This is an optimization exercise on Yosys and OpenROAD, whose aim is small area and a short achievable clock period, not a production implementation. Where RTL was checked, it was by simulation tests only, not by an equivalence proof against the original. Some runs may be left out. An edit can pass the tests and still lose a function that they never use. For runs 2 to 5 and 12 to 14, only the layout was checked, not whether the RTL still works.

### Clock distribution, run 1

(1.5 px per um)
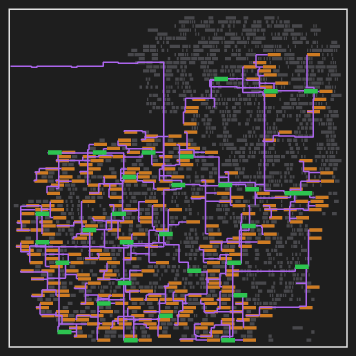
### Where the registers sit, run 1

(2 px per um)
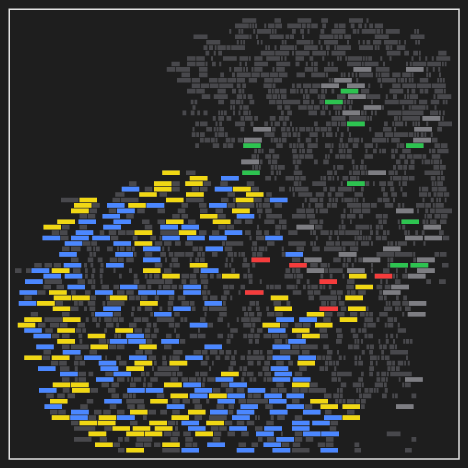
### Path with the least slack, run 1

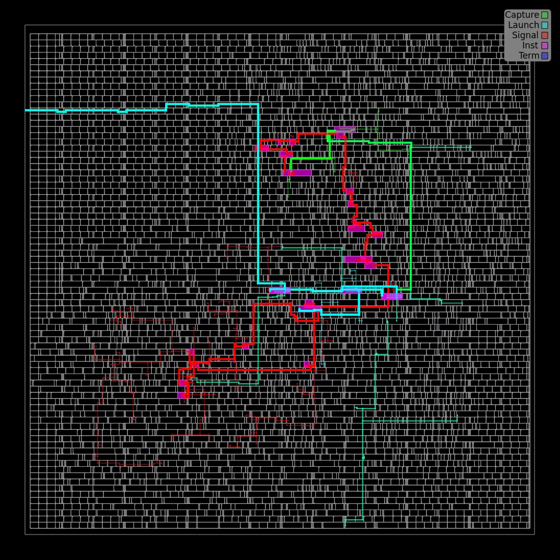
==> design.v <==
`timescale 1ns / 1ps
module lab4_2( 
              input wire      mode,
              input wire[2:0] opCode,
              input wire[3:0] value,
              input clk,
              input reset,
              output reg[9:0] result,
              output reg cacheFull,
              output reg invalidOp,
              output reg overflow);
		reg[9:0] p0;
		reg[9:0] p1;
		reg[5:0] i;
		reg[5:0] j;
		reg[5:0] size;
		reg[3:0] bits;
		reg[5:0] offset;
		reg[2:0] ops [0:31];
		reg[3:0] vals [0:31];
		always @(posedge clk or posedge reset) begin
			if (reset == 1) begin
				for (j = 0; j < 32; j = j + 1) begin
					ops[j] = 0; vals[j] = 0; i=0; cacheFull = 0;
					size = 0; offset = 0; p0 = 0; p1 = 0; result = 0;
				end
				invalidOp = 0; overflow = 0;
			end else begin
				if (mode == 0) begin  
					overflow = 0;
					if (opCode == 3'b011 || opCode == 3'b111) begin
						invalidOp = 1;
					end else begin
						invalidOp = 0;
						if (size == 32) begin
							cacheFull = 1;
						end else begin
							ops[size[4:0]] = opCode;
							vals[size[4:0]] = value;
							size = size + 1;
						end
					end
				end else begin  
					invalidOp = 0;
					if (ops[i[4:0]] == 3'b000) begin  
						result = p0 + vals[i[4:0]];
						if (p0 + vals[i[4:0]] >= 1024) overflow = 1;
						else overflow = 0;
					end else if (ops[i[4:0]] == 3'b001) begin  
						result = p0 + p1 + vals[i[4:0]];
						if (p0 + p1 + vals[i[4:0]] >= 1024) overflow = 1;
						else overflow = 0;
					end else if (ops[i[4:0]] == 3'b010) begin  
						result = p0 * p1 + vals[i[4:0]];
						if (p0 * p1 + vals[i[4:0]] >= 1024) overflow = 1;
						else overflow = 0;
					end else if (ops[i[4:0]] == 3'b100) begin  
						bits = 0;
						for (j = 0; j < 10; j = j + 1) begin
							if (p0[j] == 1) bits = bits + 1;
						end
						result = bits;
						overflow = 0;
					end else if (ops[i[4:0]] == 3'b101) begin  
						for (j = 0; j < 10; j = j + 1) begin
							result[j] = p0[9 - j];
						end
						overflow = 0;
					end else if (ops[i[4:0]] == 3'b110) begin  
						offset = vals[i[4:0]];
					end else begin  
					end
					if (ops[i[4:0]] != 3'b110) begin 
						p1 = p0;
						p0 = result;
					end
					i = i + 1; 
					if (i == size) i = offset;
				end
			end
		end
endmodule
==> run.sh <==
#!/bin/bash
# synth_recipe.tcl (not shown) runs the flow's synth.tcl, then flattens the netlist and writes it again
# the make line also repeats each setting of config.mk as NAME=value (left out here)
make -C /OpenROAD-flow-scripts/flow DESIGN_CONFIG=/design/flow/config.mk WORK_HOME=/design/flow/orfs CLKGATE_MAP_FILE= SYNTH_SCRIPT=/design/flow/synth_recipe.tcl finish
==> config.mk <==
export PLATFORM = sky130hd
export DESIGN_NAME = lab4_2
export DESIGN_NICKNAME = lab4_2
export VERILOG_FILES = /design/flow/design.v
export SDC_FILE = /design/flow/constraint.sdc
export NUM_CORES = 4
export LEC_CHECK = 0
export CAP_MARGIN = 20
export CORE_MARGIN = 2
export CORE_UTILIZATION = 40
export SLEW_MARGIN = 20
==> constraint.sdc <==
create_clock -name core_clock -period 8.0 [get_ports {clk}]
set_input_delay 1.6000 -clock core_clock [delete_from_list [all_inputs] [get_ports {clk}]]
set_output_delay 1.6000 -clock core_clock [all_outputs]
set_load 0.01 [all_outputs]
==> impl_metrics.py, run 1 <==
metrics = {
    "timing": {
        "min_period_ns": 6.84,
        "rsz0062_at_grt": "false",
        "setup_viol": 0,
        "max_freq_mhz": 146,
        "worstMarginPinSlew_ns": 1.15,
        "max_slew_margin_pct": 22.7,
        "final_hold_viol_count": 0,
        "final_max_slew_viol_count": 0,
        "fin_crit_sh_pct": 85.5,
    },
    "setup_path": {
        "max_stage_delay_ns": 0.79,
        "cp.required_ns": 8.49,
        "path_class": "reg -> reg",
        "crit_slowest_cell": "dfrtp_2",
        "reg2reg_depth": 22,
        "critical_path.max_fanout": 47,
        "worstPathCellList": "buf_4 -> nor2b_1 -> a22o_1 -> a22oi_1 -> o21ai_0 -> nor4_1 -> a41oi_1 -> ha_1 -> ha_1 -> fa_1 -> ha_1 -> inv_1 -> fa_1 -> nor2b_1 -> o31a_1 -> o2111ai_1 -> nand3b_1 -> nand2_1 -> a311oi_1 -> nand3_1 -> nor4b_2 -> a311oi_1",
        "rr_startpoint": "i[4]",
        "worstPathArrival_ns": 7.34,
        "r2r_end": "overflow",
        "endpoint_kind": "register",
        "rrSetupSlack_ns": 1.16,
        "cp-start-kind": "register",
        "cp_common_cell": "ha_1",
    },
    "placed_design": {
        "pre_cts_ws_ns": 1.32,
        "place.port_buffers": 22,
        "dp_cells": 2436,
        "hpwlAfterDp_um": 42700,
        "place_area_mm2": 0.0201,
        "place.gp.congestion": 0.934,
    },
    "synth": {
        "ys_seq_area_share_pct": 35.5,
        "yosysWarnings": 3,
        "syn_nets": 2099,
        "async_flop_share_pct": 100,
        "yosys_register_bits": 275,
        "synth_area_mm2": 0.0194,
        "syn-instance-count": 1905,
        "synthDistinctLibCells": 97,
        "yosys_most_used_dff": "dfrtp_1",
        "syn_avg_cell_area_um2": 10.2,
        "synth_edf_count": 0,
    },
    "status": {
        "status": "finished clean",
    },
    "global_routing": {
        "overflow": 0,
        "antenna_found_initial": 0,
        "grt_pass1_wl_um": 94000,
        "grt_pass1_vias": 15101,
        "grt_max_degree": 190,
        "grt_usage_pct": 24.3,
    },
    "clock_tree": {
        "cts_tree": "done",
        "numCtsBuffers": 31,
        "cts_setup_buffers": 0,
        "htree_levels": 1,
        "cts.repair.resized": 0,
        "cts_root_buffer": "clkbuf_16",
        "clkTransAtPathRegs_ns": 0.06,
        "clock_path_buffers": 3,
        "clock_sinks": 275,
        "hold_buffers": 0,
    },
    "worst_hold_path": {
        "holdCritStartpoint": "offset[3]",
        "hold_path.class": "reg -> reg",
        "min_path_cells": 2,
        "min_to": "offset[3]",
    },
    "flow_run": {
        "cap_violations": 0,
    },
    "layout": {
        "multi_input_area_mm2": 0.0114,
        "syn_to_final_growth_pct": 9.37,
        "area.sequential_mm2": 0.00689,
        "nFillCells": 4520,
        "final_cell_area_mm2": 0.0212,
        "nets": 2049,
        "layout_commonest_cell": "dfrtp_1",
        "instances_no_fill": 2495,
        "drive_gt1_share_pct": 19.3,
        "final_cell_mix": "dfrtp_1 (272), mux2_2 (241), nand2_1 (152)",
    },
    "floorplan": {
        "dieArea_mm2": 0.0503,
        "die_y_um": 224,
        "start_util_pct": 40.5,
        "io_pins": 23,
        "die_w_um": 224,
        "num_rows": 80,
        "coreArea_mm2": 0.0478,
    },
    "drt": {
        "drc_errors": 0,
        "drtIter0Drc": 1532,
        "drt-total-wl_um": 60500,
        "firstDrtPassIters": 5,
        "wire_per_inst_um": 24.3,
        "avgViaCountPerCell": 6.06,
        "vias": 15120,
        "ant_nets": 0,
    },
}
## Picture notes: 'Clock distribution'
[clock drivers] green | count: 31
[flip-flops] orange | count: 275
[clock wires] purple | length: 3800 um
routed clock nets	32
clk_skew: 0.0235 ns
worst skew pair latency: 0.60 ns

## Picture notes: 'Where the registers sit'
name in the netlist	colour	sequential cells
i	red	6
result	green	10
vals	blue	128
ops	yellow	96
post-layout util: 44.3%

## Picture notes: 'Path with the least slack'
worst setup margin: 1.16 ns
setup TNS: 0 ns

run 1: per-layer routing:
metal  share of wire, %  up-vias  GRT usage [%]
li1                   -     6654              -
met1                 46     7790           36.0
met2                 44      563           36.8
met3                7.0      113           3.88
met4                2.9        0           6.99
met5                  0        -              0
run 1: flip-flops by register name, indices dropped and copies added, names as in the netlist, 6 cells and up:
name and flops:
vals 128, ops 96, p0 10, p1 10, result 10, i 6, offset 6, size 6
run 1: stage by stage:
| step | hold slack [ns] |
|---|---|
| final | 0.484 |
| after global routing | 0.510 |
| after CTS | 0.492 |
| after detailed placement | 0.476 |
| after global placement | 0.463 |
| after floorplan | 0.443 |
run 1: logic make-up after synthesis:
kind of cell	count (synthesis)	share of synthesized area, %
AO/OA/AOI/OAI	380	13.7
XOR/XNOR	52	2.54
adder cells (fa/ha/maj)	184	14.7
buffers and inverters	285	5.90
flip-flops	275	35.5
multiplexers	270	15.7
AND/OR/NAND/NOR	459	12.0
run 1: worst max-delay path: cells and delay by family (launching register included):
kind,cells,cell delay [ns]
AOI/OAI and AO/OA,8,2.19
adders and majority gates,5,1.68
and+or+nand+nor,7,1.43
DFF,1,0.79
buffers and inverters,2,0.64
run 1: worst max path at each step:
stage,slack [ns],cells after the start,startpoint,end
finish,1.16,22,i[4],overflow
global route,0.70,21,i[4],overflow
CTS,1.27,21,i[4],overflow
detailed placement,1.32,21,i[4],overflow
global placement,1.48,21,i[4],overflow
floorplan,1.95,27,i[0],overflow
run 1: Yosys cell counts (16+ instances only):
library cell / n / share of area (%)
nand3_1: 37 / 0.95
a21o_1: 17 / 0.66
buf_2: 21 / 0.54
nor3_1: 21 / 0.54
o21ai_0: 60 / 1.5
mux2i_1: 21 / 1.1
o21ai_1: 20 / 0.52
inv_1: 145 / 2.8
ha_1: 111 / 7.2
a21oi_1: 67 / 1.7
a22oi_1: 29 / 1.1
nor2b_1: 16 / 0.52
xnor2_1: 31 / 1.4
clkbuf_1: 97 / 1.9
xor2_1: 18 / 0.81
nand4_1: 17 / 0.55
dfrtp_1: 275 / 35
fa_1: 73 / 7.5
and3_1: 16 / 0.52
mux2_2: 241 / 14
and2_1: 52 / 1.7
nor2_1: 79 / 1.5
nand2_1: 152 / 2.9
a31oi_1: 21 / 0.68
run 1: layout make-up:
| type | instances | area share, % |
|---|---|---|
| antenna | 1 | 0.0118 |
| clock buffer | 44 | 4.22 |
| clock inverter | 13 | 0.991 |
| inverter | 147 | 2.62 |
| multi-input combinational | 1345 | 53.7 |
| sequential | 275 | 32.5 |
| tap | 615 | 3.63 |
| timing repair buffer | 55 | 2.36 |
==> inputs of run 2 (changes only) <==
==> design.v (replaced) <==
`timescale 1ns / 1ps
module lab4_2( 
              input wire      mode,
              input wire[2:0] opCode,
              input wire[3:0] value,
              input clk,
              input reset,
              output reg[9:0] result,
              output reg cacheFull,
              output reg invalidOp,
              output reg overflow);
	reg [9:0] p1;
	reg [5:0] i;
	reg [5:0] size;
	reg [3:0] offset;
	reg [2:0] ops  [0:31];
	reg [3:0] vals [0:31];
	wire load_ok = ~mode & ~(opCode[1] & opCode[0]) & ~size[5];
	always @(posedge clk) begin
		if (load_ok) begin
			ops[size[4:0]]  <= opCode;
			vals[size[4:0]] <= value;
		end
	end
	wire       valid = size[5] | (i[4:0] < size[4:0]);
	wire [2:0] op = valid ? ops[i[4:0]]  : 3'b000;
	wire [3:0] v  = valid ? vals[i[4:0]] : 4'b0000;
	wire is_add2 = (op == 3'b001);
	wire is_fma  = (op == 3'b010);
	wire is_setr = (op == 3'b110);
	wire [19:0] prod = result * p1;
	wire [11:0] addend = is_fma ? prod[11:0] : ({2'b00, result} + (is_add2 ? {2'b00, p1} : 12'd0));
	wire [12:0] sum = {1'b0, addend} + {9'd0, v};
	wire        ovf = sum[12] | sum[11] | sum[10] | (is_fma & (|prod[19:12]));
	reg [3:0] popc;
	integer k;
	always @(*) begin
		popc = 4'd0;
		for (k = 0; k < 10; k = k + 1) popc = popc + result[k];
	end
	wire [9:0] brev = {result[0], result[1], result[2], result[3], result[4],
	                   result[5], result[6], result[7], result[8], result[9]};
	wire [9:0] res_new = op[2] ? (op[0] ? brev : {6'd0, popc}) : sum[9:0];
	wire       ovf_new = op[2] ? 1'b0 : ovf;
	wire [3:0] off_new = is_setr ? v : offset;
	wire [5:0] i_inc = i + 6'd1;
	wire [5:0] i_new = (i_inc == size) ? {2'b00, off_new} : i_inc;
	always @(posedge clk or posedge reset) begin
		if (reset) begin
			result <= 10'd0; p1 <= 10'd0; i <= 6'd0; size <= 6'd0; offset <= 4'd0;
			cacheFull <= 1'b0; invalidOp <= 1'b0; overflow <= 1'b0;
		end else if (~mode) begin
			overflow <= 1'b0;
			invalidOp <= opCode[1] & opCode[0];
			if (~(opCode[1] & opCode[0])) begin
				if (size[5]) cacheFull <= 1'b1;
				else size <= size + 6'd1;
			end
		end else begin
			invalidOp <= 1'b0;
			offset <= off_new;
			i <= i_new;
			if (!is_setr) begin
				result <= res_new;
				overflow <= ovf_new;
				p1 <= result;
			end
		end
	end
endmodule
### Clock distribution, run 2

(2 px per um)
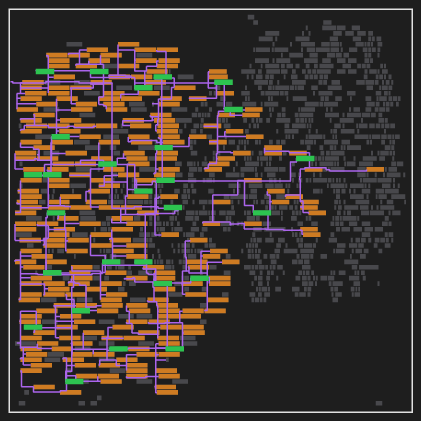
[clock wires] purple | length: 3020 um
[flip-flops] orange | count: 263
[clock drivers] green | count: 27
routed clock nets	28
clk_skew: 0.0168 ns

==> impl_metrics.py, run 2 <==
metrics = {
    "placed_design": {
        "dp_cells": 1707,
        "place.port_buffers": 22,
        "place.gp.congestion": 0.875,
        "hpwlAfterDp_um": 26100,
    },
    "drt": {
        "drt-total-wl_um": 37000,
        "wire_per_inst_um": 21.1,
        "ant_nets": 0,
        "vias": 9486,
        "drtIter0Drc": 671,
        "firstDrtPassIters": 5,
        "avgViaCountPerCell": 5.41,
        "drc_errors": 0,
    },
    "setup_path": {
        "path_class": "reg -> reg",
        "r2r_end": "overflow",
        "rrSetupSlack_ns": 1.09,
        "worstPathArrival_ns": 7.37,
        "endpoint_kind": "register",
        "cp.required_ns": 8.46,
        "rr_startpoint": "i[0]",
        "reg2reg_depth": 20,
        "critical_path.max_fanout": 27,
        "cp-start-kind": "register",
    },
    "global_routing": {
        "grt_pass1_wl_um": 57900,
        "grt_max_degree": 47,
        "overflow": 0,
        "antenna_found_initial": 0,
        "grt_usage_pct": 18.6,
        "grt_pass1_vias": 9764,
    },
    "clock_tree": {
        "hold_buffers": 0,
        "cts_tree": "done",
        "cts_setup_buffers": 0,
        "clock_latency_ns": 0.55,
        "clkTransAtPathRegs_ns": 0.06,
        "clock_path_buffers": 3,
        "htree_levels": 1,
        "numCtsBuffers": 27,
        "cts.repair.resized": 0,
        "clock_sinks": 263,
        "cts_root_buffer": "clkbuf_16",
    },
    "synth": {
        "synth_commonest_cells": "edfxtp_1 (224), inv_1 (112), nand2_1 (103), ha_1 (81), nor2_1 (73)",
        "synth_area_leaders": "edfxtp_1 (43%), fa_1 (9.1%), mux4_2 (7.7%)",
        "synth_edf_count": 224,
        "synth_area_mm2": 0.0155,
        "yosysMostFrequentCell": "edfxtp_1",
        "yosys_register_bits": 263,
        "yosys.area.top_type": "edfxtp_1",
        "ys_seq_area_share_pct": 49.8,
        "synthDistinctLibCells": 72,
        "syn_nets": 1373,
        "syn_avg_cell_area_um2": 12.8,
        "async_flop_share_pct": 14.8,
        "yosysWarnings": 1,
        "synth.top_cell.area_share_pct": 43.4,
        "yosys_most_used_dff": "edfxtp_1",
        "syn-instance-count": 1212,
    },
    "floorplan": {
        "die_w_um": 201,
        "num_rows": 72,
        "io_pins": 23,
        "coreArea_mm2": 0.0385,
        "dieArea_mm2": 0.0403,
        "die_y_um": 201,
        "start_util_pct": 40.2,
    },
    "timing": {
        "max_freq_mhz": 145,
        "tns_ns": 0,
        "setup_viol": 0,
        "holdWs_ns": 0.457,
        "worstMarginPinSlew_ns": 1.08,
        "max_slew_margin_pct": 27.7,
        "final_hold_viol_count": 0,
        "rsz0062_at_grt": "false",
        "final_max_slew_viol_count": 0,
        "fin_crit_sh_pct": 86.4,
    },
    "layout": {
        "drive_gt1_share_pct": 10.5,
        "nFillCells": 3523,
        "layout_commonest_cell": "edfxtp_1",
        "syn_to_final_growth_pct": 9.75,
        "area.sequential_mm2": 0.00771,
        "insertedDiodeCount": 0,
        "multi_input_area_mm2": 0.00710,
        "final_cell_mix": "edfxtp_1 (224), inv_1 (111), nand2_1 (103)",
        "nets": 1379,
        "largest_reg_flops": 128,
    },
    "worst_hold_path": {
        "min_path_cells": 1,
        "hold_path.class": "reg -> reg",
        "holdCritStartpoint": "cacheFull",
        "min_to": "cacheFull",
    },
    "status": {
        "status": "finished clean",
    },
    "flow_run": {
        "cap_violations": 0,
    },
}
### Path with the least slack, run 2

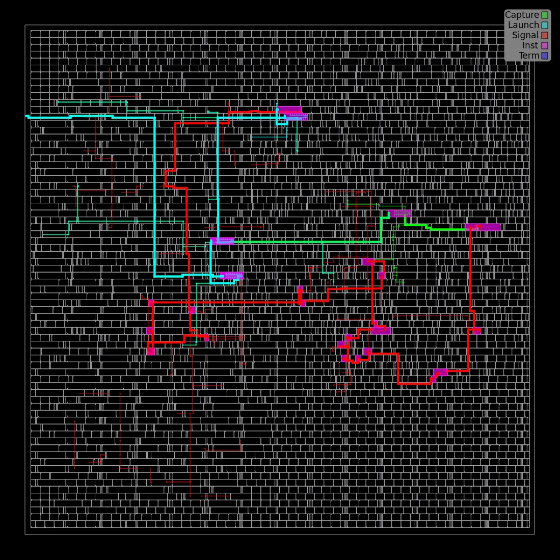
Post-Layout Cell Count: 1753
fin crit period: 6.91 ns
worst setup margin: 1.09 ns
post-layout util: 44.2%

-- run 2: layout make-up --
type	count	share of cell area, %
Clock buffer	30	4.04
Clock inverter	16	0.869
Inverter	113	2.50
Multi-Input combinational cell	781	41.8
Sequential cell	263	45.4
Tap cell	518	3.81
Timing Repair Buffer	32	1.65
-- run 2: how the worst max path moves through the flow --
stage	startpoint	to	slack (ns)	depth (start not counted)
floorplan	result[0]	overflow	2.49	20
global placement	i[0]	overflow	1.15	20
detailed placement	i[0]	result[5]	1.09	22
CTS	i[0]	result[5]	1.07	22
global route	i[0]	overflow	0.48	20
finish	i[0]	overflow	1.09	20
-- run 2: kinds of logic (layout without fill, tap and decap cells) --
family / after synthesis / in the layout / share of synthesized area [%]
fa+ha+maj: 151 / 151 / 15.6
xor+xnor: 28 / 28 / 1.58
mux: 103 / 103 / 11.0
simple gates: 328 / 328 / 10.4
buf+inv: 168 / 191 / 4.41
flops: 263 / 263 / 49.8
compound gates: 171 / 171 / 7.22
-- run 2: stage by stage --
| stage | setup slack (ns) | util [%] | area [um^2] |
|---|---|---|---|
| after floorplan | 2.49 | - | 15500 |
| after global placement | 1.15 | 42.0 | 16200 |
| after detailed placement | 1.09 | 42.0 | 16200 |
| after CTS | 1.07 | 44.2 | 17000 |
| after global routing | 0.477 | 44.2 | 17000 |
| final | 1.09 | 44.2 | 17000 |
-- run 2: worst max-delay path: stages, from the launching register on --
cell      delay, ns
dfrtp_2        0.89
buf_4          0.49
nor2_1         0.26
a22oi_1        0.24
nand3b_1       0.11
a21oi_1        0.44
o21ai_1        0.40
nor3_1         0.85
and2_1         0.24
ha_1           0.22
inv_1          0.07
fa_1           0.40
nand2b_1       0.18
a211oi_1       0.42
o21ai_0        0.16
a21oi_1        0.24
xor2_1         0.34
nand3_1        0.12
mux2_4         0.31
o21a_1         0.23
o31ai_2        0.21
-- run 2: layer usage --
layer,vias up,GRT usage [%],part of all wire (%)
met5,-,0,0
met3,57,2.68,4.5
li1,4356,-,-
met1,4834,25.0,44
met4,0,5.79,2.8
met2,239,31.4,49
==> inputs of run 3 (changes only) <==
--- a/config.mk
+++ b/config.mk
@@ -6,6 +6,8 @@
 export NUM_CORES = 4
 export LEC_CHECK = 0
+export ABC_CLOCK_PERIOD_IN_PS = 3500
 export CAP_MARGIN = 20
 export CORE_MARGIN = 2
 export CORE_UTILIZATION = 40
+export SETUP_SLACK_MARGIN = 4.5
 export SLEW_MARGIN = 20
### Routed metal per tile, run 3

(2 px per um) The die is cut into 20 by 20 equal tiles; dark blue is low, red is high, scaled to the fullest tile. Values are wire area over tile area, all layers added.
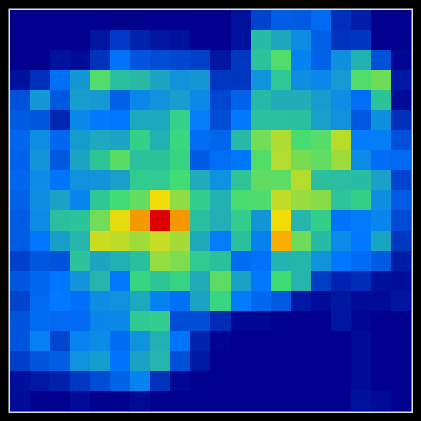
tiles over half the peak	11%
densest ninth of the die	centre
nearly empty tiles	19%
fullest tile	0.59
emptiest ninth of the die	south-east
DRT Wirelength: 38100 um
Via Count: 9709
routed length per instance: 21.0 um

==> impl_metrics.py, run 3 <==
metrics = {
    "timing": {
        "setup_viol": 0,
        "max_slew_margin_pct": 38.3,
        "max_freq_mhz": 185,
        "final_hold_viol_count": 0,
        "fin_crit_sh_pct": 67.4,
        "fin_skew_ns": 0.0243,
        "worstMarginPinSlew_ns": 0.924,
        "final_max_slew_viol_count": 0,
        "rsz0062_at_grt": "true",
        "tns_ns": 0,
        "min_period_ns": 5.40,
    },
    "status": {
        "status": "finished clean",
    },
    "setup_path": {
        "worstPathArrival_ns": 5.80,
        "rrSetupSlack_ns": 2.60,
        "crit_slowest_cell": "fa_1",
        "critical_path.max_fanout": 11,
        "cp.required_ns": 8.40,
        "cp-start-kind": "register",
        "worstPathCellList": "and2_4 -> fa_1 -> inv_1 -> fa_1 -> inv_1 -> fa_1 -> fa_1 -> inv_1 -> fa_1 -> inv_1 -> ha_2 -> a21o_1 -> and2_4 -> a221oi_2 -> o22ai_1 -> or3_1 -> nor2_1 -> o211ai_1 -> o311ai_2 -> o31ai_2",
        "crit_family": "adder cells",
        "critPathBufInv": 4,
        "endpoint_kind": "register",
        "path_class": "reg -> reg",
        "cp_common_cell": "fa_1",
        "max_stage_delay_ns": 0.53,
    },
    "synth": {
        "yosys.area.top_type": "edfxtp_1",
        "synth_edf_count": 224,
        "yosys_register_bits": 263,
        "yosysWarnings": 1,
        "yosysMostFrequentCell": "edfxtp_1",
        "synthDistinctLibCells": 72,
        "syn-instance-count": 1212,
        "synth.top_cell.area_share_pct": 43.4,
        "ys_seq_area_share_pct": 49.8,
        "synth_area_mm2": 0.0155,
        "syn_avg_cell_area_um2": 12.8,
        "async_flop_share_pct": 14.8,
        "yosys_most_used_dff": "edfxtp_1",
        "synth_area_leaders": "edfxtp_1 (43%), fa_1 (9.1%), mux4_2 (7.7%)",
        "syn_nets": 1373,
        "synth_commonest_cells": "edfxtp_1 (224), inv_1 (112), nand2_1 (103), ha_1 (81), nor2_1 (73)",
    },
    "clock_tree": {
        "clock_latency_ns": 0.54,
        "cts_root_buffer": "clkbuf_16",
        "numCtsBuffers": 28,
        "htree_levels": 1,
        "cts_tree": "done",
        "clock_sinks": 263,
        "hold_buffers": 0,
        "clkTransAtPathRegs_ns": 0.06,
        "clock_path_buffers": 3,
    },
    "drt": {
        "drtIter0Drc": 718,
        "avgViaCountPerCell": 5.35,
        "drc_errors": 0,
        "ant_nets": 0,
        "firstDrtPassIters": 5,
    },
    "global_routing": {
        "grt_max_degree": 40,
        "antenna_found_initial": 0,
        "grt_usage_pct": 18.9,
        "grt_util_met3_pct": 2.27,
        "grt_pass1_vias": 10100,
        "overflow": 0,
        "gr-usage-met1_pct": 26.0,
        "grt_pass1_wl_um": 59100,
        "met2_usage_pct": 32.2,
        "top_usage_layer": "met2",
    },
    "layout": {
        "layout_commonest_cell": "edfxtp_1",
        "nFillCells": 3419,
        "syn_to_final_growth_pct": 18.1,
        "nets": 1437,
        "drive_gt1_share_pct": 23.8,
        "final_cell_area_mm2": 0.0183,
        "largest_reg_flops": 128,
        "final_cell_mix": "edfxtp_1 (224), inv_1 (108), nand2_1 (95)",
        "insertedDiodeCount": 0,
    },
    "placed_design": {
        "hpwlAfterDp_um": 25100,
        "place.gp.congestion": 0.851,
        "place_area_mm2": 0.0163,
        "place.port_buffers": 22,
    },
    "worst_hold_path": {
        "hold_path.class": "reg -> reg",
    },
    "floorplan": {
        "dieArea_mm2": 0.0403,
        "num_rows": 72,
        "die_y_um": 201,
        "start_util_pct": 40.2,
        "io_pins": 23,
        "die_w_um": 201,
        "coreArea_mm2": 0.0385,
    },
    "flow_run": {
        "cap_violations": 0,
    },
}
### Where the registers sit, run 3

(2 px per um)
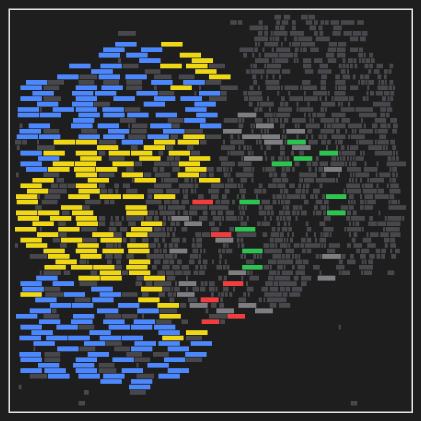
name in the netlist	colour	sequential cells
result	green	10
i	red	6
ops	yellow	96
vals	blue	128
not coloured	23
post-layout util: 47.5%
register area: 0.00775 mm^2
sequential cell area share: 42.4%

-- run 3: what timing repair did --
action | in CTS | in global routing
gates cloned | 0 | 0
setup endpoints to repair | 257 | 212
buffers inserted | 27 | 32
pin swaps | 8 | 18
resized for setup | 107 | 59
-- run 3: path summary, 6_finish.rpt --
kind                                 from         to  cells after the start
worst max-delay path                p1[6]   overflow                     20
worst min-delay path            cacheFull  cacheFull                      1
worst max register to register      p1[6]   overflow                     20
worst min register to register  cacheFull  cacheFull                      1
max in group asynchronous           reset       i[2]                      2
min in group asynchronous           reset  result[5]                      2
-- run 3: kinds of logic after synthesis --
kind of cell,Yosys count,share of synthesized area [%]
xor+xnor,28,1.58
compound gates,171,7.22
simple gates,328,10.4
flops,263,49.8
buf+inv,168,4.41
mux,103,11.0
fa+ha+maj,151,15.6
-- run 3: through the flow --
stage	hold slack, ns	setup slack, ns	cells	util [%]
final	0.482	2.60	1814	47.5
after detailed placement	0.471	2.36	1705	42.4
after global placement	0.472	2.48	1705	42.4
after global routing	0.495	2.43	1814	47.5
after floorplan	0.475	2.97	1212	-
after CTS	0.484	2.63	1782	46.2
-- run 3: routing by layer --
metal / vias to the layer above / wire [um]
met4: 0 / 553
li1: 4482 / -
met3: 42 / 1600
met2: 211 / 19000
met5: - / 0
met1: 4974 / 17000
-- run 3: area by class of cell --
class	instances	area, um^2	share of cell area (%)
well taps	518	648	3.54
clock buffers	33	741	4.05
clock inverters	17	93.8	0.513
flip-flops and latches	263	7750	42.4
inverters	113	424	2.32
repair buffers	89	831	4.54
multi-input cells	781	7800	42.6
==> inputs of run 4 (changes only) <==
--- a/design.v
+++ b/design.v
@@ -29,13 +29,40 @@
 	wire is_fma  = (op == 3'b010);
 	wire is_setr = (op == 3'b110);
-	wire [19:0] prod = result * p1;
-	wire [11:0] addend = is_fma ? prod[11:0] : ({2'b00, result} + (is_add2 ? {2'b00, p1} : 12'd0));
-	wire [12:0] sum = {1'b0, addend} + {9'd0, v};
-	wire        ovf = sum[12] | sum[11] | sum[10] | (is_fma & (|prod[19:12]));
+	wire [10:0] a11 = {1'b0, result};
+	wire [11:0] b12 = {2'b00, p1};
+	reg  [10:0] rows [0:5];
+	reg  [10:0] negs;
+	integer k, w;
+	reg one, two, neg, bm;
+	reg [10:0] mg;
+	always @(*) begin
+		negs = 11'd0;
+		for (k = 0; k < 6; k = k + 1) begin
+			bm = (k == 0) ? 1'b0 : b12[2*k-1];
+			one = b12[2*k] ^ bm;
+			two = (b12[2*k+1] & ~b12[2*k] & ~bm) | (~b12[2*k+1] & b12[2*k] & bm);
+			neg = b12[2*k+1];
+			mg = one ? a11 : two ? {a11[9:0], 1'b0} : 11'd0;
+			mg = (mg ^ {11{neg}}) << (2*k);
+			rows[k] = mg;
+			negs[2*k] = neg;
+		end
+	end
+	wire [10:0] tf = rows[0] + rows[1] + rows[2] + rows[3] + rows[4] + rows[5] + negs + {7'd0, v};
+	reg big;
+	integer m;
+	always @(*) begin
+		big = 1'b0;
+		for (m = 1; m < 10; m = m + 1)
+			big = big | ((|(result >> m)) & (|(p1 >> (10 - m))));
+	end
+	wire [11:0] sadd = {2'b00, result} + (is_add2 ? {2'b00, p1} : 12'd0) + {8'd0, v};
+	wire [9:0]  sum = is_fma ? tf[9:0] : sadd[9:0];
+	wire        ovf = is_fma ? (big | tf[10]) : (sadd[11] | sadd[10]);
 	reg [3:0] popc;
-	integer k;
+	integer q;
 	always @(*) begin
 		popc = 4'd0;
-		for (k = 0; k < 10; k = k + 1) popc = popc + result[k];
+		for (q = 0; q < 10; q = q + 1) popc = popc + result[q];
 	end
 	wire [9:0] brev = {result[0], result[1], result[2], result[3], result[4],
--- a/config.mk
+++ b/config.mk
@@ -6,8 +6,7 @@
 export NUM_CORES = 4
 export LEC_CHECK = 0
-export ABC_CLOCK_PERIOD_IN_PS = 3500
 export CAP_MARGIN = 20
 export CORE_MARGIN = 2
 export CORE_UTILIZATION = 40
-export SETUP_SLACK_MARGIN = 4.5
+export SETUP_SLACK_MARGIN = 5
 export SLEW_MARGIN = 20
### Routed metal per tile, run 4

(2 px per um) The die is cut into 38 by 38 equal tiles; dark blue is low, red is high, scaled to the fullest tile. Values are wire area over tile area, all layers added.
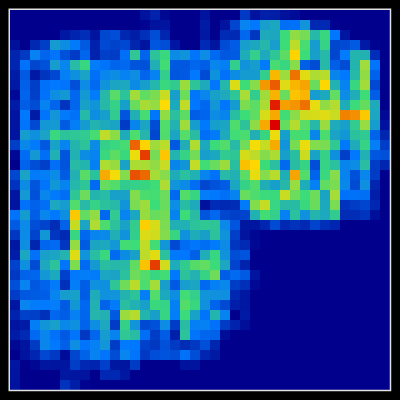
fullest tile	0.66
mean over tiles	0.17
emptiest ninth of the die	south-east
tiles over half the peak	15%
DRT Wirelength: 37600 um
overall routing resource usage: 20.9%
routed length per instance: 23.1 um

==> impl_metrics.py, run 4 <==
metrics = {
    "status": {
        "status": "finished clean",
    },
    "drt": {
        "ant_nets": 0,
        "firstDrtPassIters": 8,
        "vias": 9128,
        "drc_errors": 0,
        "drtIter0Drc": 834,
        "avgViaCountPerCell": 5.61,
    },
    "clock_tree": {
        "clock_latency_ns": 0.56,
        "clock_path_buffers": 3,
        "clkTransAtPathRegs_ns": 0.07,
        "numCtsBuffers": 29,
        "clock_sinks": 263,
        "htree_levels": 1,
        "cts_root_buffer": "clkbuf_16",
        "cts_tree": "done",
    },
    "synth": {
        "syn-instance-count": 1047,
        "synth_commonest_cells": "edfxtp_1 (224), nand2_1 (79), nor2_1 (73), inv_1 (62)",
        "yosys_register_bits": 263,
        "yosysMostFrequentCell": "edfxtp_1",
        "yosys.area.top_type": "edfxtp_1",
        "yosysWarnings": 2,
        "synth_area_leaders": "edfxtp_1 (49%), mux4_2 (8.3%), dfrtp_1 (7.1%)",
        "syn_avg_cell_area_um2": 13.2,
        "yosys_most_used_dff": "edfxtp_1",
        "synthDistinctLibCells": 62,
        "async_flop_share_pct": 14.8,
        "ys_seq_area_share_pct": 55.8,
        "synth_edf_count": 224,
        "synth_area_mm2": 0.0138,
        "syn_nets": 1136,
        "synth.top_cell.area_share_pct": 48.7,
    },
    "floorplan": {
        "die_y_um": 190,
        "coreArea_mm2": 0.0343,
        "start_util_pct": 40.3,
        "dieArea_mm2": 0.0360,
        "io_pins": 23,
        "num_rows": 68,
        "die_w_um": 190,
    },
    "timing": {
        "fin_crit_sh_pct": 61.5,
        "max_freq_mhz": 203,
        "worstMarginPinSlew_ns": 0.895,
        "setup_viol": 0,
        "max_slew_margin_pct": 40.2,
        "tns_ns": 0,
        "rsz0062_at_grt": "true",
        "setup_slack_ns": 3.08,
        "final_max_slew_viol_count": 0,
        "fin_skew_ns": 0.0220,
        "final_hold_viol_count": 0,
        "min_period_ns": 4.92,
    },
    "global_routing": {
        "overflow": 0,
        "grt_pass1_vias": 8935,
        "grt_pass1_wl_um": 56100,
        "grt_max_degree": 40,
        "antenna_found_initial": 0,
    },
    "layout": {
        "drive_gt1_share_pct": 29.3,
        "nFillCells": 2897,
        "insertedDiodeCount": 0,
        "largest_reg_flops": 128,
        "nets": 1237,
        "layout_commonest_cell": "edfxtp_1",
        "final_cell_mix": "edfxtp_1 (224), nand2_1 (74), buf_4 (66)",
        "syn_to_final_growth_pct": 24.1,
    },
    "setup_path": {
        "max_stage_delay_ns": 0.54,
        "worstPathArrival_ns": 5.35,
        "worstPathCellList": "buf_12 -> buf_12 -> mux4_2 -> mux4_2 -> a22o_4 -> fa_1 -> inv_1 -> fa_1 -> inv_2 -> ha_4 -> ha_4 -> a21o_1 -> a211oi_2 -> nor2_2 -> o41ai_2 -> buf_4 -> nor3b_2 -> o21ai_1 -> nand4_1 -> o211ai_1",
        "critical_path.max_fanout": 5,
        "path_class": "reg -> reg",
        "crit_slowest_cell": "mux4_2",
        "cp.required_ns": 8.43,
        "cp-start-kind": "register",
        "endpoint_kind": "register",
    },
    "placed_design": {
        "place.port_buffers": 22,
        "pre_cts_ws_ns": 2.13,
        "hpwlAfterDp_um": 22200,
        "place.gp.congestion": 0.856,
    },
    "worst_hold_path": {
        "hold_path.class": "reg -> reg",
    },
    "flow_run": {
        "cap_violations": 0,
    },
}
### Where the registers sit, run 4

(2 px per um)
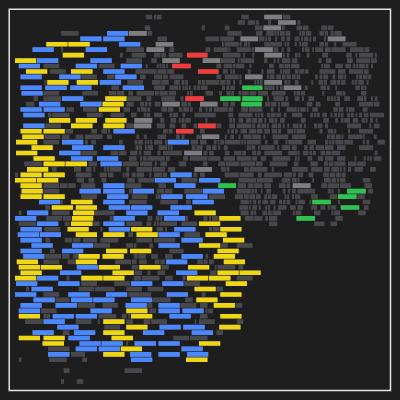
name in the netlist	colour	sequential cells
result	green	10
vals	blue	128
ops	yellow	96
i	red	6
register area: 0.00773 mm^2
sequential cell area share: 45.1%
post-layout util: 50.0%

run 4: worst max-delay path, delay by kind of cell (launching register included):
kind                     cells  cell delay [ns]
AND/OR/NAND/NOR              3             0.32
flip-flops                   1             0.47
AO/OA/AOI/OAI                6             1.06
adder cells (fa/ha/maj)      4             1.34
multiplexers                 2             1.04
buffers and inverters        5             0.56
run 4: routing by layer:
metal,GRT usage (%),vias to the layer above,wire [um]
met5,0,-,0
met4,7.99,0,1440
met3,2.95,86,2040
met2,34.9,288,18400
met1,27.8,4629,15800
li1,-,4125,-
run 4: logic make-up after synthesis:
family	Yosys count	share of synthesized area [%]
multiplexers	86	10.9
AND/OR/NAND/NOR	235	7.91
adder cells (fa/ha/maj)	79	8.73
flip-flops	263	55.8
XOR/XNOR	58	3.78
buffers and inverters	130	4.07
AO/OA/AOI/OAI	196	8.88
run 4: repair_timing:
action,4_1_cts,5_1_grt
resized for setup,195,46
pin swaps,35,30
gates cloned,5,0
hold buffers,0,0
setup endpoints to repair,270,257
setup buffers,70,28
run 4: final timing paths:
path	startpoint	endpoint	slack [ns]	cells after the start
worst max-delay path	i[0]	overflow	3.08	20
worst min-delay path	cacheFull	cacheFull	0.45	1
worst max register to register	i[0]	overflow	3.08	20
worst min register to register	cacheFull	cacheFull	0.45	1
max in group asynchronous	reset	result[4]	6.06	3
min in group asynchronous	reset	size[1]	1.50	3
run 4: final cells by class:
type	instances	area (um^2)	share of cell area (%)
sequential	263	7730	45.1
tap	455	569	3.32
clock inverter	21	216	1.26
inverter	62	241	1.41
timing repair buffer	136	1440	8.37
multi-input combinational	656	6200	36.2
clock buffer	33	741	4.32
run 4: stage by stage:
step,hold WS (ns),cells,cell area (um^2)
floorplan,0.450,1047,14000
global placement,0.449,1469,14500
detailed placement,0.445,1469,14500
CTS,0.454,1598,16800
global route,0.495,1626,17100
finish,0.447,1626,17100
==> inputs of run 5 (changes only) <==
--- a/config.mk
+++ b/config.mk
@@ -6,4 +6,5 @@
 export NUM_CORES = 4
 export LEC_CHECK = 0
+export ABC_CLOCK_PERIOD_IN_PS = 2500
 export CAP_MARGIN = 20
 export CORE_MARGIN = 2
### Placed cells, one colour a class, run 5

(2 px per um)
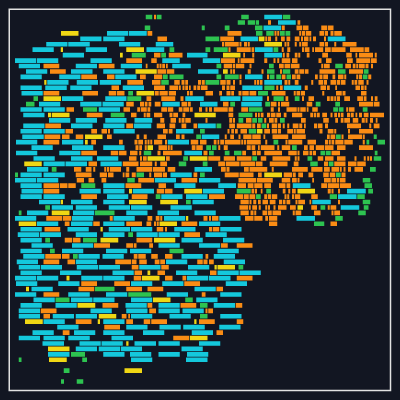
class	colour	cells
combinational and other logic	orange	718
clock drivers and dummy loads	yellow	54
remaining buffers and delay cells	green	136
sequential cells	cyan	263
Final Instance Area: 0.0171 mm^2
core region area: 0.0343 mm^2
row count: 68

==> impl_metrics.py, run 5 <==
metrics = {
    "drt": {
        "firstDrtPassIters": 8,
        "ant_nets": 0,
        "wire_per_inst_um": 23.1,
        "vias": 9128,
        "avgViaCountPerCell": 5.61,
        "drtIter0Drc": 834,
        "drc_errors": 0,
        "drt-total-wl_um": 37600,
    },
    "synth": {
        "synth.top_cell.area_share_pct": 48.7,
        "async_flop_share_pct": 14.8,
        "syn-instance-count": 1047,
        "yosys_most_used_dff": "edfxtp_1",
        "synth_edf_count": 224,
        "synthDistinctLibCells": 62,
        "yosys.area_share.simple_pct": 7.91,
        "syn_avg_cell_area_um2": 13.2,
        "ys_seq_area_share_pct": 55.8,
        "yosys_register_bits": 263,
        "synth_xor_area_share_pct": 3.78,
        "yosysMostFrequentCell": "edfxtp_1",
        "synth_commonest_cells": "edfxtp_1 (224), nand2_1 (79), nor2_1 (73), inv_1 (62)",
        "synth_top_family_by_area": "multiplexers",
        "syn_nets": 1136,
        "synth_area_leaders": "edfxtp_1 (49%), mux4_2 (8.3%), dfrtp_1 (7.1%)",
        "yosys.area.top_type": "edfxtp_1",
        "synth_compound_area_share_pct": 8.88,
        "synth_fa_ha_area_share_pct": 8.73,
        "yosysWarnings": 2,
        "synth_mux_area_share_pct": 10.9,
        "synth_area_mm2": 0.0138,
    },
    "setup_path": {
        "worstPathCellList": "buf_12 -> buf_12 -> mux4_2 -> mux4_2 -> a22o_4 -> fa_1 -> inv_1 -> fa_1 -> inv_2 -> ha_4 -> ha_4 -> a21o_1 -> a211oi_2 -> nor2_2 -> o41ai_2 -> buf_4 -> nor3b_2 -> o21ai_1 -> nand4_1 -> o211ai_1",
        "critical_path.max_fanout": 5,
        "worstPathArrival_ns": 5.35,
        "rr_startpoint": "i[0]",
        "cp-start-kind": "register",
        "critPathLaunch": "i[0]",
        "cp.required_ns": 8.43,
        "max_stage_delay_ns": 0.54,
        "reg2reg_depth": 20,
        "rrSetupSlack_ns": 3.08,
        "path_class": "reg -> reg",
        "crit_end": "overflow",
        "crit_slowest_cell": "mux4_2",
        "endpoint_kind": "register",
        "r2r_end": "overflow",
    },
    "global_routing": {
        "grt_pass1_wl_um": 56100,
        "grt_max_degree": 40,
        "antenna_found_initial": 0,
        "grt_pass1_vias": 8935,
        "overflow": 0,
        "grt_usage_pct": 20.9,
    },
    "worst_hold_path": {
        "hold_path.class": "reg -> reg",
    },
    "layout": {
        "insertedDiodeCount": 0,
        "drive_gt1_share_pct": 29.3,
        "final_util_pct": 50.0,
        "nets": 1237,
        "layout_commonest_cell": "edfxtp_1",
        "largest_reg_flops": 128,
        "syn_to_final_growth_pct": 24.1,
        "final_cell_mix": "edfxtp_1 (224), nand2_1 (74), buf_4 (66)",
    },
    "floorplan": {
        "die_w_um": 190,
        "start_util_pct": 40.3,
        "die_y_um": 190,
        "io_pins": 23,
        "dieArea_mm2": 0.0360,
    },
    "clock_tree": {
        "clock_sinks": 263,
        "clock_path_buffers": 3,
        "htree_levels": 1,
        "cts_root_buffer": "clkbuf_16",
        "numCtsBuffers": 29,
        "cts_tree": "done",
        "clkTransAtPathRegs_ns": 0.07,
    },
    "timing": {
        "max_slew_margin_pct": 40.2,
        "rsz0062_at_grt": "true",
        "final_max_slew_viol_count": 0,
        "min_period_ns": 4.92,
        "final_hold_viol_count": 0,
        "worstMarginPinSlew_ns": 0.895,
        "setup_viol": 0,
        "max_freq_mhz": 203,
        "tns_ns": 0,
        "fin_crit_sh_pct": 61.5,
    },
    "flow_run": {
        "cap_violations": 0,
    },
    "status": {
        "status": "finished clean",
    },
    "placed_design": {
        "place.port_buffers": 22,
        "place.gp.congestion": 0.856,
        "hpwlAfterDp_um": 22200,
    },
}
### Clock distribution, run 5

(2 px per um)
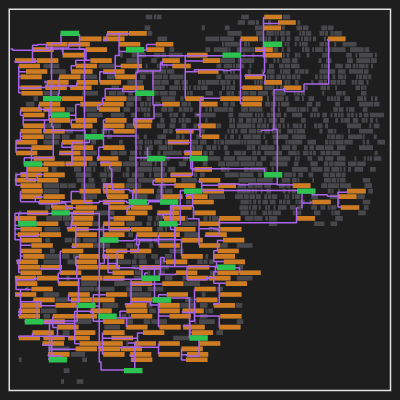
[clock drivers] green | count: 29
[flip-flops] orange | count: 263
[clock wires] purple | length: 3360 um
routed clock nets	30
clk_skew: 0.0220 ns
worst skew pair latency: 0.56 ns

run 5: cell families after synthesis:
family | Yosys count
flip-flops | 263
AND/OR/NAND/NOR | 235
AO/OA/AOI/OAI | 196
buffers and inverters | 130
multiplexers | 86
adder cells (fa/ha/maj) | 79
XOR/XNOR | 58
run 5: final cells by class:
cell class / instances / area [um^2]
multi-input cells: 656 / 6200
clock inverters: 21 / 216
fillers: 2897 / 17100
repair buffers: 136 / 1440
well taps: 455 / 569
inverters: 62 / 241
clock buffers: 33 / 741
flip-flops and latches: 263 / 7730
run 5: routing by layer:
layer  up-vias  GRT usage [%]  part of all wire [%]  wire length (um)
li1       4125              -                     -                 -
met1      4629           27.8                    42             15800
met2       288           34.9                    49             18400
met3        86           2.95                   5.4              2040
met4         0           7.99                   3.8              1440
met5         -              0                     0                 0
run 5: worst min-delay path by stage:
| stage | from | to | slack [ns] | cells after the start |
|---|---|---|---|---|
| after floorplan | offset[3] | offset[3] | 0.45 | 2 |
| after global placement | cacheFull | cacheFull | 0.45 | 1 |
| after detailed placement | cacheFull | cacheFull | 0.45 | 1 |
| after CTS | cacheFull | cacheFull | 0.45 | 1 |
| after global routing | cacheFull | cacheFull | 0.49 | 1 |
| final | cacheFull | cacheFull | 0.45 | 1 |
run 5: timing repair:
action | 4_1_cts | 5_1_grt
gates cloned | 5 | 0
resized for setup | 195 | 46
setup buffers | 70 | 28
hold buffers | 0 | 0
endpoints found under the setup margin | 270 | 257
pin swaps | 35 | 30
run 5: critical path: cells and delay by family, from the launching register on:
kind	cells	cell delay, ns
mux	2	1.04
buf+inv	5	0.56
compound gates	6	1.06
flops	1	0.47
simple gates	3	0.32
fa+ha+maj	4	1.34
run 5: per-stage QoR:
stage          instances  instance area (um^2)  worst slack [ns]  hold WS (ns)
5_1_grt             1626                 17100              2.96         0.495
2_1_floorplan       1047                 14000              3.11         0.450
4_1_cts             1598                 16800              3.11         0.454
6_report            1626                 17100              3.08         0.447
3_5_place_dp        1469                 14500              2.13         0.445
3_3_place_gp        1469                 14500              2.28         0.449
==> inputs of run 6 (changes only) <==
--- a/design.v
+++ b/design.v
@@ -16,5 +16,8 @@
 	reg [2:0] ops  [0:31];
 	reg [3:0] vals [0:31];
-	wire load_ok = ~mode & ~(opCode[1] & opCode[0]) & ~size[5];
+	reg [2:0] op;
+	reg [3:0] v;
+	wire in_ok   = ~(opCode[1] & opCode[0]);
+	wire load_ok = ~mode & in_ok & ~size[5];
 	always @(posedge clk) begin
 		if (load_ok) begin
@@ -23,15 +26,13 @@
 		end
 	end
-	wire       valid = size[5] | (i[4:0] < size[4:0]);
-	wire [2:0] op = valid ? ops[i[4:0]]  : 3'b000;
-	wire [3:0] v  = valid ? vals[i[4:0]] : 4'b0000;
-	wire is_add2 = (op == 3'b001);
-	wire is_fma  = (op == 3'b010);
-	wire is_setr = (op == 3'b110);
+	wire is_add2 = ~op[2] & op[0];
+	wire is_fma  = ~op[2] & op[1];
+	wire is_setr = op[2] & op[1];
+	wire [11:0] sadd = {2'b00, result} + (is_add2 ? {2'b00, p1} : 12'd0) + {8'd0, v};
 	wire [10:0] a11 = {1'b0, result};
 	wire [11:0] b12 = {2'b00, p1};
 	reg  [10:0] rows [0:5];
 	reg  [10:0] negs;
-	integer k, w;
+	integer k;
 	reg one, two, neg, bm;
 	reg [10:0] mg;
@@ -44,6 +45,5 @@
 			neg = b12[2*k+1];
 			mg = one ? a11 : two ? {a11[9:0], 1'b0} : 11'd0;
-			mg = (mg ^ {11{neg}}) << (2*k);
-			rows[k] = mg;
+			rows[k] = (mg ^ {11{neg}}) << (2*k);
 			negs[2*k] = neg;
 		end
@@ -57,7 +57,4 @@
 			big = big | ((|(result >> m)) & (|(p1 >> (10 - m))));
 	end
-	wire [11:0] sadd = {2'b00, result} + (is_add2 ? {2'b00, p1} : 12'd0) + {8'd0, v};
-	wire [9:0]  sum = is_fma ? tf[9:0] : sadd[9:0];
-	wire        ovf = is_fma ? (big | tf[10]) : (sadd[11] | sadd[10]);
 	reg [3:0] popc;
 	integer q;
@@ -68,19 +65,28 @@
 	wire [9:0] brev = {result[0], result[1], result[2], result[3], result[4],
 	                   result[5], result[6], result[7], result[8], result[9]};
-	wire [9:0] res_new = op[2] ? (op[0] ? brev : {6'd0, popc}) : sum[9:0];
-	wire       ovf_new = op[2] ? 1'b0 : ovf;
+	wire [9:0] res_new = op[2] ? (op[0] ? brev : {6'd0, popc}) :
+	                     is_fma ? tf[9:0] : sadd[9:0];
+	wire       ovf_new = ~op[2] & (is_fma ? (big | tf[10]) : (sadd[11] | sadd[10]));
 	wire [3:0] off_new = is_setr ? v : offset;
 	wire [5:0] i_inc = i + 6'd1;
 	wire [5:0] i_new = (i_inc == size) ? {2'b00, off_new} : i_inc;
+	wire       f_valid = size[5] | (i_new[4:0] < size[4:0]);
+	wire [2:0] f_op = f_valid ? ops[i_new[4:0]]  : 3'b000;
+	wire [3:0] f_v  = f_valid ? vals[i_new[4:0]] : 4'b0000;
 	always @(posedge clk or posedge reset) begin
 		if (reset) begin
 			result <= 10'd0; p1 <= 10'd0; i <= 6'd0; size <= 6'd0; offset <= 4'd0;
 			cacheFull <= 1'b0; invalidOp <= 1'b0; overflow <= 1'b0;
+			op <= 3'b000; v <= 4'b0000;
 		end else if (~mode) begin
 			overflow <= 1'b0;
-			invalidOp <= opCode[1] & opCode[0];
-			if (~(opCode[1] & opCode[0])) begin
+			invalidOp <= ~in_ok;
+			if (in_ok) begin
 				if (size[5]) cacheFull <= 1'b1;
 				else size <= size + 6'd1;
+			end
+			if (load_ok && i[4:0] == size[4:0]) begin
+				op <= opCode;
+				v <= value;
 			end
 		end else begin
@@ -88,4 +94,6 @@
 			offset <= off_new;
 			i <= i_new;
+			op <= f_op;
+			v <= f_v;
 			if (!is_setr) begin
 				result <= res_new;
--- a/config.mk
+++ b/config.mk
@@ -6,5 +6,4 @@
 export NUM_CORES = 4
 export LEC_CHECK = 0
-export ABC_CLOCK_PERIOD_IN_PS = 2500
 export CAP_MARGIN = 20
 export CORE_MARGIN = 2
### Clock distribution, run 6

(2 px per um)
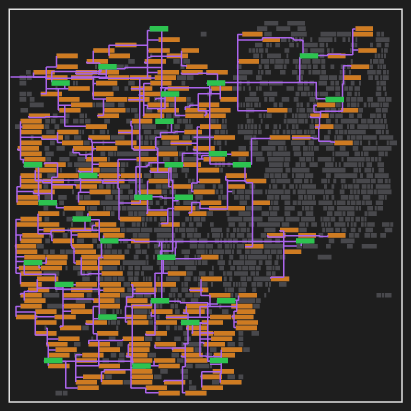
[clock drivers] green | count: 29
[clock wires] purple | length: 3450 um
[flip-flops] orange | count: 270
routed clock nets	30
clk_skew: 0.0165 ns

==> impl_metrics.py, run 6 <==
metrics = {
    "timing": {
        "min_period_ns": 3.98,
        "final_max_slew_viol_count": 0,
        "final_hold_viol_count": 0,
        "max_freq_mhz": 252,
        "worstMarginPinSlew_ns": 0.748,
        "fin_crit_sh_pct": 49.7,
        "rsz0062_at_grt": "true",
        "max_slew_margin_pct": 50.1,
        "tns_ns": 0,
        "setup_viol": 0,
    },
    "placed_design": {
        "place.port_buffers": 22,
        "hpwlAfterDp_um": 26200,
        "place.gp.congestion": 0.909,
        "dp_cells": 1674,
    },
    "setup_path": {
        "cp.required_ns": 8.43,
        "path_class": "reg -> reg",
        "worstPathArrival_ns": 4.41,
        "cp-start-kind": "register",
        "endpoint_kind": "register",
        "critical_path.max_fanout": 6,
    },
    "layout": {
        "nets": 1470,
        "syn_to_final_growth_pct": 28.7,
        "multi_input_area_mm2": 0.00718,
        "instances_no_fill": 1872,
        "nFillCells": 3091,
        "final_cell_mix": "edfxtp_1 (224), nand2_1 (120), buf_4 (108)",
        "drive_gt1_share_pct": 30.0,
        "layout_commonest_cell": "edfxtp_1",
        "largest_reg_flops": 128,
        "insertedDiodeCount": 0,
    },
    "synth": {
        "syn-instance-count": 1247,
        "synth.top_cell.area_share_pct": 45.8,
        "yosys_register_bits": 270,
        "syn_nets": 1335,
        "syn_avg_cell_area_um2": 11.8,
        "yosysWarnings": 2,
        "yosysMostFrequentCell": "edfxtp_1",
        "yosys.area.top_type": "edfxtp_1",
        "synth_area_leaders": "edfxtp_1 (46%), dfrtp_1 (7.8%), ha_1 (4.2%)",
        "async_flop_share_pct": 17.0,
        "synth_area_mm2": 0.0147,
        "synth_edf_count": 224,
        "ys_seq_area_share_pct": 53.6,
        "synthDistinctLibCells": 75,
        "synth_commonest_cells": "edfxtp_1 (224), nand2_1 (129), a21oi_1 (69), inv_1 (64), nor2_1 (57)",
        "yosys_most_used_dff": "edfxtp_1",
    },
    "drt": {
        "drtIter0Drc": 1165,
        "ant_nets": 0,
        "vias": 11007,
        "avgViaCountPerCell": 5.88,
        "drc_errors": 0,
        "firstDrtPassIters": 6,
        "wire_per_inst_um": 24.1,
        "drt-total-wl_um": 45200,
    },
    "clock_tree": {
        "clock_latency_ns": 0.56,
        "numCtsBuffers": 29,
        "clkTransAtPathRegs_ns": 0.06,
        "hold_buffers": 0,
        "cts_root_buffer": "clkbuf_16",
        "htree_levels": 1,
        "clock_path_buffers": 3,
        "clock_sinks": 270,
        "cts_tree": "done",
    },
    "global_routing": {
        "grt_usage_pct": 23.4,
        "grt_max_degree": 47,
        "grt_pass1_vias": 10815,
        "grt_pass1_wl_um": 67900,
        "antenna_found_initial": 0,
        "overflow": 0,
    },
    "floorplan": {
        "io_pins": 23,
        "die_y_um": 196,
        "die_w_um": 196,
        "start_util_pct": 40.3,
        "coreArea_mm2": 0.0364,
        "num_rows": 70,
        "dieArea_mm2": 0.0383,
    },
    "worst_hold_path": {
        "hold_path.class": "reg -> reg",
    },
    "flow_run": {
        "cap_violations": 0,
    },
    "status": {
        "status": "finished clean",
    },
}
### Where the registers sit, run 6

(2 px per um)
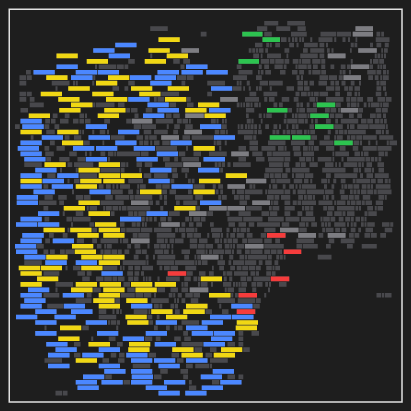
name in the netlist	colour	sequential cells
vals	blue	128
ops	yellow	96
result	green	10
i	red	6
sequential cell area share: 41.9%
register area: 0.00793 mm^2
post-layout util: 51.9%

[run 6: area by class of cell]
class	count	area share, %
clock buffer	32	3.90
clock inverter	21	0.979
inverter	67	1.63
multi-input combinational	835	38.0
sequential	270	41.9
tap	468	3.10
timing repair buffer	178	10.5
timing repair inverter	1	0.0463
[run 6: critical path: stages (launching register included)]
cell and delay (ns):
dfrtp_1 0.39, buf_12 0.13, clkinv_8 0.05, ha_4 0.30, buf_6 0.14, o31ai_4 0.06, fa_1 0.48, inv_1 0.05
fa_1 0.53, inv_2 0.05, ha_4 0.25, fa_2 0.39, a21oi_2 0.18, o21bai_2 0.12, a21oi_2 0.13, nor2_1 0.05
nor2_1 0.12, xor2_1 0.18, nand2_1 0.07, o21ai_1 0.09, o22ai_1 0.09
[run 6: stage by stage]
step                      hold slack [ns]  cell area (um^2)  setup slack (ns)  utilization, %
final                               0.491             18900              4.02            51.9
after global routing                0.542             18900              3.83            51.9
after CTS                           0.499             18200              4.08            50.0
after detailed placement            0.484             15600              2.97            42.7
after global placement              0.467             15600              3.08            42.7
after floorplan                     0.450             15200              4.08               -
[run 6: cells by family after synthesis]
family          after synthesis  synth area share, %
mux                          76                 5.81
flops                       270                 53.6
simple gates                310                 9.84
compound gates              302                 14.2
buf+inv                     145                 4.27
xor+xnor                     66                 4.19
fa+ha+maj                    78                 8.12
[run 6: repair_timing]
item,in CTS,in global routing
cloned,12,3
pin swaps,45,51
setup endpoints to repair,271,140
setup buffers,90,40
gates resized for setup,212,59
[run 6: path summary, 6_finish.rpt]
check | slack [ns] | end | cells after the start | start
worst min-delay path | 0.49 | offset[3] | 2 | offset[3]
worst max-delay path | 4.02 | result[9] | 20 | p1[1]
min in group asynchronous | 1.56 | i[2] | 3 | reset
max in group asynchronous | 5.85 | p1[7] | 3 | reset
worst max register to register | 4.02 | result[9] | 20 | p1[1]
worst min register to register | 0.49 | offset[3] | 2 | offset[3]
[run 6: metal layers]
layer	part of all wire (%)	global-route usage, %
met3	7.4	2.66
met4	3.3	6.79
met5	0	0
met2	49	39.6
met1	41	31.8
==> inputs of run 7 (changes only) <==
--- a/config.mk
+++ b/config.mk
@@ -9,4 +9,4 @@
 export CORE_MARGIN = 2
 export CORE_UTILIZATION = 40
-export SETUP_SLACK_MARGIN = 5
+export SETUP_SLACK_MARGIN = 3.5
 export SLEW_MARGIN = 20
### Routed metal per tile, run 7

(2 px per um) The die is cut into 39 by 39 equal tiles; dark blue is low, red is high, scaled to the fullest tile. Values are wire area over tile area, all layers added.
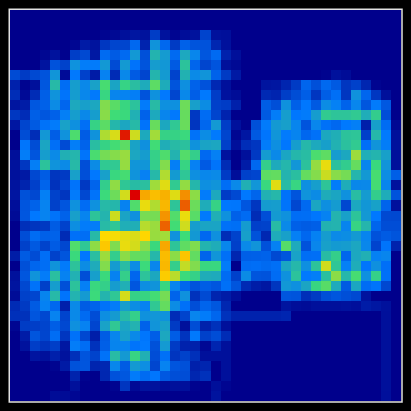
emptiest ninth of the die	south-east
fullest tile	0.84
densest ninth of the die	centre
mean over tiles	0.17
tiles over half the peak	7.7%
overall routing resource usage: 20.8%
routed length per instance: 22.8 um
Via Count: 10093
DRT Wirelength: 39700 um

==> impl_metrics.py, run 7 <==
metrics = {
    "drt": {
        "drc_errors": 0,
        "firstDrtPassIters": 7,
        "ant_nets": 0,
        "drtIter0Drc": 942,
        "avgViaCountPerCell": 5.79,
    },
    "setup_path": {
        "worstPathArrival_ns": 4.70,
        "critical_path.max_fanout": 9,
        "cp-start-kind": "register",
        "worstPathCellList": "inv_1 -> o21ai_0 -> a211oi_1 -> a21oi_1 -> fa_1 -> fa_1 -> fa_1 -> xor2_1 -> xnor2_1 -> xnor2_1 -> xnor2_1 -> xnor2_1 -> xnor2_1 -> a211oi_1",
        "max_stage_delay_ns": 0.65,
        "path_class": "reg -> reg",
        "cp.required_ns": 8.47,
        "endpoint_kind": "register",
        "cp_common_cell": "xnor2_1",
        "crit_slowest_cell": "dfrtp_1",
    },
    "floorplan": {
        "start_util_pct": 40.3,
        "num_rows": 70,
        "io_pins": 23,
        "dieArea_mm2": 0.0383,
        "die_y_um": 196,
        "coreArea_mm2": 0.0364,
        "die_w_um": 196,
    },
    "global_routing": {
        "grt_pass1_wl_um": 60900,
        "antenna_found_initial": 1,
        "overflow": 0,
        "grt_pass1_vias": 9831,
        "grt_max_degree": 47,
    },
    "placed_design": {
        "place.port_buffers": 22,
        "hpwlAfterDp_um": 26700,
        "place.gp.congestion": 0.931,
    },
    "timing": {
        "fin_crit_sh_pct": 52.9,
        "rsz0062_at_grt": "false",
        "min_period_ns": 4.23,
        "final_max_slew_viol_count": 0,
        "worstMarginPinSlew_ns": 0.930,
        "final_hold_viol_count": 0,
        "max_slew_margin_pct": 38.0,
        "fin_skew_ns": 0.0530,
        "setup_viol": 0,
        "max_freq_mhz": 236,
        "tns_ns": 0,
    },
    "clock_tree": {
        "cts_tree": "done",
        "clock_sinks": 270,
        "cts_root_buffer": "clkbuf_16",
        "htree_levels": 1,
        "clock_path_buffers": 3,
        "clock_latency_ns": 0.60,
        "hold_buffers": 0,
        "clkTransAtPathRegs_ns": 0.07,
        "numCtsBuffers": 30,
    },
    "layout": {
        "insertedDiodeCount": 0,
        "nets": 1342,
        "layout_commonest_cell": "edfxtp_1",
        "drive_gt1_share_pct": 11.6,
        "largest_reg_flops": 128,
        "syn_to_final_growth_pct": 12.4,
        "final_cell_mix": "edfxtp_1 (224), nand2_1 (128), a21oi_1 (67)",
    },
    "synth": {
        "synth_edf_count": 224,
        "yosysWarnings": 2,
        "yosys_register_bits": 270,
        "yosysMostFrequentCell": "edfxtp_1",
        "yosys_most_used_dff": "edfxtp_1",
        "synth_commonest_cells": "edfxtp_1 (224), nand2_1 (129), a21oi_1 (69), inv_1 (64), nor2_1 (57)",
        "ys_seq_area_share_pct": 53.6,
        "yosys.area.top_type": "edfxtp_1",
        "async_flop_share_pct": 17.0,
        "syn-instance-count": 1247,
        "syn_nets": 1335,
        "synth.top_cell.area_share_pct": 45.8,
        "synth_area_leaders": "edfxtp_1 (46%), dfrtp_1 (7.8%), ha_1 (4.2%)",
        "synth_area_mm2": 0.0147,
        "synthDistinctLibCells": 75,
        "syn_avg_cell_area_um2": 11.8,
    },
    "worst_hold_path": {
        "hold_path.class": "reg -> reg",
    },
    "status": {
        "status": "finished clean",
    },
    "flow_run": {
        "cap_violations": 0,
    },
}
### Path with the least slack, run 7

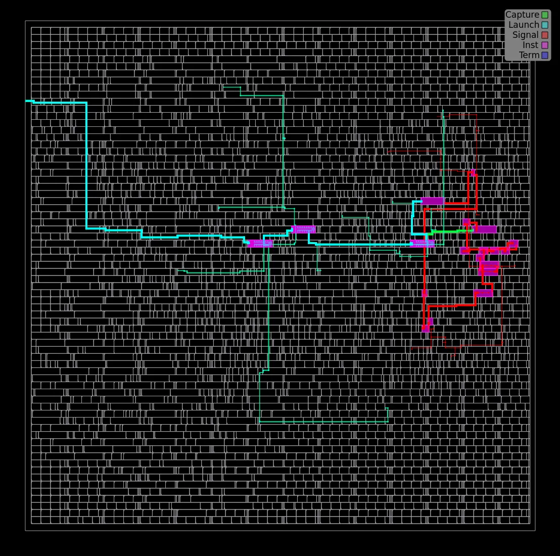
worst setup margin: 3.77 ns
post-layout util: 45.3%
Post-Layout Cell Count: 1744

run 7: cell counts after synthesis:
Identical to the previous run, type by type.
run 7: layout make-up:
class                      count  area, um^2
fill                        3305       19900
sequential                   270        7890
multi-input combinational    833        6260
clock buffer                  31         754
tap                          468         586
timing repair buffer          52         453
clock inverter                23         298
inverter                      67         265
run 7: worst paths after layout:
check	startpoint	to	slack, ns	cells past startpoint
worst max-delay path	result[6]	overflow	3.77	14
worst min-delay path	offset[0]	offset[0]	0.49	2
worst max register to register	result[6]	overflow	3.77	14
worst min register to register	offset[0]	offset[0]	0.49	2
max in group asynchronous	reset	p1[1]	5.84	2
min in group asynchronous	reset	v[1]	1.51	2
run 7: metrics by stage:
step                      worst slack [ns]  cells  cell area (um^2)  hold slack [ns]
after global placement                2.85   1678             15300            0.469
after floorplan                       3.50   1247             14700            0.450
after detailed placement              2.79   1678             15300            0.478
after CTS                             3.47   1734             16400            0.491
after global routing                  3.51   1744             16500            0.523
final                                 3.77   1744             16500            0.487
run 7: logic make-up after synthesis:
family	count (synthesis)	synth area share, %
buf+inv	145	4.27
compound gates	302	14.2
fa+ha+maj	78	8.12
xor+xnor	66	4.19
simple gates	310	9.84
flops	270	53.6
mux	76	5.81
run 7: critical path: cells and delay by family (launching register included):
family,cells,cell delay [ns]
adder cells (fa/ha/maj),3,1.46
flip-flops,1,0.65
AO/OA/AOI/OAI,4,0.77
XOR/XNOR,6,0.96
buffers and inverters,1,0.29
run 7: repair_timing:
action,CTS,global route
pin swaps,1,1
buffers inserted,1,10
endpoints found under the setup margin,13,11
gates resized for setup,17,16
gates cloned,1,0
run 7: layer usage:
layer | vias to the layer above | part of all wire, % | global-route usage (%)
met2 | 385 | 46 | 33.6
met3 | 102 | 6.5 | 3.11
li1 | 4625 | - | -
met5 | - | 0.018 | 0
met4 | 2 | 4.5 | 8.59
met1 | 4979 | 43 | 28.4
==> inputs of run 8 (changes only) <==
--- a/config.mk
+++ b/config.mk
@@ -9,4 +9,5 @@
 export CORE_MARGIN = 2
 export CORE_UTILIZATION = 40
+export CTS_BUF_LIST = sky130_fd_sc_hd__clkbuf_4 sky130_fd_sc_hd__clkbuf_8
 export SETUP_SLACK_MARGIN = 3.5
 export SLEW_MARGIN = 20
### Where the registers sit, run 8

(2 px per um)
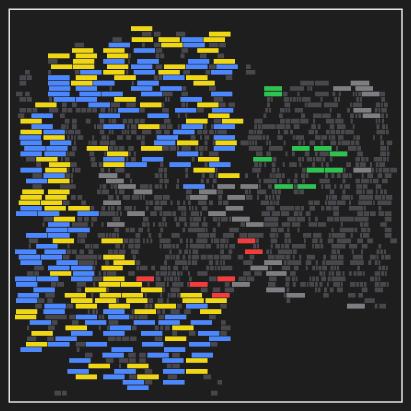
name in the netlist	colour	sequential cells
result	green	10
i	red	6
vals	blue	128
ops	yellow	96
sequential cell area share: 48.3%
post-layout util: 44.9%
register area: 0.00789 mm^2

==> impl_metrics.py, run 8 <==
metrics = {
    "status": {
        "status": "finished clean",
    },
    "layout": {
        "final_cell_mix": "edfxtp_1 (224), nand2_1 (128), a21oi_1 (68)",
        "syn_to_final_growth_pct": 11.2,
        "nets": 1355,
        "layout_commonest_cell": "edfxtp_1",
        "insertedDiodeCount": 0,
        "final_cell_area_mm2": 0.0163,
        "largest_reg_flops": 128,
        "nFillCells": 3369,
        "drive_gt1_share_pct": 13.0,
    },
    "clock_tree": {
        "clkTransAtPathRegs_ns": 0.06,
        "clock_sinks": 270,
        "clock_path_buffers": 3,
        "clock_latency_ns": 0.59,
        "hold_buffers": 0,
        "numCtsBuffers": 46,
        "htree_levels": 2,
        "cts_tree": "done",
        "cts_root_buffer": "clkbuf_8",
    },
    "global_routing": {
        "antenna_found_initial": 0,
        "grt_pass1_wl_um": 61200,
        "overflow": 0,
        "grt_max_degree": 47,
        "grt_pass1_vias": 10009,
    },
    "drt": {
        "drtIter0Drc": 1114,
        "firstDrtPassIters": 5,
        "drc_errors": 0,
        "ant_nets": 0,
        "drt-total-wl_um": 40000,
        "wire_per_inst_um": 22.6,
        "avgViaCountPerCell": 5.74,
    },
    "timing": {
        "min_period_ns": 4.25,
        "tns_ns": 0,
        "final_max_slew_viol_count": 0,
        "worstMarginPinSlew_ns": 0.908,
        "setup_slack_ns": 3.75,
        "fin_crit_sh_pct": 53.1,
        "max_slew_margin_pct": 39.5,
        "holdWs_ns": 0.489,
        "final_hold_viol_count": 0,
        "max_freq_mhz": 235,
        "setup_viol": 0,
        "fin_skew_ns": 0.0369,
        "rsz0062_at_grt": "false",
    },
    "synth": {
        "synth_area_leaders": "edfxtp_1 (46%), dfrtp_1 (7.8%), ha_1 (4.2%)",
        "synthDistinctLibCells": 75,
        "async_flop_share_pct": 17.0,
        "synth_area_mm2": 0.0147,
        "ys_seq_area_share_pct": 53.6,
        "synth_edf_count": 224,
        "syn_avg_cell_area_um2": 11.8,
        "synth.top_cell.area_share_pct": 45.8,
        "synth_commonest_cells": "edfxtp_1 (224), nand2_1 (129), a21oi_1 (69), inv_1 (64), nor2_1 (57)",
        "yosysWarnings": 2,
        "syn_nets": 1335,
        "syn-instance-count": 1247,
        "yosys_register_bits": 270,
        "yosys_most_used_dff": "edfxtp_1",
        "yosysMostFrequentCell": "edfxtp_1",
        "yosys.area.top_type": "edfxtp_1",
    },
    "setup_path": {
        "critical_path.max_fanout": 9,
        "worstPathArrival_ns": 4.73,
        "cp-start-kind": "register",
        "path_class": "reg -> reg",
        "endpoint_kind": "register",
        "cp.required_ns": 8.49,
    },
    "floorplan": {
        "start_util_pct": 40.3,
        "die_y_um": 196,
        "num_rows": 70,
        "coreArea_mm2": 0.0364,
        "io_pins": 23,
        "dieArea_mm2": 0.0383,
        "die_w_um": 196,
    },
    "placed_design": {
        "place.gp.congestion": 0.931,
        "place.port_buffers": 22,
        "pre_cts_ws_ns": 2.79,
        "place_area_mm2": 0.0153,
        "hpwlAfterDp_um": 26700,
    },
    "worst_hold_path": {
        "hold_path.class": "reg -> reg",
    },
    "flow_run": {
        "cap_violations": 0,
    },
}
### Routed metal per tile, run 8

(2 px per um) The die is cut into 39 by 39 equal tiles; dark blue is low, red is high, scaled to the fullest tile. Values are wire area over tile area, all layers added.
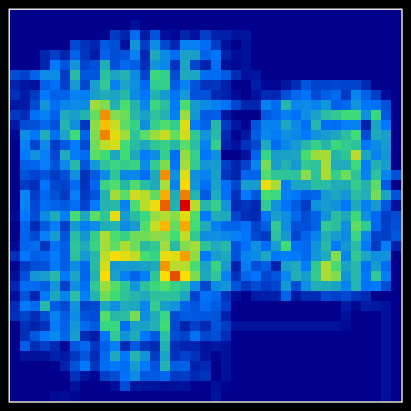
mean over tiles	0.17
emptiest ninth of the die	south-east
nearly empty tiles	27%
tiles over half the peak	8.7%
fullest tile	0.81
Via Count: 10168
overall routing resource usage: 21.1%

## run 8: per-layer routing
metal  wire, um  vias to the layer above  track usage [%]
met5          0                        -                0
met4       1790                        0             9.88
met3       2570                       93             3.44
met2      18500                      395             33.5
met1      17100                     5008             28.4
li1           -                     4672                -
## run 8: timing repair
item                                    CTS  global route
endpoints found under the setup margin   13            11
pin swaps                                 1             1
resized for setup                        16            15
buffers inserted                          1             7
cloned                                    1             0
## run 8: critical path, stage by stage (launching register included)
cell,delay [ns]
dfrtp_1,0.64
inv_1,0.28
o21ai_0,0.24
a211oi_1,0.10
a21oi_1,0.23
fa_1,0.50
fa_1,0.52
fa_1,0.44
xor2_1,0.16
xnor2_1,0.21
xnor2_1,0.16
xnor2_1,0.11
xnor2_1,0.24
xnor2_1,0.11
a211oi_1,0.21
## run 8: cell families after synthesis
| family | after synthesis | share of synthesized area [%] |
|---|---|---|
| buf+inv | 145 | 4.27 |
| flops | 270 | 53.6 |
| xor+xnor | 66 | 4.19 |
| compound gates | 302 | 14.2 |
| fa+ha+maj | 78 | 8.12 |
| simple gates | 310 | 9.84 |
| mux | 76 | 5.81 |
## run 8: metrics by stage
| stage | util (%) | cells |
|---|---|---|
| after floorplan | - | 1247 |
| after global placement | 41.9 | 1678 |
| after detailed placement | 41.9 | 1678 |
| after CTS | 44.6 | 1765 |
| after global routing | 44.9 | 1772 |
| final | 44.9 | 1772 |
## run 8: area by class of cell
type | count | area [um^2] | area share (%)
multi-input cells | 833 | 6260 | 38.3
inverters | 67 | 265 | 1.62
repair buffers | 49 | 430 | 2.63
clock buffers | 58 | 723 | 4.42
flip-flops and latches | 270 | 7890 | 48.3
well taps | 468 | 586 | 3.58
clock inverters | 27 | 190 | 1.16
## run 8: path summary, 6_finish.rpt
check	end	slack [ns]	cells after the start	start
min in group asynchronous	p1[3]	1.50	2	reset
min reg2reg	offset[0]	0.49	2	offset[0]
max in group asynchronous	p1[1]	5.87	2	reset
min	offset[0]	0.49	2	offset[0]
max	overflow	3.75	14	result[6]
max reg2reg	overflow	3.75	14	result[6]
==> inputs of run 9 (changes only) <==
--- a/config.mk
+++ b/config.mk
@@ -9,5 +9,4 @@
 export CORE_MARGIN = 2
 export CORE_UTILIZATION = 40
-export CTS_BUF_LIST = sky130_fd_sc_hd__clkbuf_4 sky130_fd_sc_hd__clkbuf_8
-export SETUP_SLACK_MARGIN = 3.5
+export SETUP_SLACK_MARGIN = 2.5
 export SLEW_MARGIN = 20
### Clock distribution, run 9

(2 px per um)
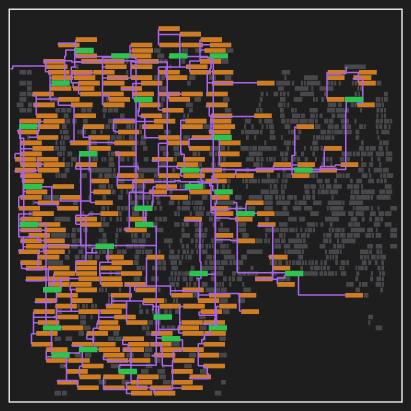
[clock wires] purple | length: 3410 um
[clock drivers] green | count: 30
[flip-flops] orange | count: 270
routed clock nets	31
clk_skew: 0.0478 ns
worst skew pair latency: 0.60 ns

==> impl_metrics.py, run 9 <==
metrics = {
    "status": {
        "status": "finished clean",
    },
    "synth": {
        "syn_avg_cell_area_um2": 11.8,
        "yosysMostFrequentCell": "edfxtp_1",
        "syn-instance-count": 1247,
        "syn_nets": 1335,
        "yosys.area.top_type": "edfxtp_1",
        "synth_commonest_cells": "edfxtp_1 (224), nand2_1 (129), a21oi_1 (69), inv_1 (64), nor2_1 (57)",
        "yosysWarnings": 2,
        "ys_seq_area_share_pct": 53.6,
        "synth_edf_count": 224,
        "synthDistinctLibCells": 75,
        "yosys_most_used_dff": "edfxtp_1",
        "synth_area_leaders": "edfxtp_1 (46%), dfrtp_1 (7.8%), ha_1 (4.2%)",
        "yosys_register_bits": 270,
        "async_flop_share_pct": 17.0,
        "synth_area_mm2": 0.0147,
        "synth.top_cell.area_share_pct": 45.8,
    },
    "drt": {
        "wl_met1_um": 16500,
        "drtIter0Drc": 995,
        "dr_wl_met2_um": 18700,
        "drc_errors": 0,
        "drt-total-wl_um": 39300,
        "ant_nets": 0,
        "wl_met3_um": 2610,
        "wire_per_inst_um": 22.7,
        "vias": 10069,
        "avgViaCountPerCell": 5.81,
        "firstDrtPassIters": 5,
        "top_layer": "met4",
    },
    "floorplan": {
        "start_util_pct": 40.3,
        "coreArea_mm2": 0.0364,
        "die_w_um": 196,
        "die_y_um": 196,
        "num_rows": 70,
        "io_pins": 23,
        "dieArea_mm2": 0.0383,
    },
    "setup_path": {
        "r2r_end": "op[0]",
        "crit_slowest_cell": "ha_1",
        "worstPathArrival_ns": 5.62,
        "cp_common_cell": "ha_1",
        "path_class": "reg -> reg",
        "max_stage_delay_ns": 0.77,
        "cp-start-kind": "register",
        "rrSetupSlack_ns": 2.87,
        "rr_startpoint": "i[0]",
        "reg2reg_depth": 13,
        "cp.required_ns": 8.49,
        "endpoint_kind": "register",
        "worstPathCellList": "ha_1 -> xor2_1 -> nor3_4 -> o211ai_4 -> o21ai_4 -> nand2_2 -> inv_2 -> ha_1 -> and3_1 -> a221oi_1 -> o21ai_1 -> nor2b_1 -> nor4_1",
        "critical_path.max_fanout": 26,
    },
    "timing": {
        "final_max_slew_viol_count": 0,
        "worstMarginPinSlew_ns": 0.899,
        "rsz0062_at_grt": "false",
        "setup_viol": 0,
        "max_slew_margin_pct": 39.5,
        "final_hold_viol_count": 0,
        "fin_crit_sh_pct": 64.1,
        "max_freq_mhz": 195,
        "tns_ns": 0,
    },
    "placed_design": {
        "place.port_buffers": 22,
        "place_area_mm2": 0.0153,
        "place.gp.congestion": 0.903,
        "hpwlAfterDp_um": 26800,
    },
    "clock_tree": {
        "htree_levels": 1,
        "cts_root_buffer": "clkbuf_16",
        "clock_path_buffers": 3,
        "clock_sinks": 270,
        "clkTransAtPathRegs_ns": 0.06,
        "numCtsBuffers": 30,
        "hold_buffers": 0,
        "cts_tree": "done",
        "cts_setup_buffers": 0,
        "cts.repair.resized": 0,
    },
    "worst_hold_path": {
        "holdCritStartpoint": "offset[0]",
        "min_to": "offset[0]",
        "hold_path.class": "reg -> reg",
        "min_path_cells": 2,
    },
    "layout": {
        "drive_gt1_share_pct": 8.77,
        "final_cell_area_mm2": 0.0162,
        "nets": 1331,
        "insertedDiodeCount": 0,
        "layout_commonest_cell": "edfxtp_1",
        "largest_reg_flops": 128,
        "final_cell_mix": "edfxtp_1 (224), nand2_1 (128), a21oi_1 (69)",
        "syn_to_final_growth_pct": 10.6,
    },
    "global_routing": {
        "grt_usage_pct": 20.5,
        "grt_pass1_vias": 9784,
        "overflow": 0,
        "grt_pass1_wl_um": 60000,
        "grt_max_degree": 59,
        "antenna_found_initial": 0,
    },
    "flow_run": {
        "cap_violations": 0,
    },
}
### Path with the least slack, run 9

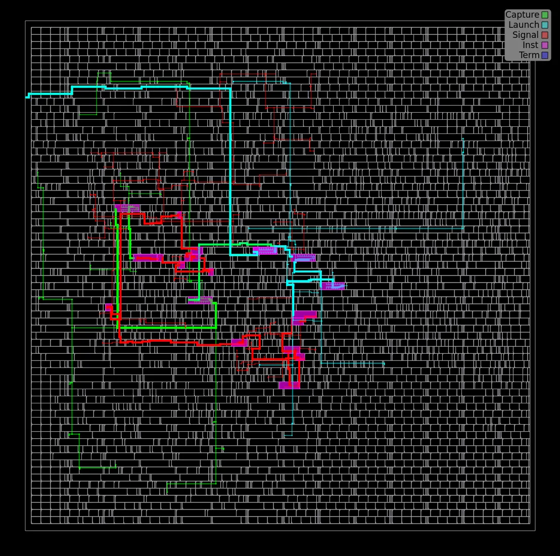
fin crit period: 5.13 ns
worst setup margin: 2.87 ns
Post-Layout Cell Count: 1734
post-layout util: 44.6%

==> run 9: changes by cell type in the layout (fill, tap and decap cells not counted), sizes merged <==
cell      delta
buf          -7
bufinv       +1
clkbuf      -23
clkinv       -7
clkinvlp     -2
inv          +1
o21ai        -1
==> run 9: how the worst max path moves through the flow <==
stage | from | endpoint | slack [ns] | cells after the start
2_1_floorplan | p1[1] | result[8] | 3.32 | 20
3_3_place_gp | p1[1] | result[8] | 2.70 | 17
3_5_place_dp | p1[1] | result[8] | 2.62 | 17
4_1_cts | p1[1] | result[8] | 2.58 | 17
5_1_grt | i[0] | op[0] | 2.55 | 13
6_report | i[0] | op[0] | 2.87 | 13
==> run 9: per-layer routing <==
| layer | track usage [%] | up-vias |
|---|---|---|
| li1 | - | 4614 |
| met1 | 27.6 | 4983 |
| met2 | 33.8 | 381 |
| met3 | 3.27 | 91 |
| met4 | 7.35 | 0 |
| met5 | 0 | - |
==> run 9: cells by family after synthesis <==
kind of cell	share of synthesized area (%)
fa+ha+maj	8.12
simple gates	9.84
compound gates	14.2
mux	5.81
flops	53.6
xor+xnor	4.19
buf+inv	4.27
==> run 9: critical path: cells and delay by family (launching register included) <==
kind / cells / cell delay [ns]
XOR/XNOR: 1 / 0.21
AO/OA/AOI/OAI: 4 / 1.25
adder cells (fa/ha/maj): 2 / 1.12
buffers and inverters: 1 / 0.64
flip-flops: 1 / 0.48
AND/OR/NAND/NOR: 5 / 1.34
==> run 9: through the flow <==
| stage | hold slack [ns] | setup slack [ns] | cells |
|---|---|---|---|
| floorplan | 0.450 | 3.32 | 1247 |
| finish | 0.504 | 2.87 | 1734 |
| global route | 0.540 | 2.55 | 1734 |
| global placement | 0.472 | 2.70 | 1679 |
| detailed placement | 0.489 | 2.62 | 1679 |
| CTS | 0.512 | 2.58 | 1734 |
==> run 9: final cells by class <==
cell class,count,area (um^2)
fill,3341,20200
sequential,270,7880
multi-input combinational,832,6190
clock buffer,35,769
tap,468,586
timing repair buffer,42,370
inverter,67,251
clock inverter,20,196
==> inputs of run 10 (changes only) <==
--- a/config.mk
+++ b/config.mk
@@ -9,4 +9,7 @@
 export CORE_MARGIN = 2
 export CORE_UTILIZATION = 40
-export SETUP_SLACK_MARGIN = 2.5
+export CTS_BUF_LIST = sky130_fd_sc_hd__clkbuf_8
+export CTS_CLUSTER_DIAMETER = 100
+export CTS_CLUSTER_SIZE = 16
+export SETUP_SLACK_MARGIN = 3.5
 export SLEW_MARGIN = 20
### Routed metal per tile, run 10

(2 px per um) The die is cut into 39 by 39 equal tiles; dark blue is low, red is high, scaled to the fullest tile. Values are wire area over tile area, all layers added.
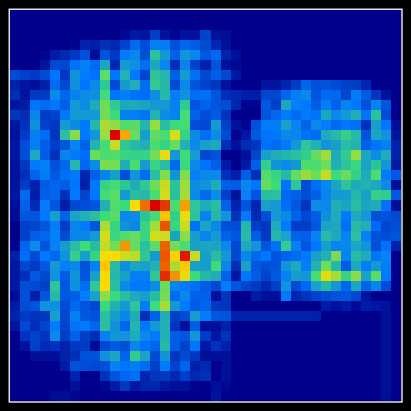
mean over tiles	0.17
nearly empty tiles	27%
emptiest ninth of the die	south-east
routed length per instance: 22.8 um
overall routing resource usage: 20.6%
DRT Wirelength: 39300 um
Via Count: 9984

==> impl_metrics.py, run 10 <==
metrics = {
    "clock_tree": {
        "clkTransAtPathRegs_ns": 0.12,
        "clock_sinks": 270,
        "cts_tree": "done",
        "cts_root_buffer": "clkbuf_8",
        "htree_levels": 1,
        "clock_latency_ns": 0.56,
        "clock_path_buffers": 3,
        "numCtsBuffers": 21,
    },
    "layout": {
        "area.sequential_mm2": 0.00789,
        "multi_input_area_mm2": 0.00626,
        "nFillCells": 3394,
        "final_cell_mix": "edfxtp_1 (224), nand2_1 (128), inv_1 (75)",
        "largest_reg_flops": 128,
        "syn_to_final_growth_pct": 7.69,
        "layout_commonest_cell": "edfxtp_1",
        "insertedDiodeCount": 0,
        "nets": 1333,
        "drive_gt1_share_pct": 9.93,
    },
    "setup_path": {
        "cp.required_ns": 8.48,
        "cp-start-kind": "register",
        "endpoint_kind": "register",
        "path_class": "reg -> reg",
        "worstPathArrival_ns": 4.75,
        "critical_path.max_fanout": 13,
    },
    "synth": {
        "yosys.area.top_type": "edfxtp_1",
        "synth_edf_count": 224,
        "synth_commonest_cells": "edfxtp_1 (224), nand2_1 (129), a21oi_1 (69), inv_1 (64), nor2_1 (57)",
        "synth.top_cell.area_share_pct": 45.8,
        "yosysWarnings": 2,
        "synthDistinctLibCells": 75,
        "yosysMostFrequentCell": "edfxtp_1",
        "synth_area_mm2": 0.0147,
        "syn_nets": 1335,
        "synth_area_leaders": "edfxtp_1 (46%), dfrtp_1 (7.8%), ha_1 (4.2%)",
        "syn-instance-count": 1247,
        "async_flop_share_pct": 17.0,
        "yosys_most_used_dff": "edfxtp_1",
        "syn_avg_cell_area_um2": 11.8,
        "ys_seq_area_share_pct": 53.6,
        "yosys_register_bits": 270,
    },
    "drt": {
        "drtIter0Drc": 1006,
        "ant_nets": 0,
        "firstDrtPassIters": 5,
        "drc_errors": 0,
        "avgViaCountPerCell": 5.78,
    },
    "floorplan": {
        "die_y_um": 196,
        "die_w_um": 196,
        "start_util_pct": 40.3,
        "dieArea_mm2": 0.0383,
        "io_pins": 23,
    },
    "placed_design": {
        "hpwlAfterDp_um": 26700,
        "place.gp.congestion": 0.931,
        "pre_cts_ws_ns": 2.79,
        "place.port_buffers": 22,
    },
    "flow_run": {
        "cap_violations": 0,
    },
    "global_routing": {
        "grt_pass1_vias": 9744,
        "antenna_found_initial": 1,
        "overflow": 0,
        "grt_pass1_wl_um": 60100,
        "grt_max_degree": 47,
    },
    "timing": {
        "fin_skew_ns": 0.0319,
        "rsz0062_at_grt": "true",
        "final_max_slew_viol_count": 0,
        "tns_ns": 0,
        "max_slew_margin_pct": 38.5,
        "min_period_ns": 4.27,
        "fin_crit_sh_pct": 53.4,
        "final_hold_viol_count": 0,
        "max_freq_mhz": 234,
        "worstMarginPinSlew_ns": 0.922,
        "setup_viol": 0,
        "holdWs_ns": 0.498,
        "setup_slack_ns": 3.73,
    },
    "worst_hold_path": {
        "hold_path.class": "reg -> reg",
    },
    "status": {
        "status": "finished clean",
    },
}
### Placed cells, one colour a class, run 10

(2 px per um)
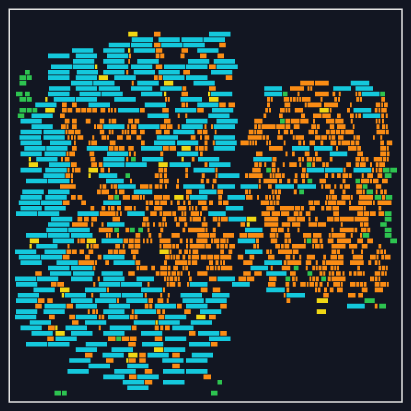
class	colour	cells
remaining buffers and delay cells	green	52
sequential cells	cyan	270
clock drivers and dummy loads	yellow	37
combinational and other logic	orange	900
Final Instance Area: 0.0158 mm^2
row count: 70
sequential cell area share: 49.9%
core region area: 0.0364 mm^2
post-layout util: 43.4%

==> run 10: cell counts after synthesis <==
No cell type changed its count.
==> run 10: stage by stage <==
step	std cells	area (um^2)
after floorplan	1247	14700
after global placement	1678	15300
after detailed placement	1678	15300
after CTS	1717	15700
after global routing	1727	15800
final	1727	15800
==> run 10: final timing paths <==
check                          start        end  slack [ns]  cells past startpoint
max                            p1[4]   overflow        3.73                     14
min                        offset[0]  offset[0]        0.50                      2
max reg2reg                    p1[4]   overflow        3.73                     14
min reg2reg                offset[0]  offset[0]        0.50                      2
max in group asynchronous      reset      p1[1]        5.85                      2
min in group asynchronous      reset      p1[2]        1.52                      2
==> run 10: cell families (layout without fill, tap and decap cells) <==
logic type                 after synthesis  in the layout  share of synthesized area (%)
xor gates and xnor gates                66             66                           4.19
buffers and inverters                  145            156                           4.27
and+or+nand+nor                        310            310                           9.84
muxes                                   76             76                           5.81
DFF                                    270            270                           53.6
AOI/OAI and AO/OA                      302            303                           14.2
adders and majority gates               78             78                           8.12
==> run 10: metal layers <==
| layer | wire length [um] | up-vias | track usage [%] |
|---|---|---|---|
| met1 | 16900 | 4908 | 28.3 |
| met3 | 2520 | 95 | 3.03 |
| met5 | 10 | - | 0 |
| met2 | 18100 | 371 | 32.8 |
| li1 | - | 4608 | - |
| met4 | 1760 | 2 | 8.73 |
==> run 10: area by class of cell <==
| type | instances | area share (%) |
|---|---|---|
| clock buffers | 21 | 1.83 |
| clock inverters | 16 | 0.467 |
| inverters | 67 | 1.68 |
| multi-input cells | 833 | 39.6 |
| flip-flops and latches | 270 | 49.9 |
| well taps | 468 | 3.70 |
| repair buffers | 52 | 2.86 |
==> run 10: worst max-delay path, cell delays in order, from the launching register on <==
cell and delay, ns:
dfrtp_1 0.58, inv_1 0.17, ha_2 0.50, a211oi_1 0.07, a21oi_1 0.21, fa_1 0.49
fa_1 0.52, fa_1 0.44, xor2_1 0.16, xnor2_1 0.21, xnor2_1 0.16, xnor2_1 0.12
xnor2_1 0.24, xnor2_1 0.12, a211oi_1 0.21
==> run 10: timing repair <==
| action | in CTS | in global routing |
|---|---|---|
| gates resized for setup | 17 | 16 |
| endpoints found under the setup margin | 13 | 11 |
| buffers inserted | 1 | 10 |
| cloned | 1 | 0 |
| pin swaps | 1 | 1 |
| hold buffers | 0 | 0 |
==> inputs of run 11 (changes only) <==
--- a/config.mk
+++ b/config.mk
@@ -9,7 +9,7 @@
 export CORE_MARGIN = 2
 export CORE_UTILIZATION = 40
-export CTS_BUF_LIST = sky130_fd_sc_hd__clkbuf_8
+export CTS_BUF_LIST = sky130_fd_sc_hd__clkbuf_16
 export CTS_CLUSTER_DIAMETER = 100
-export CTS_CLUSTER_SIZE = 16
+export CTS_CLUSTER_SIZE = 22
 export SETUP_SLACK_MARGIN = 3.5
 export SLEW_MARGIN = 20
### Clock distribution, run 11

(2 px per um)
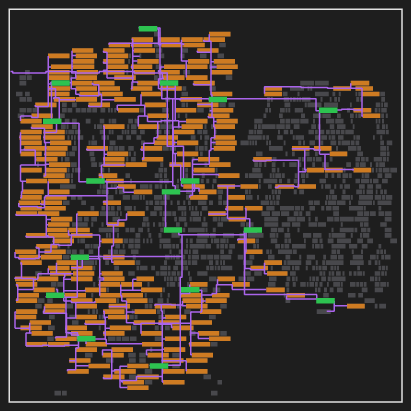
[clock wires] purple | length: 3010 um
[clock drivers] green | count: 17
[flip-flops] orange | count: 270
routed clock nets	18
clk_skew: 0.0183 ns
worst skew pair latency: 0.50 ns

==> impl_metrics.py, run 11 <==
metrics = {
    "clock_tree": {
        "hold_buffers": 0,
        "htree_levels": 1,
        "clock_sinks": 270,
        "cts_root_buffer": "clkbuf_16",
        "clock_path_buffers": 3,
        "clkTransAtPathRegs_ns": 0.09,
        "numCtsBuffers": 17,
        "cts_tree": "done",
    },
    "worst_hold_path": {
        "min_path_cells": 2,
        "holdCritStartpoint": "offset[0]",
        "hold_path.class": "reg -> reg",
        "min_to": "offset[0]",
    },
    "synth": {
        "yosys_register_bits": 270,
        "async_flop_share_pct": 17.0,
        "yosys.area.top_type": "edfxtp_1",
        "yosysWarnings": 2,
        "synth_area_mm2": 0.0147,
        "syn_avg_cell_area_um2": 11.8,
        "yosys_most_used_dff": "edfxtp_1",
        "yosysMostFrequentCell": "edfxtp_1",
        "synth_area_leaders": "edfxtp_1 (46%), dfrtp_1 (7.8%), ha_1 (4.2%)",
        "ys_seq_area_share_pct": 53.6,
        "synth.top_cell.area_share_pct": 45.8,
        "syn-instance-count": 1247,
        "syn_nets": 1335,
        "synth_edf_count": 224,
        "synthDistinctLibCells": 75,
        "synth_commonest_cells": "edfxtp_1 (224), nand2_1 (129), a21oi_1 (69), inv_1 (64), nor2_1 (57)",
    },
    "global_routing": {
        "overflow": 0,
        "antenna_found_initial": 0,
        "grt_pass1_wl_um": 60000,
        "grt_max_degree": 47,
        "grt_usage_pct": 20.5,
        "grt_pass1_vias": 9700,
    },
    "floorplan": {
        "io_pins": 23,
        "dieArea_mm2": 0.0383,
        "num_rows": 70,
        "start_util_pct": 40.3,
        "die_y_um": 196,
        "die_w_um": 196,
        "coreArea_mm2": 0.0364,
    },
    "timing": {
        "worstMarginPinSlew_ns": 0.925,
        "tns_ns": 0,
        "rsz0062_at_grt": "true",
        "setup_viol": 0,
        "final_hold_viol_count": 0,
        "max_freq_mhz": 233,
        "min_period_ns": 4.29,
        "max_slew_margin_pct": 38.4,
        "fin_crit_sh_pct": 53.6,
        "setup_slack_ns": 3.71,
        "final_max_slew_viol_count": 0,
    },
    "drt": {
        "drt-total-wl_um": 39200,
        "avgViaCountPerCell": 5.81,
        "drc_errors": 0,
        "wire_per_inst_um": 22.9,
        "vias": 9963,
        "firstDrtPassIters": 5,
        "ant_nets": 0,
        "drtIter0Drc": 946,
    },
    "setup_path": {
        "worstPathArrival_ns": 4.66,
        "r2r_end": "result[8]",
        "endpoint_kind": "register",
        "rrSetupSlack_ns": 3.71,
        "cp.required_ns": 8.37,
        "cp-start-kind": "register",
        "reg2reg_depth": 18,
        "rr_startpoint": "result[1]",
        "path_class": "reg -> reg",
        "critical_path.max_fanout": 11,
    },
    "flow_run": {
        "cap_violations": 0,
    },
    "layout": {
        "nets": 1324,
        "insertedDiodeCount": 0,
        "drive_gt1_share_pct": 9.39,
        "final_cell_mix": "edfxtp_1 (224), nand2_1 (128), inv_1 (69)",
        "syn_to_final_growth_pct": 8.36,
        "largest_reg_flops": 128,
        "layout_commonest_cell": "edfxtp_1",
    },
    "placed_design": {
        "place.port_buffers": 22,
        "hpwlAfterDp_um": 26700,
        "pre_cts_ws_ns": 2.79,
        "place.gp.congestion": 0.931,
    },
    "status": {
        "status": "finished clean",
    },
}
### Where the registers sit, run 11

(2 px per um)
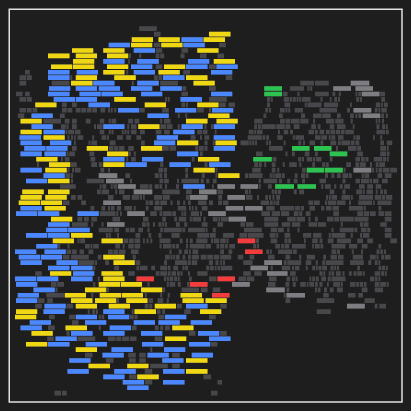
name in the netlist	colour	sequential cells
vals	blue	128
i	red	6
result	green	10
ops	yellow	96
not coloured	30
sequential cell area share: 49.6%
post-layout util: 43.7%

[run 11: cell count changes in the layout (fill, tap and decap cells not counted), moves of 5 or more]
cell,previous run,this run
clkbuf_8,21,0
clkbuf_16,0,17
buf_4,29,24
inv_1,75,69
[run 11: final cells by class]
| type | count | area, um^2 |
|---|---|---|
| Clock buffer | 17 | 425 |
| Inverter | 67 | 265 |
| Clock inverter | 12 | 73.8 |
| Timing Repair Buffer | 47 | 415 |
| Multi-Input combinational cell | 833 | 6270 |
| Tap cell | 468 | 586 |
| Fill cell | 3372 | 20500 |
| Sequential cell | 270 | 7890 |
[run 11: worst max-delay path, cell delays in order (launching register included)]
cell       delay, ns
dfrtp_2         0.58
buf_4           0.29
a21oi_1         0.09
nor2_1          0.13
o31ai_2         0.09
fa_1            0.50
inv_1           0.05
fa_1            0.48
inv_1           0.04
ha_1            0.30
ha_1            0.28
a21o_1          0.16
a21oi_1         0.21
o21bai_1        0.11
a21oi_2         0.18
xnor2_1         0.14
nor2_1          0.06
a2111oi_1       0.38
a21oi_1         0.07
[run 11: worst max path at each step]
stage                     startpoint        end  slack [ns]  cells past startpoint
after floorplan                p1[1]  result[8]        3.50                     20
after global placement         p1[1]  result[8]        2.85                     17
after detailed placement       p1[1]  result[8]        2.79                     17
after CTS                      p1[1]  result[8]        3.45                     17
after global routing       result[1]  result[8]        3.42                     18
final                      result[1]  result[8]        3.71                     18
[run 11: timing repair]
action	in CTS	in global routing
cloned	1	0
pin swaps	1	1
endpoints found under the setup margin	13	12
buffers inserted	0	6
resized for setup	13	19
[run 11: cells by family after synthesis]
logic type | synth area share [%]
buffers and inverters | 4.27
AND/OR/NAND/NOR | 9.84
AO/OA/AOI/OAI | 14.2
XOR/XNOR | 4.19
adder cells (fa/ha/maj) | 8.12
multiplexers | 5.81
flip-flops | 53.6
[run 11: per-stage QoR]
stage	hold slack (ns)	cell area, um^2	cells	utilization, %
after floorplan	0.450	14700	1247	-
after global placement	0.469	15300	1678	41.9
after detailed placement	0.478	15300	1678	41.9
after CTS	0.495	15800	1708	43.4
after global routing	0.527	15900	1714	43.7
final	0.491	15900	1714	43.7
[run 11: routing by layer]
metal / vias to the layer above / track usage [%] / wire length (um)
li1: 4595 / - / -
met1: 4901 / 28.1 / 16900
met2: 369 / 32.6 / 18000
met3: 98 / 2.96 / 2460
met4: 0 / 9.09 / 1840
met5: - / 0 / 0
==> inputs of run 12 (changes only) <==
--- a/design.v
+++ b/design.v
@@ -11,5 +11,6 @@
               output reg overflow);
 	reg [9:0] p1;
-	reg [5:0] i;
+	reg [5:0] j;
+	reg       w;
 	reg [5:0] size;
 	reg [3:0] offset;
@@ -30,6 +31,6 @@
 	wire is_setr = op[2] & op[1];
 	wire [11:0] sadd = {2'b00, result} + (is_add2 ? {2'b00, p1} : 12'd0) + {8'd0, v};
-	wire [10:0] a11 = {1'b0, result};
-	wire [11:0] b12 = {2'b00, p1};
+	wire [10:0] a11 = {1'b0, p1};
+	wire [11:0] b12 = {2'b00, result};
 	reg  [10:0] rows [0:5];
 	reg  [10:0] negs;
@@ -69,12 +70,16 @@
 	wire       ovf_new = ~op[2] & (is_fma ? (big | tf[10]) : (sadd[11] | sadd[10]));
 	wire [3:0] off_new = is_setr ? v : offset;
-	wire [5:0] i_inc = i + 6'd1;
-	wire [5:0] i_new = (i_inc == size) ? {2'b00, off_new} : i_inc;
-	wire       f_valid = size[5] | (i_new[4:0] < size[4:0]);
+	wire [5:0] i_new = w ? {2'b00, off_new} : j;
+	wire       off_lt = size[5] | ({1'b0, off_new} < size[4:0]);
+	wire       j_lt   = size[5] | (j[4:0] < size[4:0]);
+	wire       f_valid = w ? off_lt : j_lt;
 	wire [2:0] f_op = f_valid ? ops[i_new[4:0]]  : 3'b000;
 	wire [3:0] f_v  = f_valid ? vals[i_new[4:0]] : 4'b0000;
+	wire [5:0] j_new = i_new + 6'd1;
+	wire       w_new = w ? ({2'b00, off_new} + 6'd1 == size) : (j + 6'd1 == size);
+	wire [5:0] s_inc = size + 6'd1;
 	always @(posedge clk or posedge reset) begin
 		if (reset) begin
-			result <= 10'd0; p1 <= 10'd0; i <= 6'd0; size <= 6'd0; offset <= 4'd0;
+			result <= 10'd0; p1 <= 10'd0; j <= 6'd1; w <= 1'b0; size <= 6'd0; offset <= 4'd0;
 			cacheFull <= 1'b0; invalidOp <= 1'b0; overflow <= 1'b0;
 			op <= 3'b000; v <= 4'b0000;
@@ -84,7 +89,10 @@
 			if (in_ok) begin
 				if (size[5]) cacheFull <= 1'b1;
-				else size <= size + 6'd1;
+				else begin
+					size <= s_inc;
+					w <= (j == s_inc);
+				end
 			end
-			if (load_ok && i[4:0] == size[4:0]) begin
+			if (load_ok && j[4:0] == s_inc[4:0]) begin
 				op <= opCode;
 				v <= value;
@@ -93,5 +101,6 @@
 			invalidOp <= 1'b0;
 			offset <= off_new;
-			i <= i_new;
+			j <= j_new;
+			w <= w_new;
 			op <= f_op;
 			v <= f_v;
--- a/config.mk
+++ b/config.mk
@@ -9,7 +9,4 @@
 export CORE_MARGIN = 2
 export CORE_UTILIZATION = 40
-export CTS_BUF_LIST = sky130_fd_sc_hd__clkbuf_16
-export CTS_CLUSTER_DIAMETER = 100
-export CTS_CLUSTER_SIZE = 22
 export SETUP_SLACK_MARGIN = 3.5
 export SLEW_MARGIN = 20
### Clock distribution, run 12

(2 px per um)
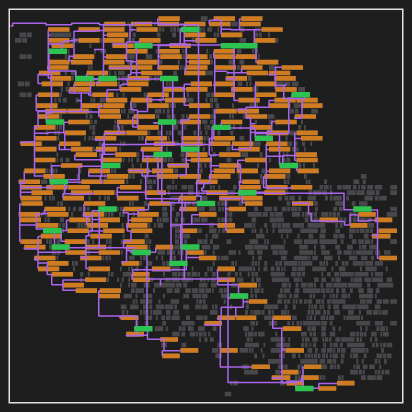
[clock wires] purple | length: 3430 um
[clock drivers] green | count: 30
[flip-flops] orange | count: 271
routed clock nets	31
clk_skew: 0.00785 ns
worst skew pair latency: 0.58 ns

==> impl_metrics.py, run 12 <==
metrics = {
    "status": {
        "status": "finished clean",
    },
    "placed_design": {
        "place.port_buffers": 22,
        "place.gp.congestion": 0.892,
        "hpwlAfterDp_um": 25200,
    },
    "flow_run": {
        "cap_violations": 0,
    },
    "floorplan": {
        "coreArea_mm2": 0.0364,
        "die_y_um": 196,
        "die_w_um": 196,
        "num_rows": 70,
        "start_util_pct": 40.5,
        "io_pins": 23,
        "dieArea_mm2": 0.0384,
    },
    "layout": {
        "syn_to_final_growth_pct": 12.7,
        "layout_commonest_cell": "nand2_1",
        "nFillCells": 3380,
        "nets": 1478,
        "insertedDiodeCount": 0,
        "drive_gt1_share_pct": 10.4,
        "final_cell_mix": "nand2_1 (244), edfxtp_1 (224), a21oi_1 (100)",
        "largest_reg_flops": 128,
    },
    "drt": {
        "wire_per_inst_um": 20.6,
        "drtIter0Drc": 899,
        "firstDrtPassIters": 5,
        "drc_errors": 0,
        "avgViaCountPerCell": 5.58,
        "drt-total-wl_um": 38600,
        "ant_nets": 0,
        "vias": 10451,
    },
    "global_routing": {
        "gr-usage-met1_pct": 27.7,
        "met2_usage_pct": 33.2,
        "antenna_found_initial": 0,
        "grt_max_degree": 78,
        "top_usage_layer": "met2",
        "grt_util_met3_pct": 2.56,
        "grt_pass1_wl_um": 59900,
        "overflow": 0,
        "grt_usage_pct": 20.1,
        "grt_pass1_vias": 10080,
    },
    "setup_path": {
        "worstPathArrival_ns": 4.87,
        "rrSetupSlack_ns": 3.61,
        "cp-start-kind": "register",
        "endpoint_kind": "register",
        "critical_path.max_fanout": 16,
        "cp.required_ns": 8.48,
        "reg2reg_depth": 17,
        "path_class": "reg -> reg",
    },
    "timing": {
        "setup_viol": 0,
        "max_freq_mhz": 228,
        "rsz0062_at_grt": "true",
        "tns_ns": 0,
        "worstMarginPinSlew_ns": 0.950,
        "holdWs_ns": 0.462,
        "max_slew_margin_pct": 36.7,
        "fin_crit_sh_pct": 54.9,
        "final_hold_viol_count": 0,
        "final_max_slew_viol_count": 0,
    },
    "synth": {
        "yosys.area.top_type": "edfxtp_1",
        "synth_area_mm2": 0.0148,
        "yosys_register_bits": 271,
        "ys_seq_area_share_pct": 53.6,
        "synth_area_leaders": "edfxtp_1 (46%), dfrtp_1 (7.8%), nand2_1 (6.2%)",
        "syn-instance-count": 1374,
        "synthDistinctLibCells": 72,
        "async_flop_share_pct": 17.3,
        "synth_commonest_cells": "nand2_1 (244), edfxtp_1 (224), a21oi_1 (103), nor2_1 (76), nand3_1 (74)",
        "synth.top_cell.area_share_pct": 45.6,
        "yosysMostFrequentCell": "nand2_1",
        "yosys_most_used_dff": "edfxtp_1",
        "syn_avg_cell_area_um2": 10.7,
        "synth_edf_count": 224,
        "yosysWarnings": 2,
        "syn_nets": 1470,
    },
    "worst_hold_path": {
        "hold_path.class": "reg -> reg",
        "min_path_cells": 1,
    },
    "clock_tree": {
        "cts_tree": "done",
        "clock_path_buffers": 3,
        "clock_sinks": 271,
        "numCtsBuffers": 30,
        "clkTransAtPathRegs_ns": 0.06,
        "hold_buffers": 0,
        "htree_levels": 1,
        "cts_root_buffer": "clkbuf_16",
    },
}
### Path with the least slack, run 12

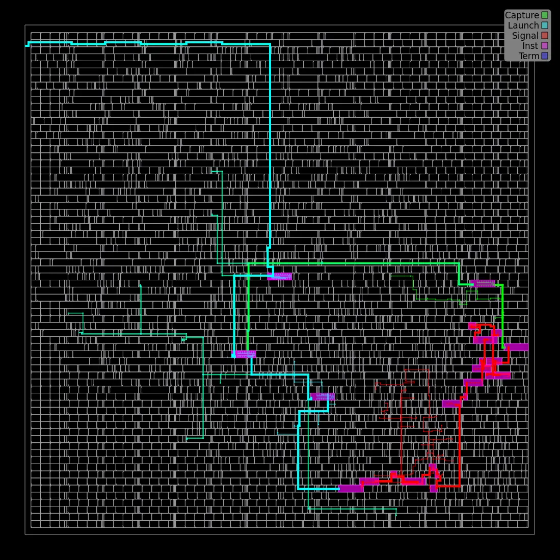
Post-Layout Cell Count: 1873
fin crit period: 4.39 ns
post-layout util: 45.6%
worst setup margin: 3.61 ns

[run 12: per-stage QoR]
stage	instances	utilization (%)	worst slack, ns	instance area, um^2
6_report	1873	45.6	3.61	16600
5_1_grt	1873	45.6	3.42	16600
3_3_place_gp	1797	42.0	2.99	15300
4_1_cts	1856	44.8	3.51	16300
2_1_floorplan	1374	-	3.52	14800
3_5_place_dp	1797	42.0	2.79	15300
[run 12: worst max-delay path: stages (launching register included)]
cell,delay (ns)
dfrtp_2,0.45
buf_12,0.17
inv_4,0.12
ha_4,0.25
buf_4,0.14
nand2_1,0.05
o31ai_1,0.11
fa_1,0.49
inv_1,0.05
fa_1,0.53
inv_1,0.05
fa_1,0.59
ha_4,0.23
o21a_1,0.12
o41a_1,0.42
xnor2_2,0.18
nor3_2,0.07
o32ai_2,0.25
[run 12: final cells by class]
class | count | area (um^2) | area share, %
clock buffer | 41 | 812 | 4.88
clock inverter | 14 | 120 | 0.722
inverter | 66 | 265 | 1.60
multi-input combinational | 951 | 6360 | 38.2
sequential | 271 | 7920 | 47.6
tap | 468 | 586 | 3.52
timing repair buffer | 62 | 566 | 3.40
[run 12: layer usage]
layer	wire length, um	share of wire, %
met1	16900	44
met2	18300	47
met3	2260	5.8
met4	1210	3.1
met5	0	0
[run 12: logic make-up (layout without fill, tap and decap cells)]
kind of cell | after synthesis | after routing | share of synthesized area [%]
xor+xnor | 75 | 75 | 4.55
mux | 38 | 38 | 2.63
buf+inv | 152 | 183 | 4.58
flops | 271 | 271 | 53.6
compound gates | 242 | 242 | 10.3
fa+ha+maj | 86 | 86 | 8.77
simple gates | 510 | 510 | 15.7
[run 12: worst paths after layout]
kind	from	endpoint
worst max-delay path	result[3]	overflow
worst min-delay path	cacheFull	cacheFull
worst max register to register	result[3]	overflow
worst min register to register	cacheFull	cacheFull
max in group asynchronous	reset	result[1]
min in group asynchronous	reset	result[3]
[run 12: what timing repair did]
action                                 4_1_cts  5_1_grt
resized for setup                           16       33
setup buffers                                4       16
pin swaps                                    0       15
setup endpoints to repair                    4        2
endpoints found under the hold margin        0        0
gates cloned                                 0        1
==> inputs of run 13 (changes only) <==
--- a/design.v
+++ b/design.v
@@ -19,4 +19,5 @@
 	reg [2:0] op;
 	reg [3:0] v;
+	reg       is_setr;	 
 	wire in_ok   = ~(opCode[1] & opCode[0]);
 	wire load_ok = ~mode & in_ok & ~size[5];
@@ -29,5 +30,4 @@
 	wire is_add2 = ~op[2] & op[0];
 	wire is_fma  = ~op[2] & op[1];
-	wire is_setr = op[2] & op[1];
 	wire [11:0] sadd = {2'b00, result} + (is_add2 ? {2'b00, p1} : 12'd0) + {8'd0, v};
 	wire [10:0] a11 = {1'b0, p1};
@@ -83,5 +83,5 @@
 			result <= 10'd0; p1 <= 10'd0; j <= 6'd1; w <= 1'b0; size <= 6'd0; offset <= 4'd0;
 			cacheFull <= 1'b0; invalidOp <= 1'b0; overflow <= 1'b0;
-			op <= 3'b000; v <= 4'b0000;
+			op <= 3'b000; v <= 4'b0000; is_setr <= 1'b0;
 		end else if (~mode) begin
 			overflow <= 1'b0;
@@ -97,4 +97,5 @@
 				op <= opCode;
 				v <= value;
+				is_setr <= opCode[2] & opCode[1];
 			end
 		end else begin
@@ -105,4 +106,5 @@
 			op <= f_op;
 			v <= f_v;
+			is_setr <= f_op[2] & f_op[1];
 			if (!is_setr) begin
 				result <= res_new;
--- a/config.mk
+++ b/config.mk
@@ -9,4 +9,7 @@
 export CORE_MARGIN = 2
 export CORE_UTILIZATION = 40
+export CTS_BUF_LIST = sky130_fd_sc_hd__clkbuf_16
+export CTS_CLUSTER_DIAMETER = 100
+export CTS_CLUSTER_SIZE = 22
 export SETUP_SLACK_MARGIN = 3.5
 export SLEW_MARGIN = 20
### Placed cells, one colour a class, run 13

(2 px per um)
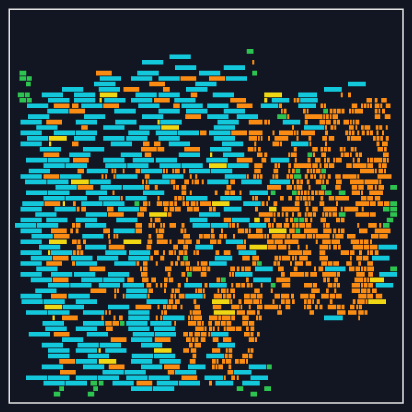
class	colour	cells
remaining buffers and delay cells	green	50
clock drivers and dummy loads	yellow	30
combinational and other logic	orange	841
sequential cells	cyan	272
Final Instance Area: 0.0161 mm^2
sequential cell area share: 49.4%
post-layout util: 44.2%

==> impl_metrics.py, run 13 <==
metrics = {
    "drt": {
        "drc_errors": 0,
        "vias": 9397,
        "ant_nets": 0,
        "drt-total-wl_um": 36300,
        "avgViaCountPerCell": 5.66,
        "drtIter0Drc": 836,
        "firstDrtPassIters": 7,
        "wire_per_inst_um": 21.8,
    },
    "placed_design": {
        "place.gp.congestion": 0.892,
        "place.port_buffers": 22,
        "pre_cts_ws_ns": 3.00,
        "hpwlAfterDp_um": 24100,
    },
    "worst_hold_path": {
        "hold_path.class": "reg -> reg",
    },
    "synth": {
        "yosys_register_bits": 272,
        "synth_area_mm2": 0.0148,
        "synth.top_cell.area_share_pct": 45.6,
        "yosysMostFrequentCell": "edfxtp_1",
        "ys_seq_area_share_pct": 53.7,
        "synth_commonest_cells": "edfxtp_1 (224), nor2_1 (84), a21oi_1 (79), nand2_1 (69), inv_1 (68)",
        "syn_nets": 1286,
        "synth_area_leaders": "edfxtp_1 (46%), dfrtp_1 (8.0%), mux4_2 (6.6%)",
        "synth_edf_count": 224,
        "synthDistinctLibCells": 72,
        "syn-instance-count": 1190,
        "yosys_most_used_dff": "edfxtp_1",
        "yosys.area.top_type": "edfxtp_1",
        "syn_avg_cell_area_um2": 12.4,
        "yosysWarnings": 2,
        "async_flop_share_pct": 17.6,
    },
    "layout": {
        "insertedDiodeCount": 0,
        "drive_gt1_share_pct": 10.8,
        "layout_commonest_cell": "edfxtp_1",
        "final_cell_mix": "edfxtp_1 (224), nor2_1 (84), a21oi_1 (77)",
        "nFillCells": 3329,
        "nets": 1278,
        "syn_to_final_growth_pct": 9.04,
        "largest_reg_flops": 128,
    },
    "floorplan": {
        "io_pins": 23,
        "dieArea_mm2": 0.0385,
        "coreArea_mm2": 0.0364,
        "num_rows": 70,
        "die_w_um": 196,
        "die_y_um": 196,
        "start_util_pct": 40.5,
    },
    "global_routing": {
        "antenna_found_initial": 0,
        "grt_pass1_wl_um": 55800,
        "grt_pass1_vias": 9332,
        "grt_max_degree": 49,
        "grt_usage_pct": 18.8,
        "overflow": 0,
    },
    "timing": {
        "rsz0062_at_grt": "true",
        "worstMarginPinSlew_ns": 0.898,
        "final_hold_viol_count": 0,
        "fin_crit_sh_pct": 54.1,
        "fin_skew_ns": 0.0216,
        "final_max_slew_viol_count": 0,
        "setup_viol": 0,
        "max_freq_mhz": 231,
        "tns_ns": 0,
        "max_slew_margin_pct": 40.2,
    },
    "status": {
        "status": "finished clean",
    },
    "setup_path": {
        "path_class": "reg -> reg",
        "worstPathArrival_ns": 4.78,
        "cp-start-kind": "register",
        "critical_path.max_fanout": 20,
        "cp.required_ns": 8.45,
        "endpoint_kind": "register",
    },
    "clock_tree": {
        "numCtsBuffers": 17,
        "cts_root_buffer": "clkbuf_16",
        "htree_levels": 1,
        "clkTransAtPathRegs_ns": 0.09,
        "clock_sinks": 272,
        "clock_latency_ns": 0.52,
        "cts_tree": "done",
        "clock_path_buffers": 3,
    },
    "flow_run": {
        "cap_violations": 0,
    },
}
### Path with the least slack, run 13

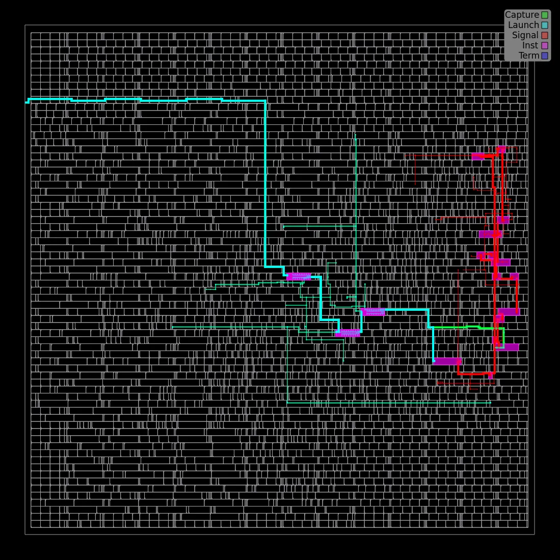
fin crit period: 4.33 ns
worst setup margin: 3.67 ns
Post-Layout Cell Count: 1661

run 13: stage by stage:
step | utilization, % | instance area, um^2 | hold WS [ns] | std cells
final | 44.2 | 16100 | 0.484 | 1661
after global routing | 44.2 | 16100 | 0.502 | 1661
after CTS | 43.9 | 16000 | 0.487 | 1652
after detailed placement | 42.3 | 15400 | 0.466 | 1620
after global placement | 42.3 | 15400 | 0.469 | 1620
after floorplan | - | 14800 | 0.449 | 1190
run 13: critical path, stage by stage, from the launching register on:
cell,delay [ns]
dfrtp_4,0.61
inv_1,0.37
ha_1,0.35
o31ai_1,0.34
ha_1,0.29
inv_1,0.06
fa_1,0.44
fa_1,0.45
xnor2_1,0.15
xnor2_1,0.19
xnor2_1,0.16
xnor2_1,0.15
xnor3_1,0.43
nand4bb_1,0.19
nand3_1,0.08
run 13: logic make-up (layout without fill, tap and decap cells):
group                      Yosys count  after routing  synth area share [%]
xor gates and xnor gates            74             74                  4.48
DFF                                272            272                  53.7
and+or+nand+nor                    267            267                  8.49
muxes                               90             90                  9.89
adders and majority gates           86             86                  8.76
AOI/OAI and AO/OA                  249            249                  10.7
buffers and inverters              152            155                  4.01
run 13: layer usage:
| metal | up-vias | global-route usage, % | wire length, um |
|---|---|---|---|
| met5 | - | 0 | 0 |
| met4 | 0 | 6.90 | 1330 |
| met3 | 63 | 2.60 | 1690 |
| met2 | 254 | 31.6 | 17500 |
| met1 | 4716 | 25.0 | 15700 |
| li1 | 4364 | - | - |
run 13: final cells by class:
cell class | count | area [um^2] | share of cell area, %
inverter | 75 | 293 | 1.82
timing repair buffer | 50 | 440 | 2.74
tap | 468 | 586 | 3.64
multi-input combinational | 766 | 6300 | 39.1
clock buffer | 17 | 425 | 2.64
clock inverter | 13 | 105 | 0.653
sequential | 272 | 7950 | 49.4
run 13: path summary, 6_finish.rpt:
| path | slack [ns] | cells past startpoint | end | startpoint |
|---|---|---|---|---|
| setup reg to reg | 3.67 | 14 | overflow | result[7] |
| max in group asynchronous | 5.89 | 3 | result[7] | reset |
| hold / removal | 0.48 | 1 | cacheFull | cacheFull |
| min in group asynchronous | 1.58 | 3 | result[3] | reset |
| hold reg to reg | 0.48 | 1 | cacheFull | cacheFull |
| setup / recovery | 3.67 | 14 | overflow | result[7] |
run 13: repair_timing:
action                     in CTS  in global routing
gates resized for setup        13                 15
pin swaps                       0                  2
buffers inserted                2                  9
setup endpoints to repair       6                  7
hold buffers                    0                  0
==> inputs of run 14 (changes only) <==
--- a/config.mk
+++ b/config.mk
@@ -12,4 +12,4 @@
 export CTS_CLUSTER_DIAMETER = 100
 export CTS_CLUSTER_SIZE = 22
-export SETUP_SLACK_MARGIN = 3.5
+export SETUP_SLACK_MARGIN = 4.2
 export SLEW_MARGIN = 20
### Routed metal per tile, run 14

(2 px per um) The die is cut into 39 by 39 equal tiles; dark blue is low, red is high, scaled to the fullest tile. Values are wire area over tile area, all layers added.
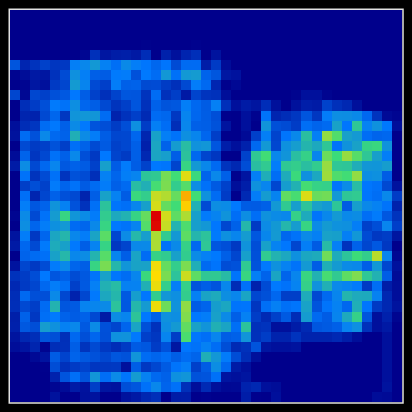
nearly empty tiles	26%
mean over tiles	0.15
tiles over half the peak	4.3%
fullest tile	0.82
emptiest ninth of the die	north-east
overall routing resource usage: 19.0%
routed length per instance: 21.8 um

==> impl_metrics.py, run 14 <==
metrics = {
    "status": {
        "status": "finished clean",
    },
    "drt": {
        "ant_nets": 0,
        "wl_met3_um": 1750,
        "drt-total-wl_um": 36500,
        "vias": 9394,
        "dr_wl_met2_um": 18100,
        "firstDrtPassIters": 6,
        "drtIter0Drc": 707,
        "avgViaCountPerCell": 5.61,
        "drc_errors": 0,
        "wl_met1_um": 15600,
    },
    "clock_tree": {
        "clock_latency_ns": 0.52,
        "clock_sinks": 272,
        "numCtsBuffers": 17,
        "htree_levels": 1,
        "clock_path_buffers": 3,
        "cts_tree": "done",
        "clkTransAtPathRegs_ns": 0.10,
    },
    "setup_path": {
        "cp.required_ns": 8.40,
        "critical_path.max_fanout": 3,
        "endpoint_kind": "register",
        "path_class": "reg -> reg",
        "cp-start-kind": "register",
        "worstPathArrival_ns": 4.57,
    },
    "global_routing": {
        "grt_pass1_wl_um": 56200,
        "grt_pass1_vias": 9178,
        "antenna_found_initial": 0,
        "grt_max_degree": 49,
    },
    "synth": {
        "syn_avg_cell_area_um2": 12.4,
        "synth_area_leaders": "edfxtp_1 (46%), dfrtp_1 (8.0%), mux4_2 (6.6%)",
        "yosysWarnings": 2,
        "synth.top_cell.area_share_pct": 45.6,
        "yosysMostFrequentCell": "edfxtp_1",
        "synthDistinctLibCells": 72,
        "syn_nets": 1286,
        "yosys_most_used_dff": "edfxtp_1",
        "yosys_register_bits": 272,
        "syn-instance-count": 1190,
        "ys_seq_area_share_pct": 53.7,
        "synth_commonest_cells": "edfxtp_1 (224), nor2_1 (84), a21oi_1 (79), nand2_1 (69), inv_1 (68)",
        "async_flop_share_pct": 17.6,
        "synth_edf_count": 224,
        "synth_area_mm2": 0.0148,
    },
    "timing": {
        "worstMarginPinSlew_ns": 0.984,
        "fin_crit_sh_pct": 52.1,
        "max_freq_mhz": 240,
        "fin_skew_ns": 0.0195,
        "final_max_slew_viol_count": 0,
        "rsz0062_at_grt": "true",
        "max_slew_margin_pct": 34.4,
        "setup_viol": 0,
        "final_hold_viol_count": 0,
        "tns_ns": 0,
        "holdWs_ns": 0.494,
    },
    "floorplan": {
        "die_w_um": 196,
        "coreArea_mm2": 0.0364,
        "io_pins": 23,
        "dieArea_mm2": 0.0385,
        "num_rows": 70,
        "start_util_pct": 40.5,
    },
    "layout": {
        "largest_reg_flops": 128,
        "drive_gt1_share_pct": 17.3,
        "nFillCells": 3277,
        "final_cell_mix": "edfxtp_1 (224), a21oi_1 (73), inv_1 (70)",
        "insertedDiodeCount": 0,
        "multi_input_area_mm2": 0.00663,
        "area.sequential_mm2": 0.00796,
        "syn_to_final_growth_pct": 12.5,
        "nets": 1291,
    },
    "worst_hold_path": {
        "hold_path.class": "reg -> reg",
    },
    "flow_run": {
        "cap_violations": 0,
    },
    "placed_design": {
        "place.port_buffers": 22,
        "place.gp.congestion": 0.890,
    },
}
### Path with the least slack, run 14

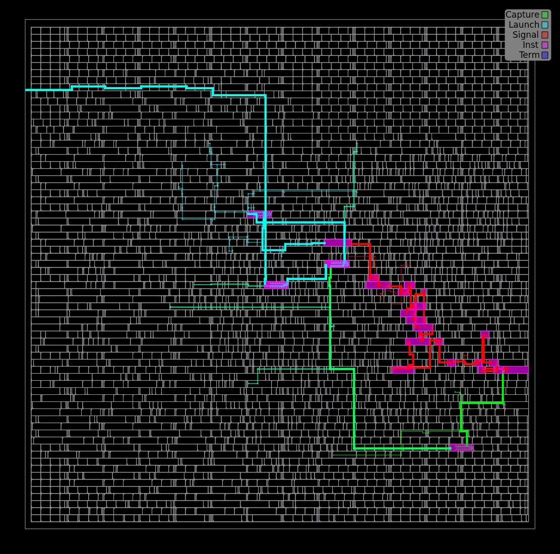
fin crit period: 4.17 ns
worst setup margin: 3.83 ns
Post-Layout Cell Count: 1674
post-layout util: 45.6%

-- run 14: cell counts after synthesis --
No cell type changed its count.
-- run 14: through the flow --
stage / area [um^2] / utilization [%] / instances
after global routing: 16600 / 45.6 / 1674
after detailed placement: 15500 / 42.5 / 1621
after CTS: 16400 / 44.9 / 1670
after floorplan: 14900 / - / 1190
final: 16600 / 45.6 / 1674
after global placement: 15500 / 42.5 / 1621
-- run 14: critical path, stage by stage (launching register included) --
cell,delay [ns]
dfrtp_4,0.52
inv_8,0.07
ha_4,0.14
buf_6,0.09
and3_4,0.19
a21oi_4,0.04
xnor2_2,0.16
fa_1,0.53
inv_2,0.05
fa_1,0.55
inv_2,0.05
ha_4,0.23
fa_2,0.41
a21o_1,0.18
a21oi_2,0.15
o21bai_1,0.10
a21oi_2,0.15
xnor2_1,0.13
mux2i_1,0.09
o31ai_1,0.23
-- run 14: cell families (layout without fill, tap and decap cells) --
kind of cell,Yosys count,after routing,share of synthesized area [%]
compound gates,249,249,10.7
xor+xnor,74,74,4.48
fa+ha+maj,86,86,8.76
buf+inv,152,168,4.01
flops,272,272,53.7
mux,90,90,9.89
simple gates,267,267,8.49
-- run 14: cell type report --
cell class,instances,area share [%]
inverters,75,1.89
clock inverters,13,0.641
well taps,468,3.53
multi-input cells,766,39.9
repair buffers,63,3.51
flip-flops and latches,272,47.9
clock buffers,17,2.56
-- run 14: final timing paths --
path | slack [ns] | startpoint | depth (start not counted) | to
worst max-delay path | 3.83 | result[0] | 19 | result[9]
worst min-delay path | 0.49 | cacheFull | 1 | cacheFull
worst max register to register | 3.83 | result[0] | 19 | result[9]
worst min register to register | 0.49 | cacheFull | 1 | cacheFull
max in group asynchronous | 5.89 | reset | 3 | result[2]
min in group asynchronous | 1.58 | reset | 3 | overflow
-- run 14: per-layer routing --
layer	global-route usage (%)	vias to the layer above
met4	5.13	0
met3	2.32	60
met2	32.5	265
met1	25.7	4671
li1	-	4398
met5	0	-
-- run 14: repair_timing --
| action | CTS | global route |
|---|---|---|
| pin swaps | 16 | 22 |
| hold buffers | 0 | 0 |
| gates resized for setup | 49 | 51 |
| endpoints found under the setup margin | 110 | 238 |
| buffers inserted | 19 | 4 |

==> afterwards: timing with drivers on the ports <==
Ports are ideal in the flow. The routed layouts listed here were re-timed in OpenROAD.
Step 1 assumes that a clkbuf_16 drives the clock port and a buf_2 every other input.
Step 2, shift: input delay + t, output delay - t, t = (earliest + latest rising clock arrival at the registers) / 2. This alone moves slack from input paths to output paths.
Three values: ideal ports, drivers, drivers and shift; two values: the first two.
run	shift t [ns]	setup WS [ns]	hold WS [ns]	pins driven straight from the clock port
run 1	0.646	1.159 / 1.159 / 1.159	0.484 / 0.484 / 0.484	1
run 2	0.589	1.091 / 1.091 / 1.091	0.457 / 0.457 / 0.457	1
run 3	0.575	2.604 / 2.604 / 2.604	0.482 / 0.482 / 0.482	1
run 4	0.597	3.079 / 3.079 / 3.079	0.447 / 0.447 / 0.447	1
run 5	0.597	3.079 / 3.079 / 3.079	0.447 / 0.447 / 0.447	1
run 6	0.603	4.025 / 4.025 / 4.025	0.491 / 0.491 / 0.491	1
run 7	0.621	3.766 / 3.766 / 3.223	0.487 / 0.487 / 0.487	1
run 8	0.621	3.752 / 3.752 / 3.236	0.489 / 0.489 / 0.489	1
run 9	0.621	2.873 / 2.873 / 2.873	0.504 / 0.504 / 0.504	1
run 10	0.592	3.725 / 3.725 / 3.231	0.498 / 0.498 / 0.498	1
run 11	0.545	3.711 / 3.711 / 3.279	0.491 / 0.491 / 0.491	1
run 12	0.629	3.610 / 3.610 / 3.379	0.462 / 0.462 / 0.462	1
run 13	0.555	3.671 / 3.671 / 3.182	0.484 / 0.484 / 0.484	1
run 14	0.557	3.831 / 3.831 / 3.653	0.494 / 0.494 / 0.494	1
After both steps setup and hold are still met in every run listed. The setup slack of run 7, which loses most, moves by 0.000 ns with the drivers and by -0.543 ns with both steps.
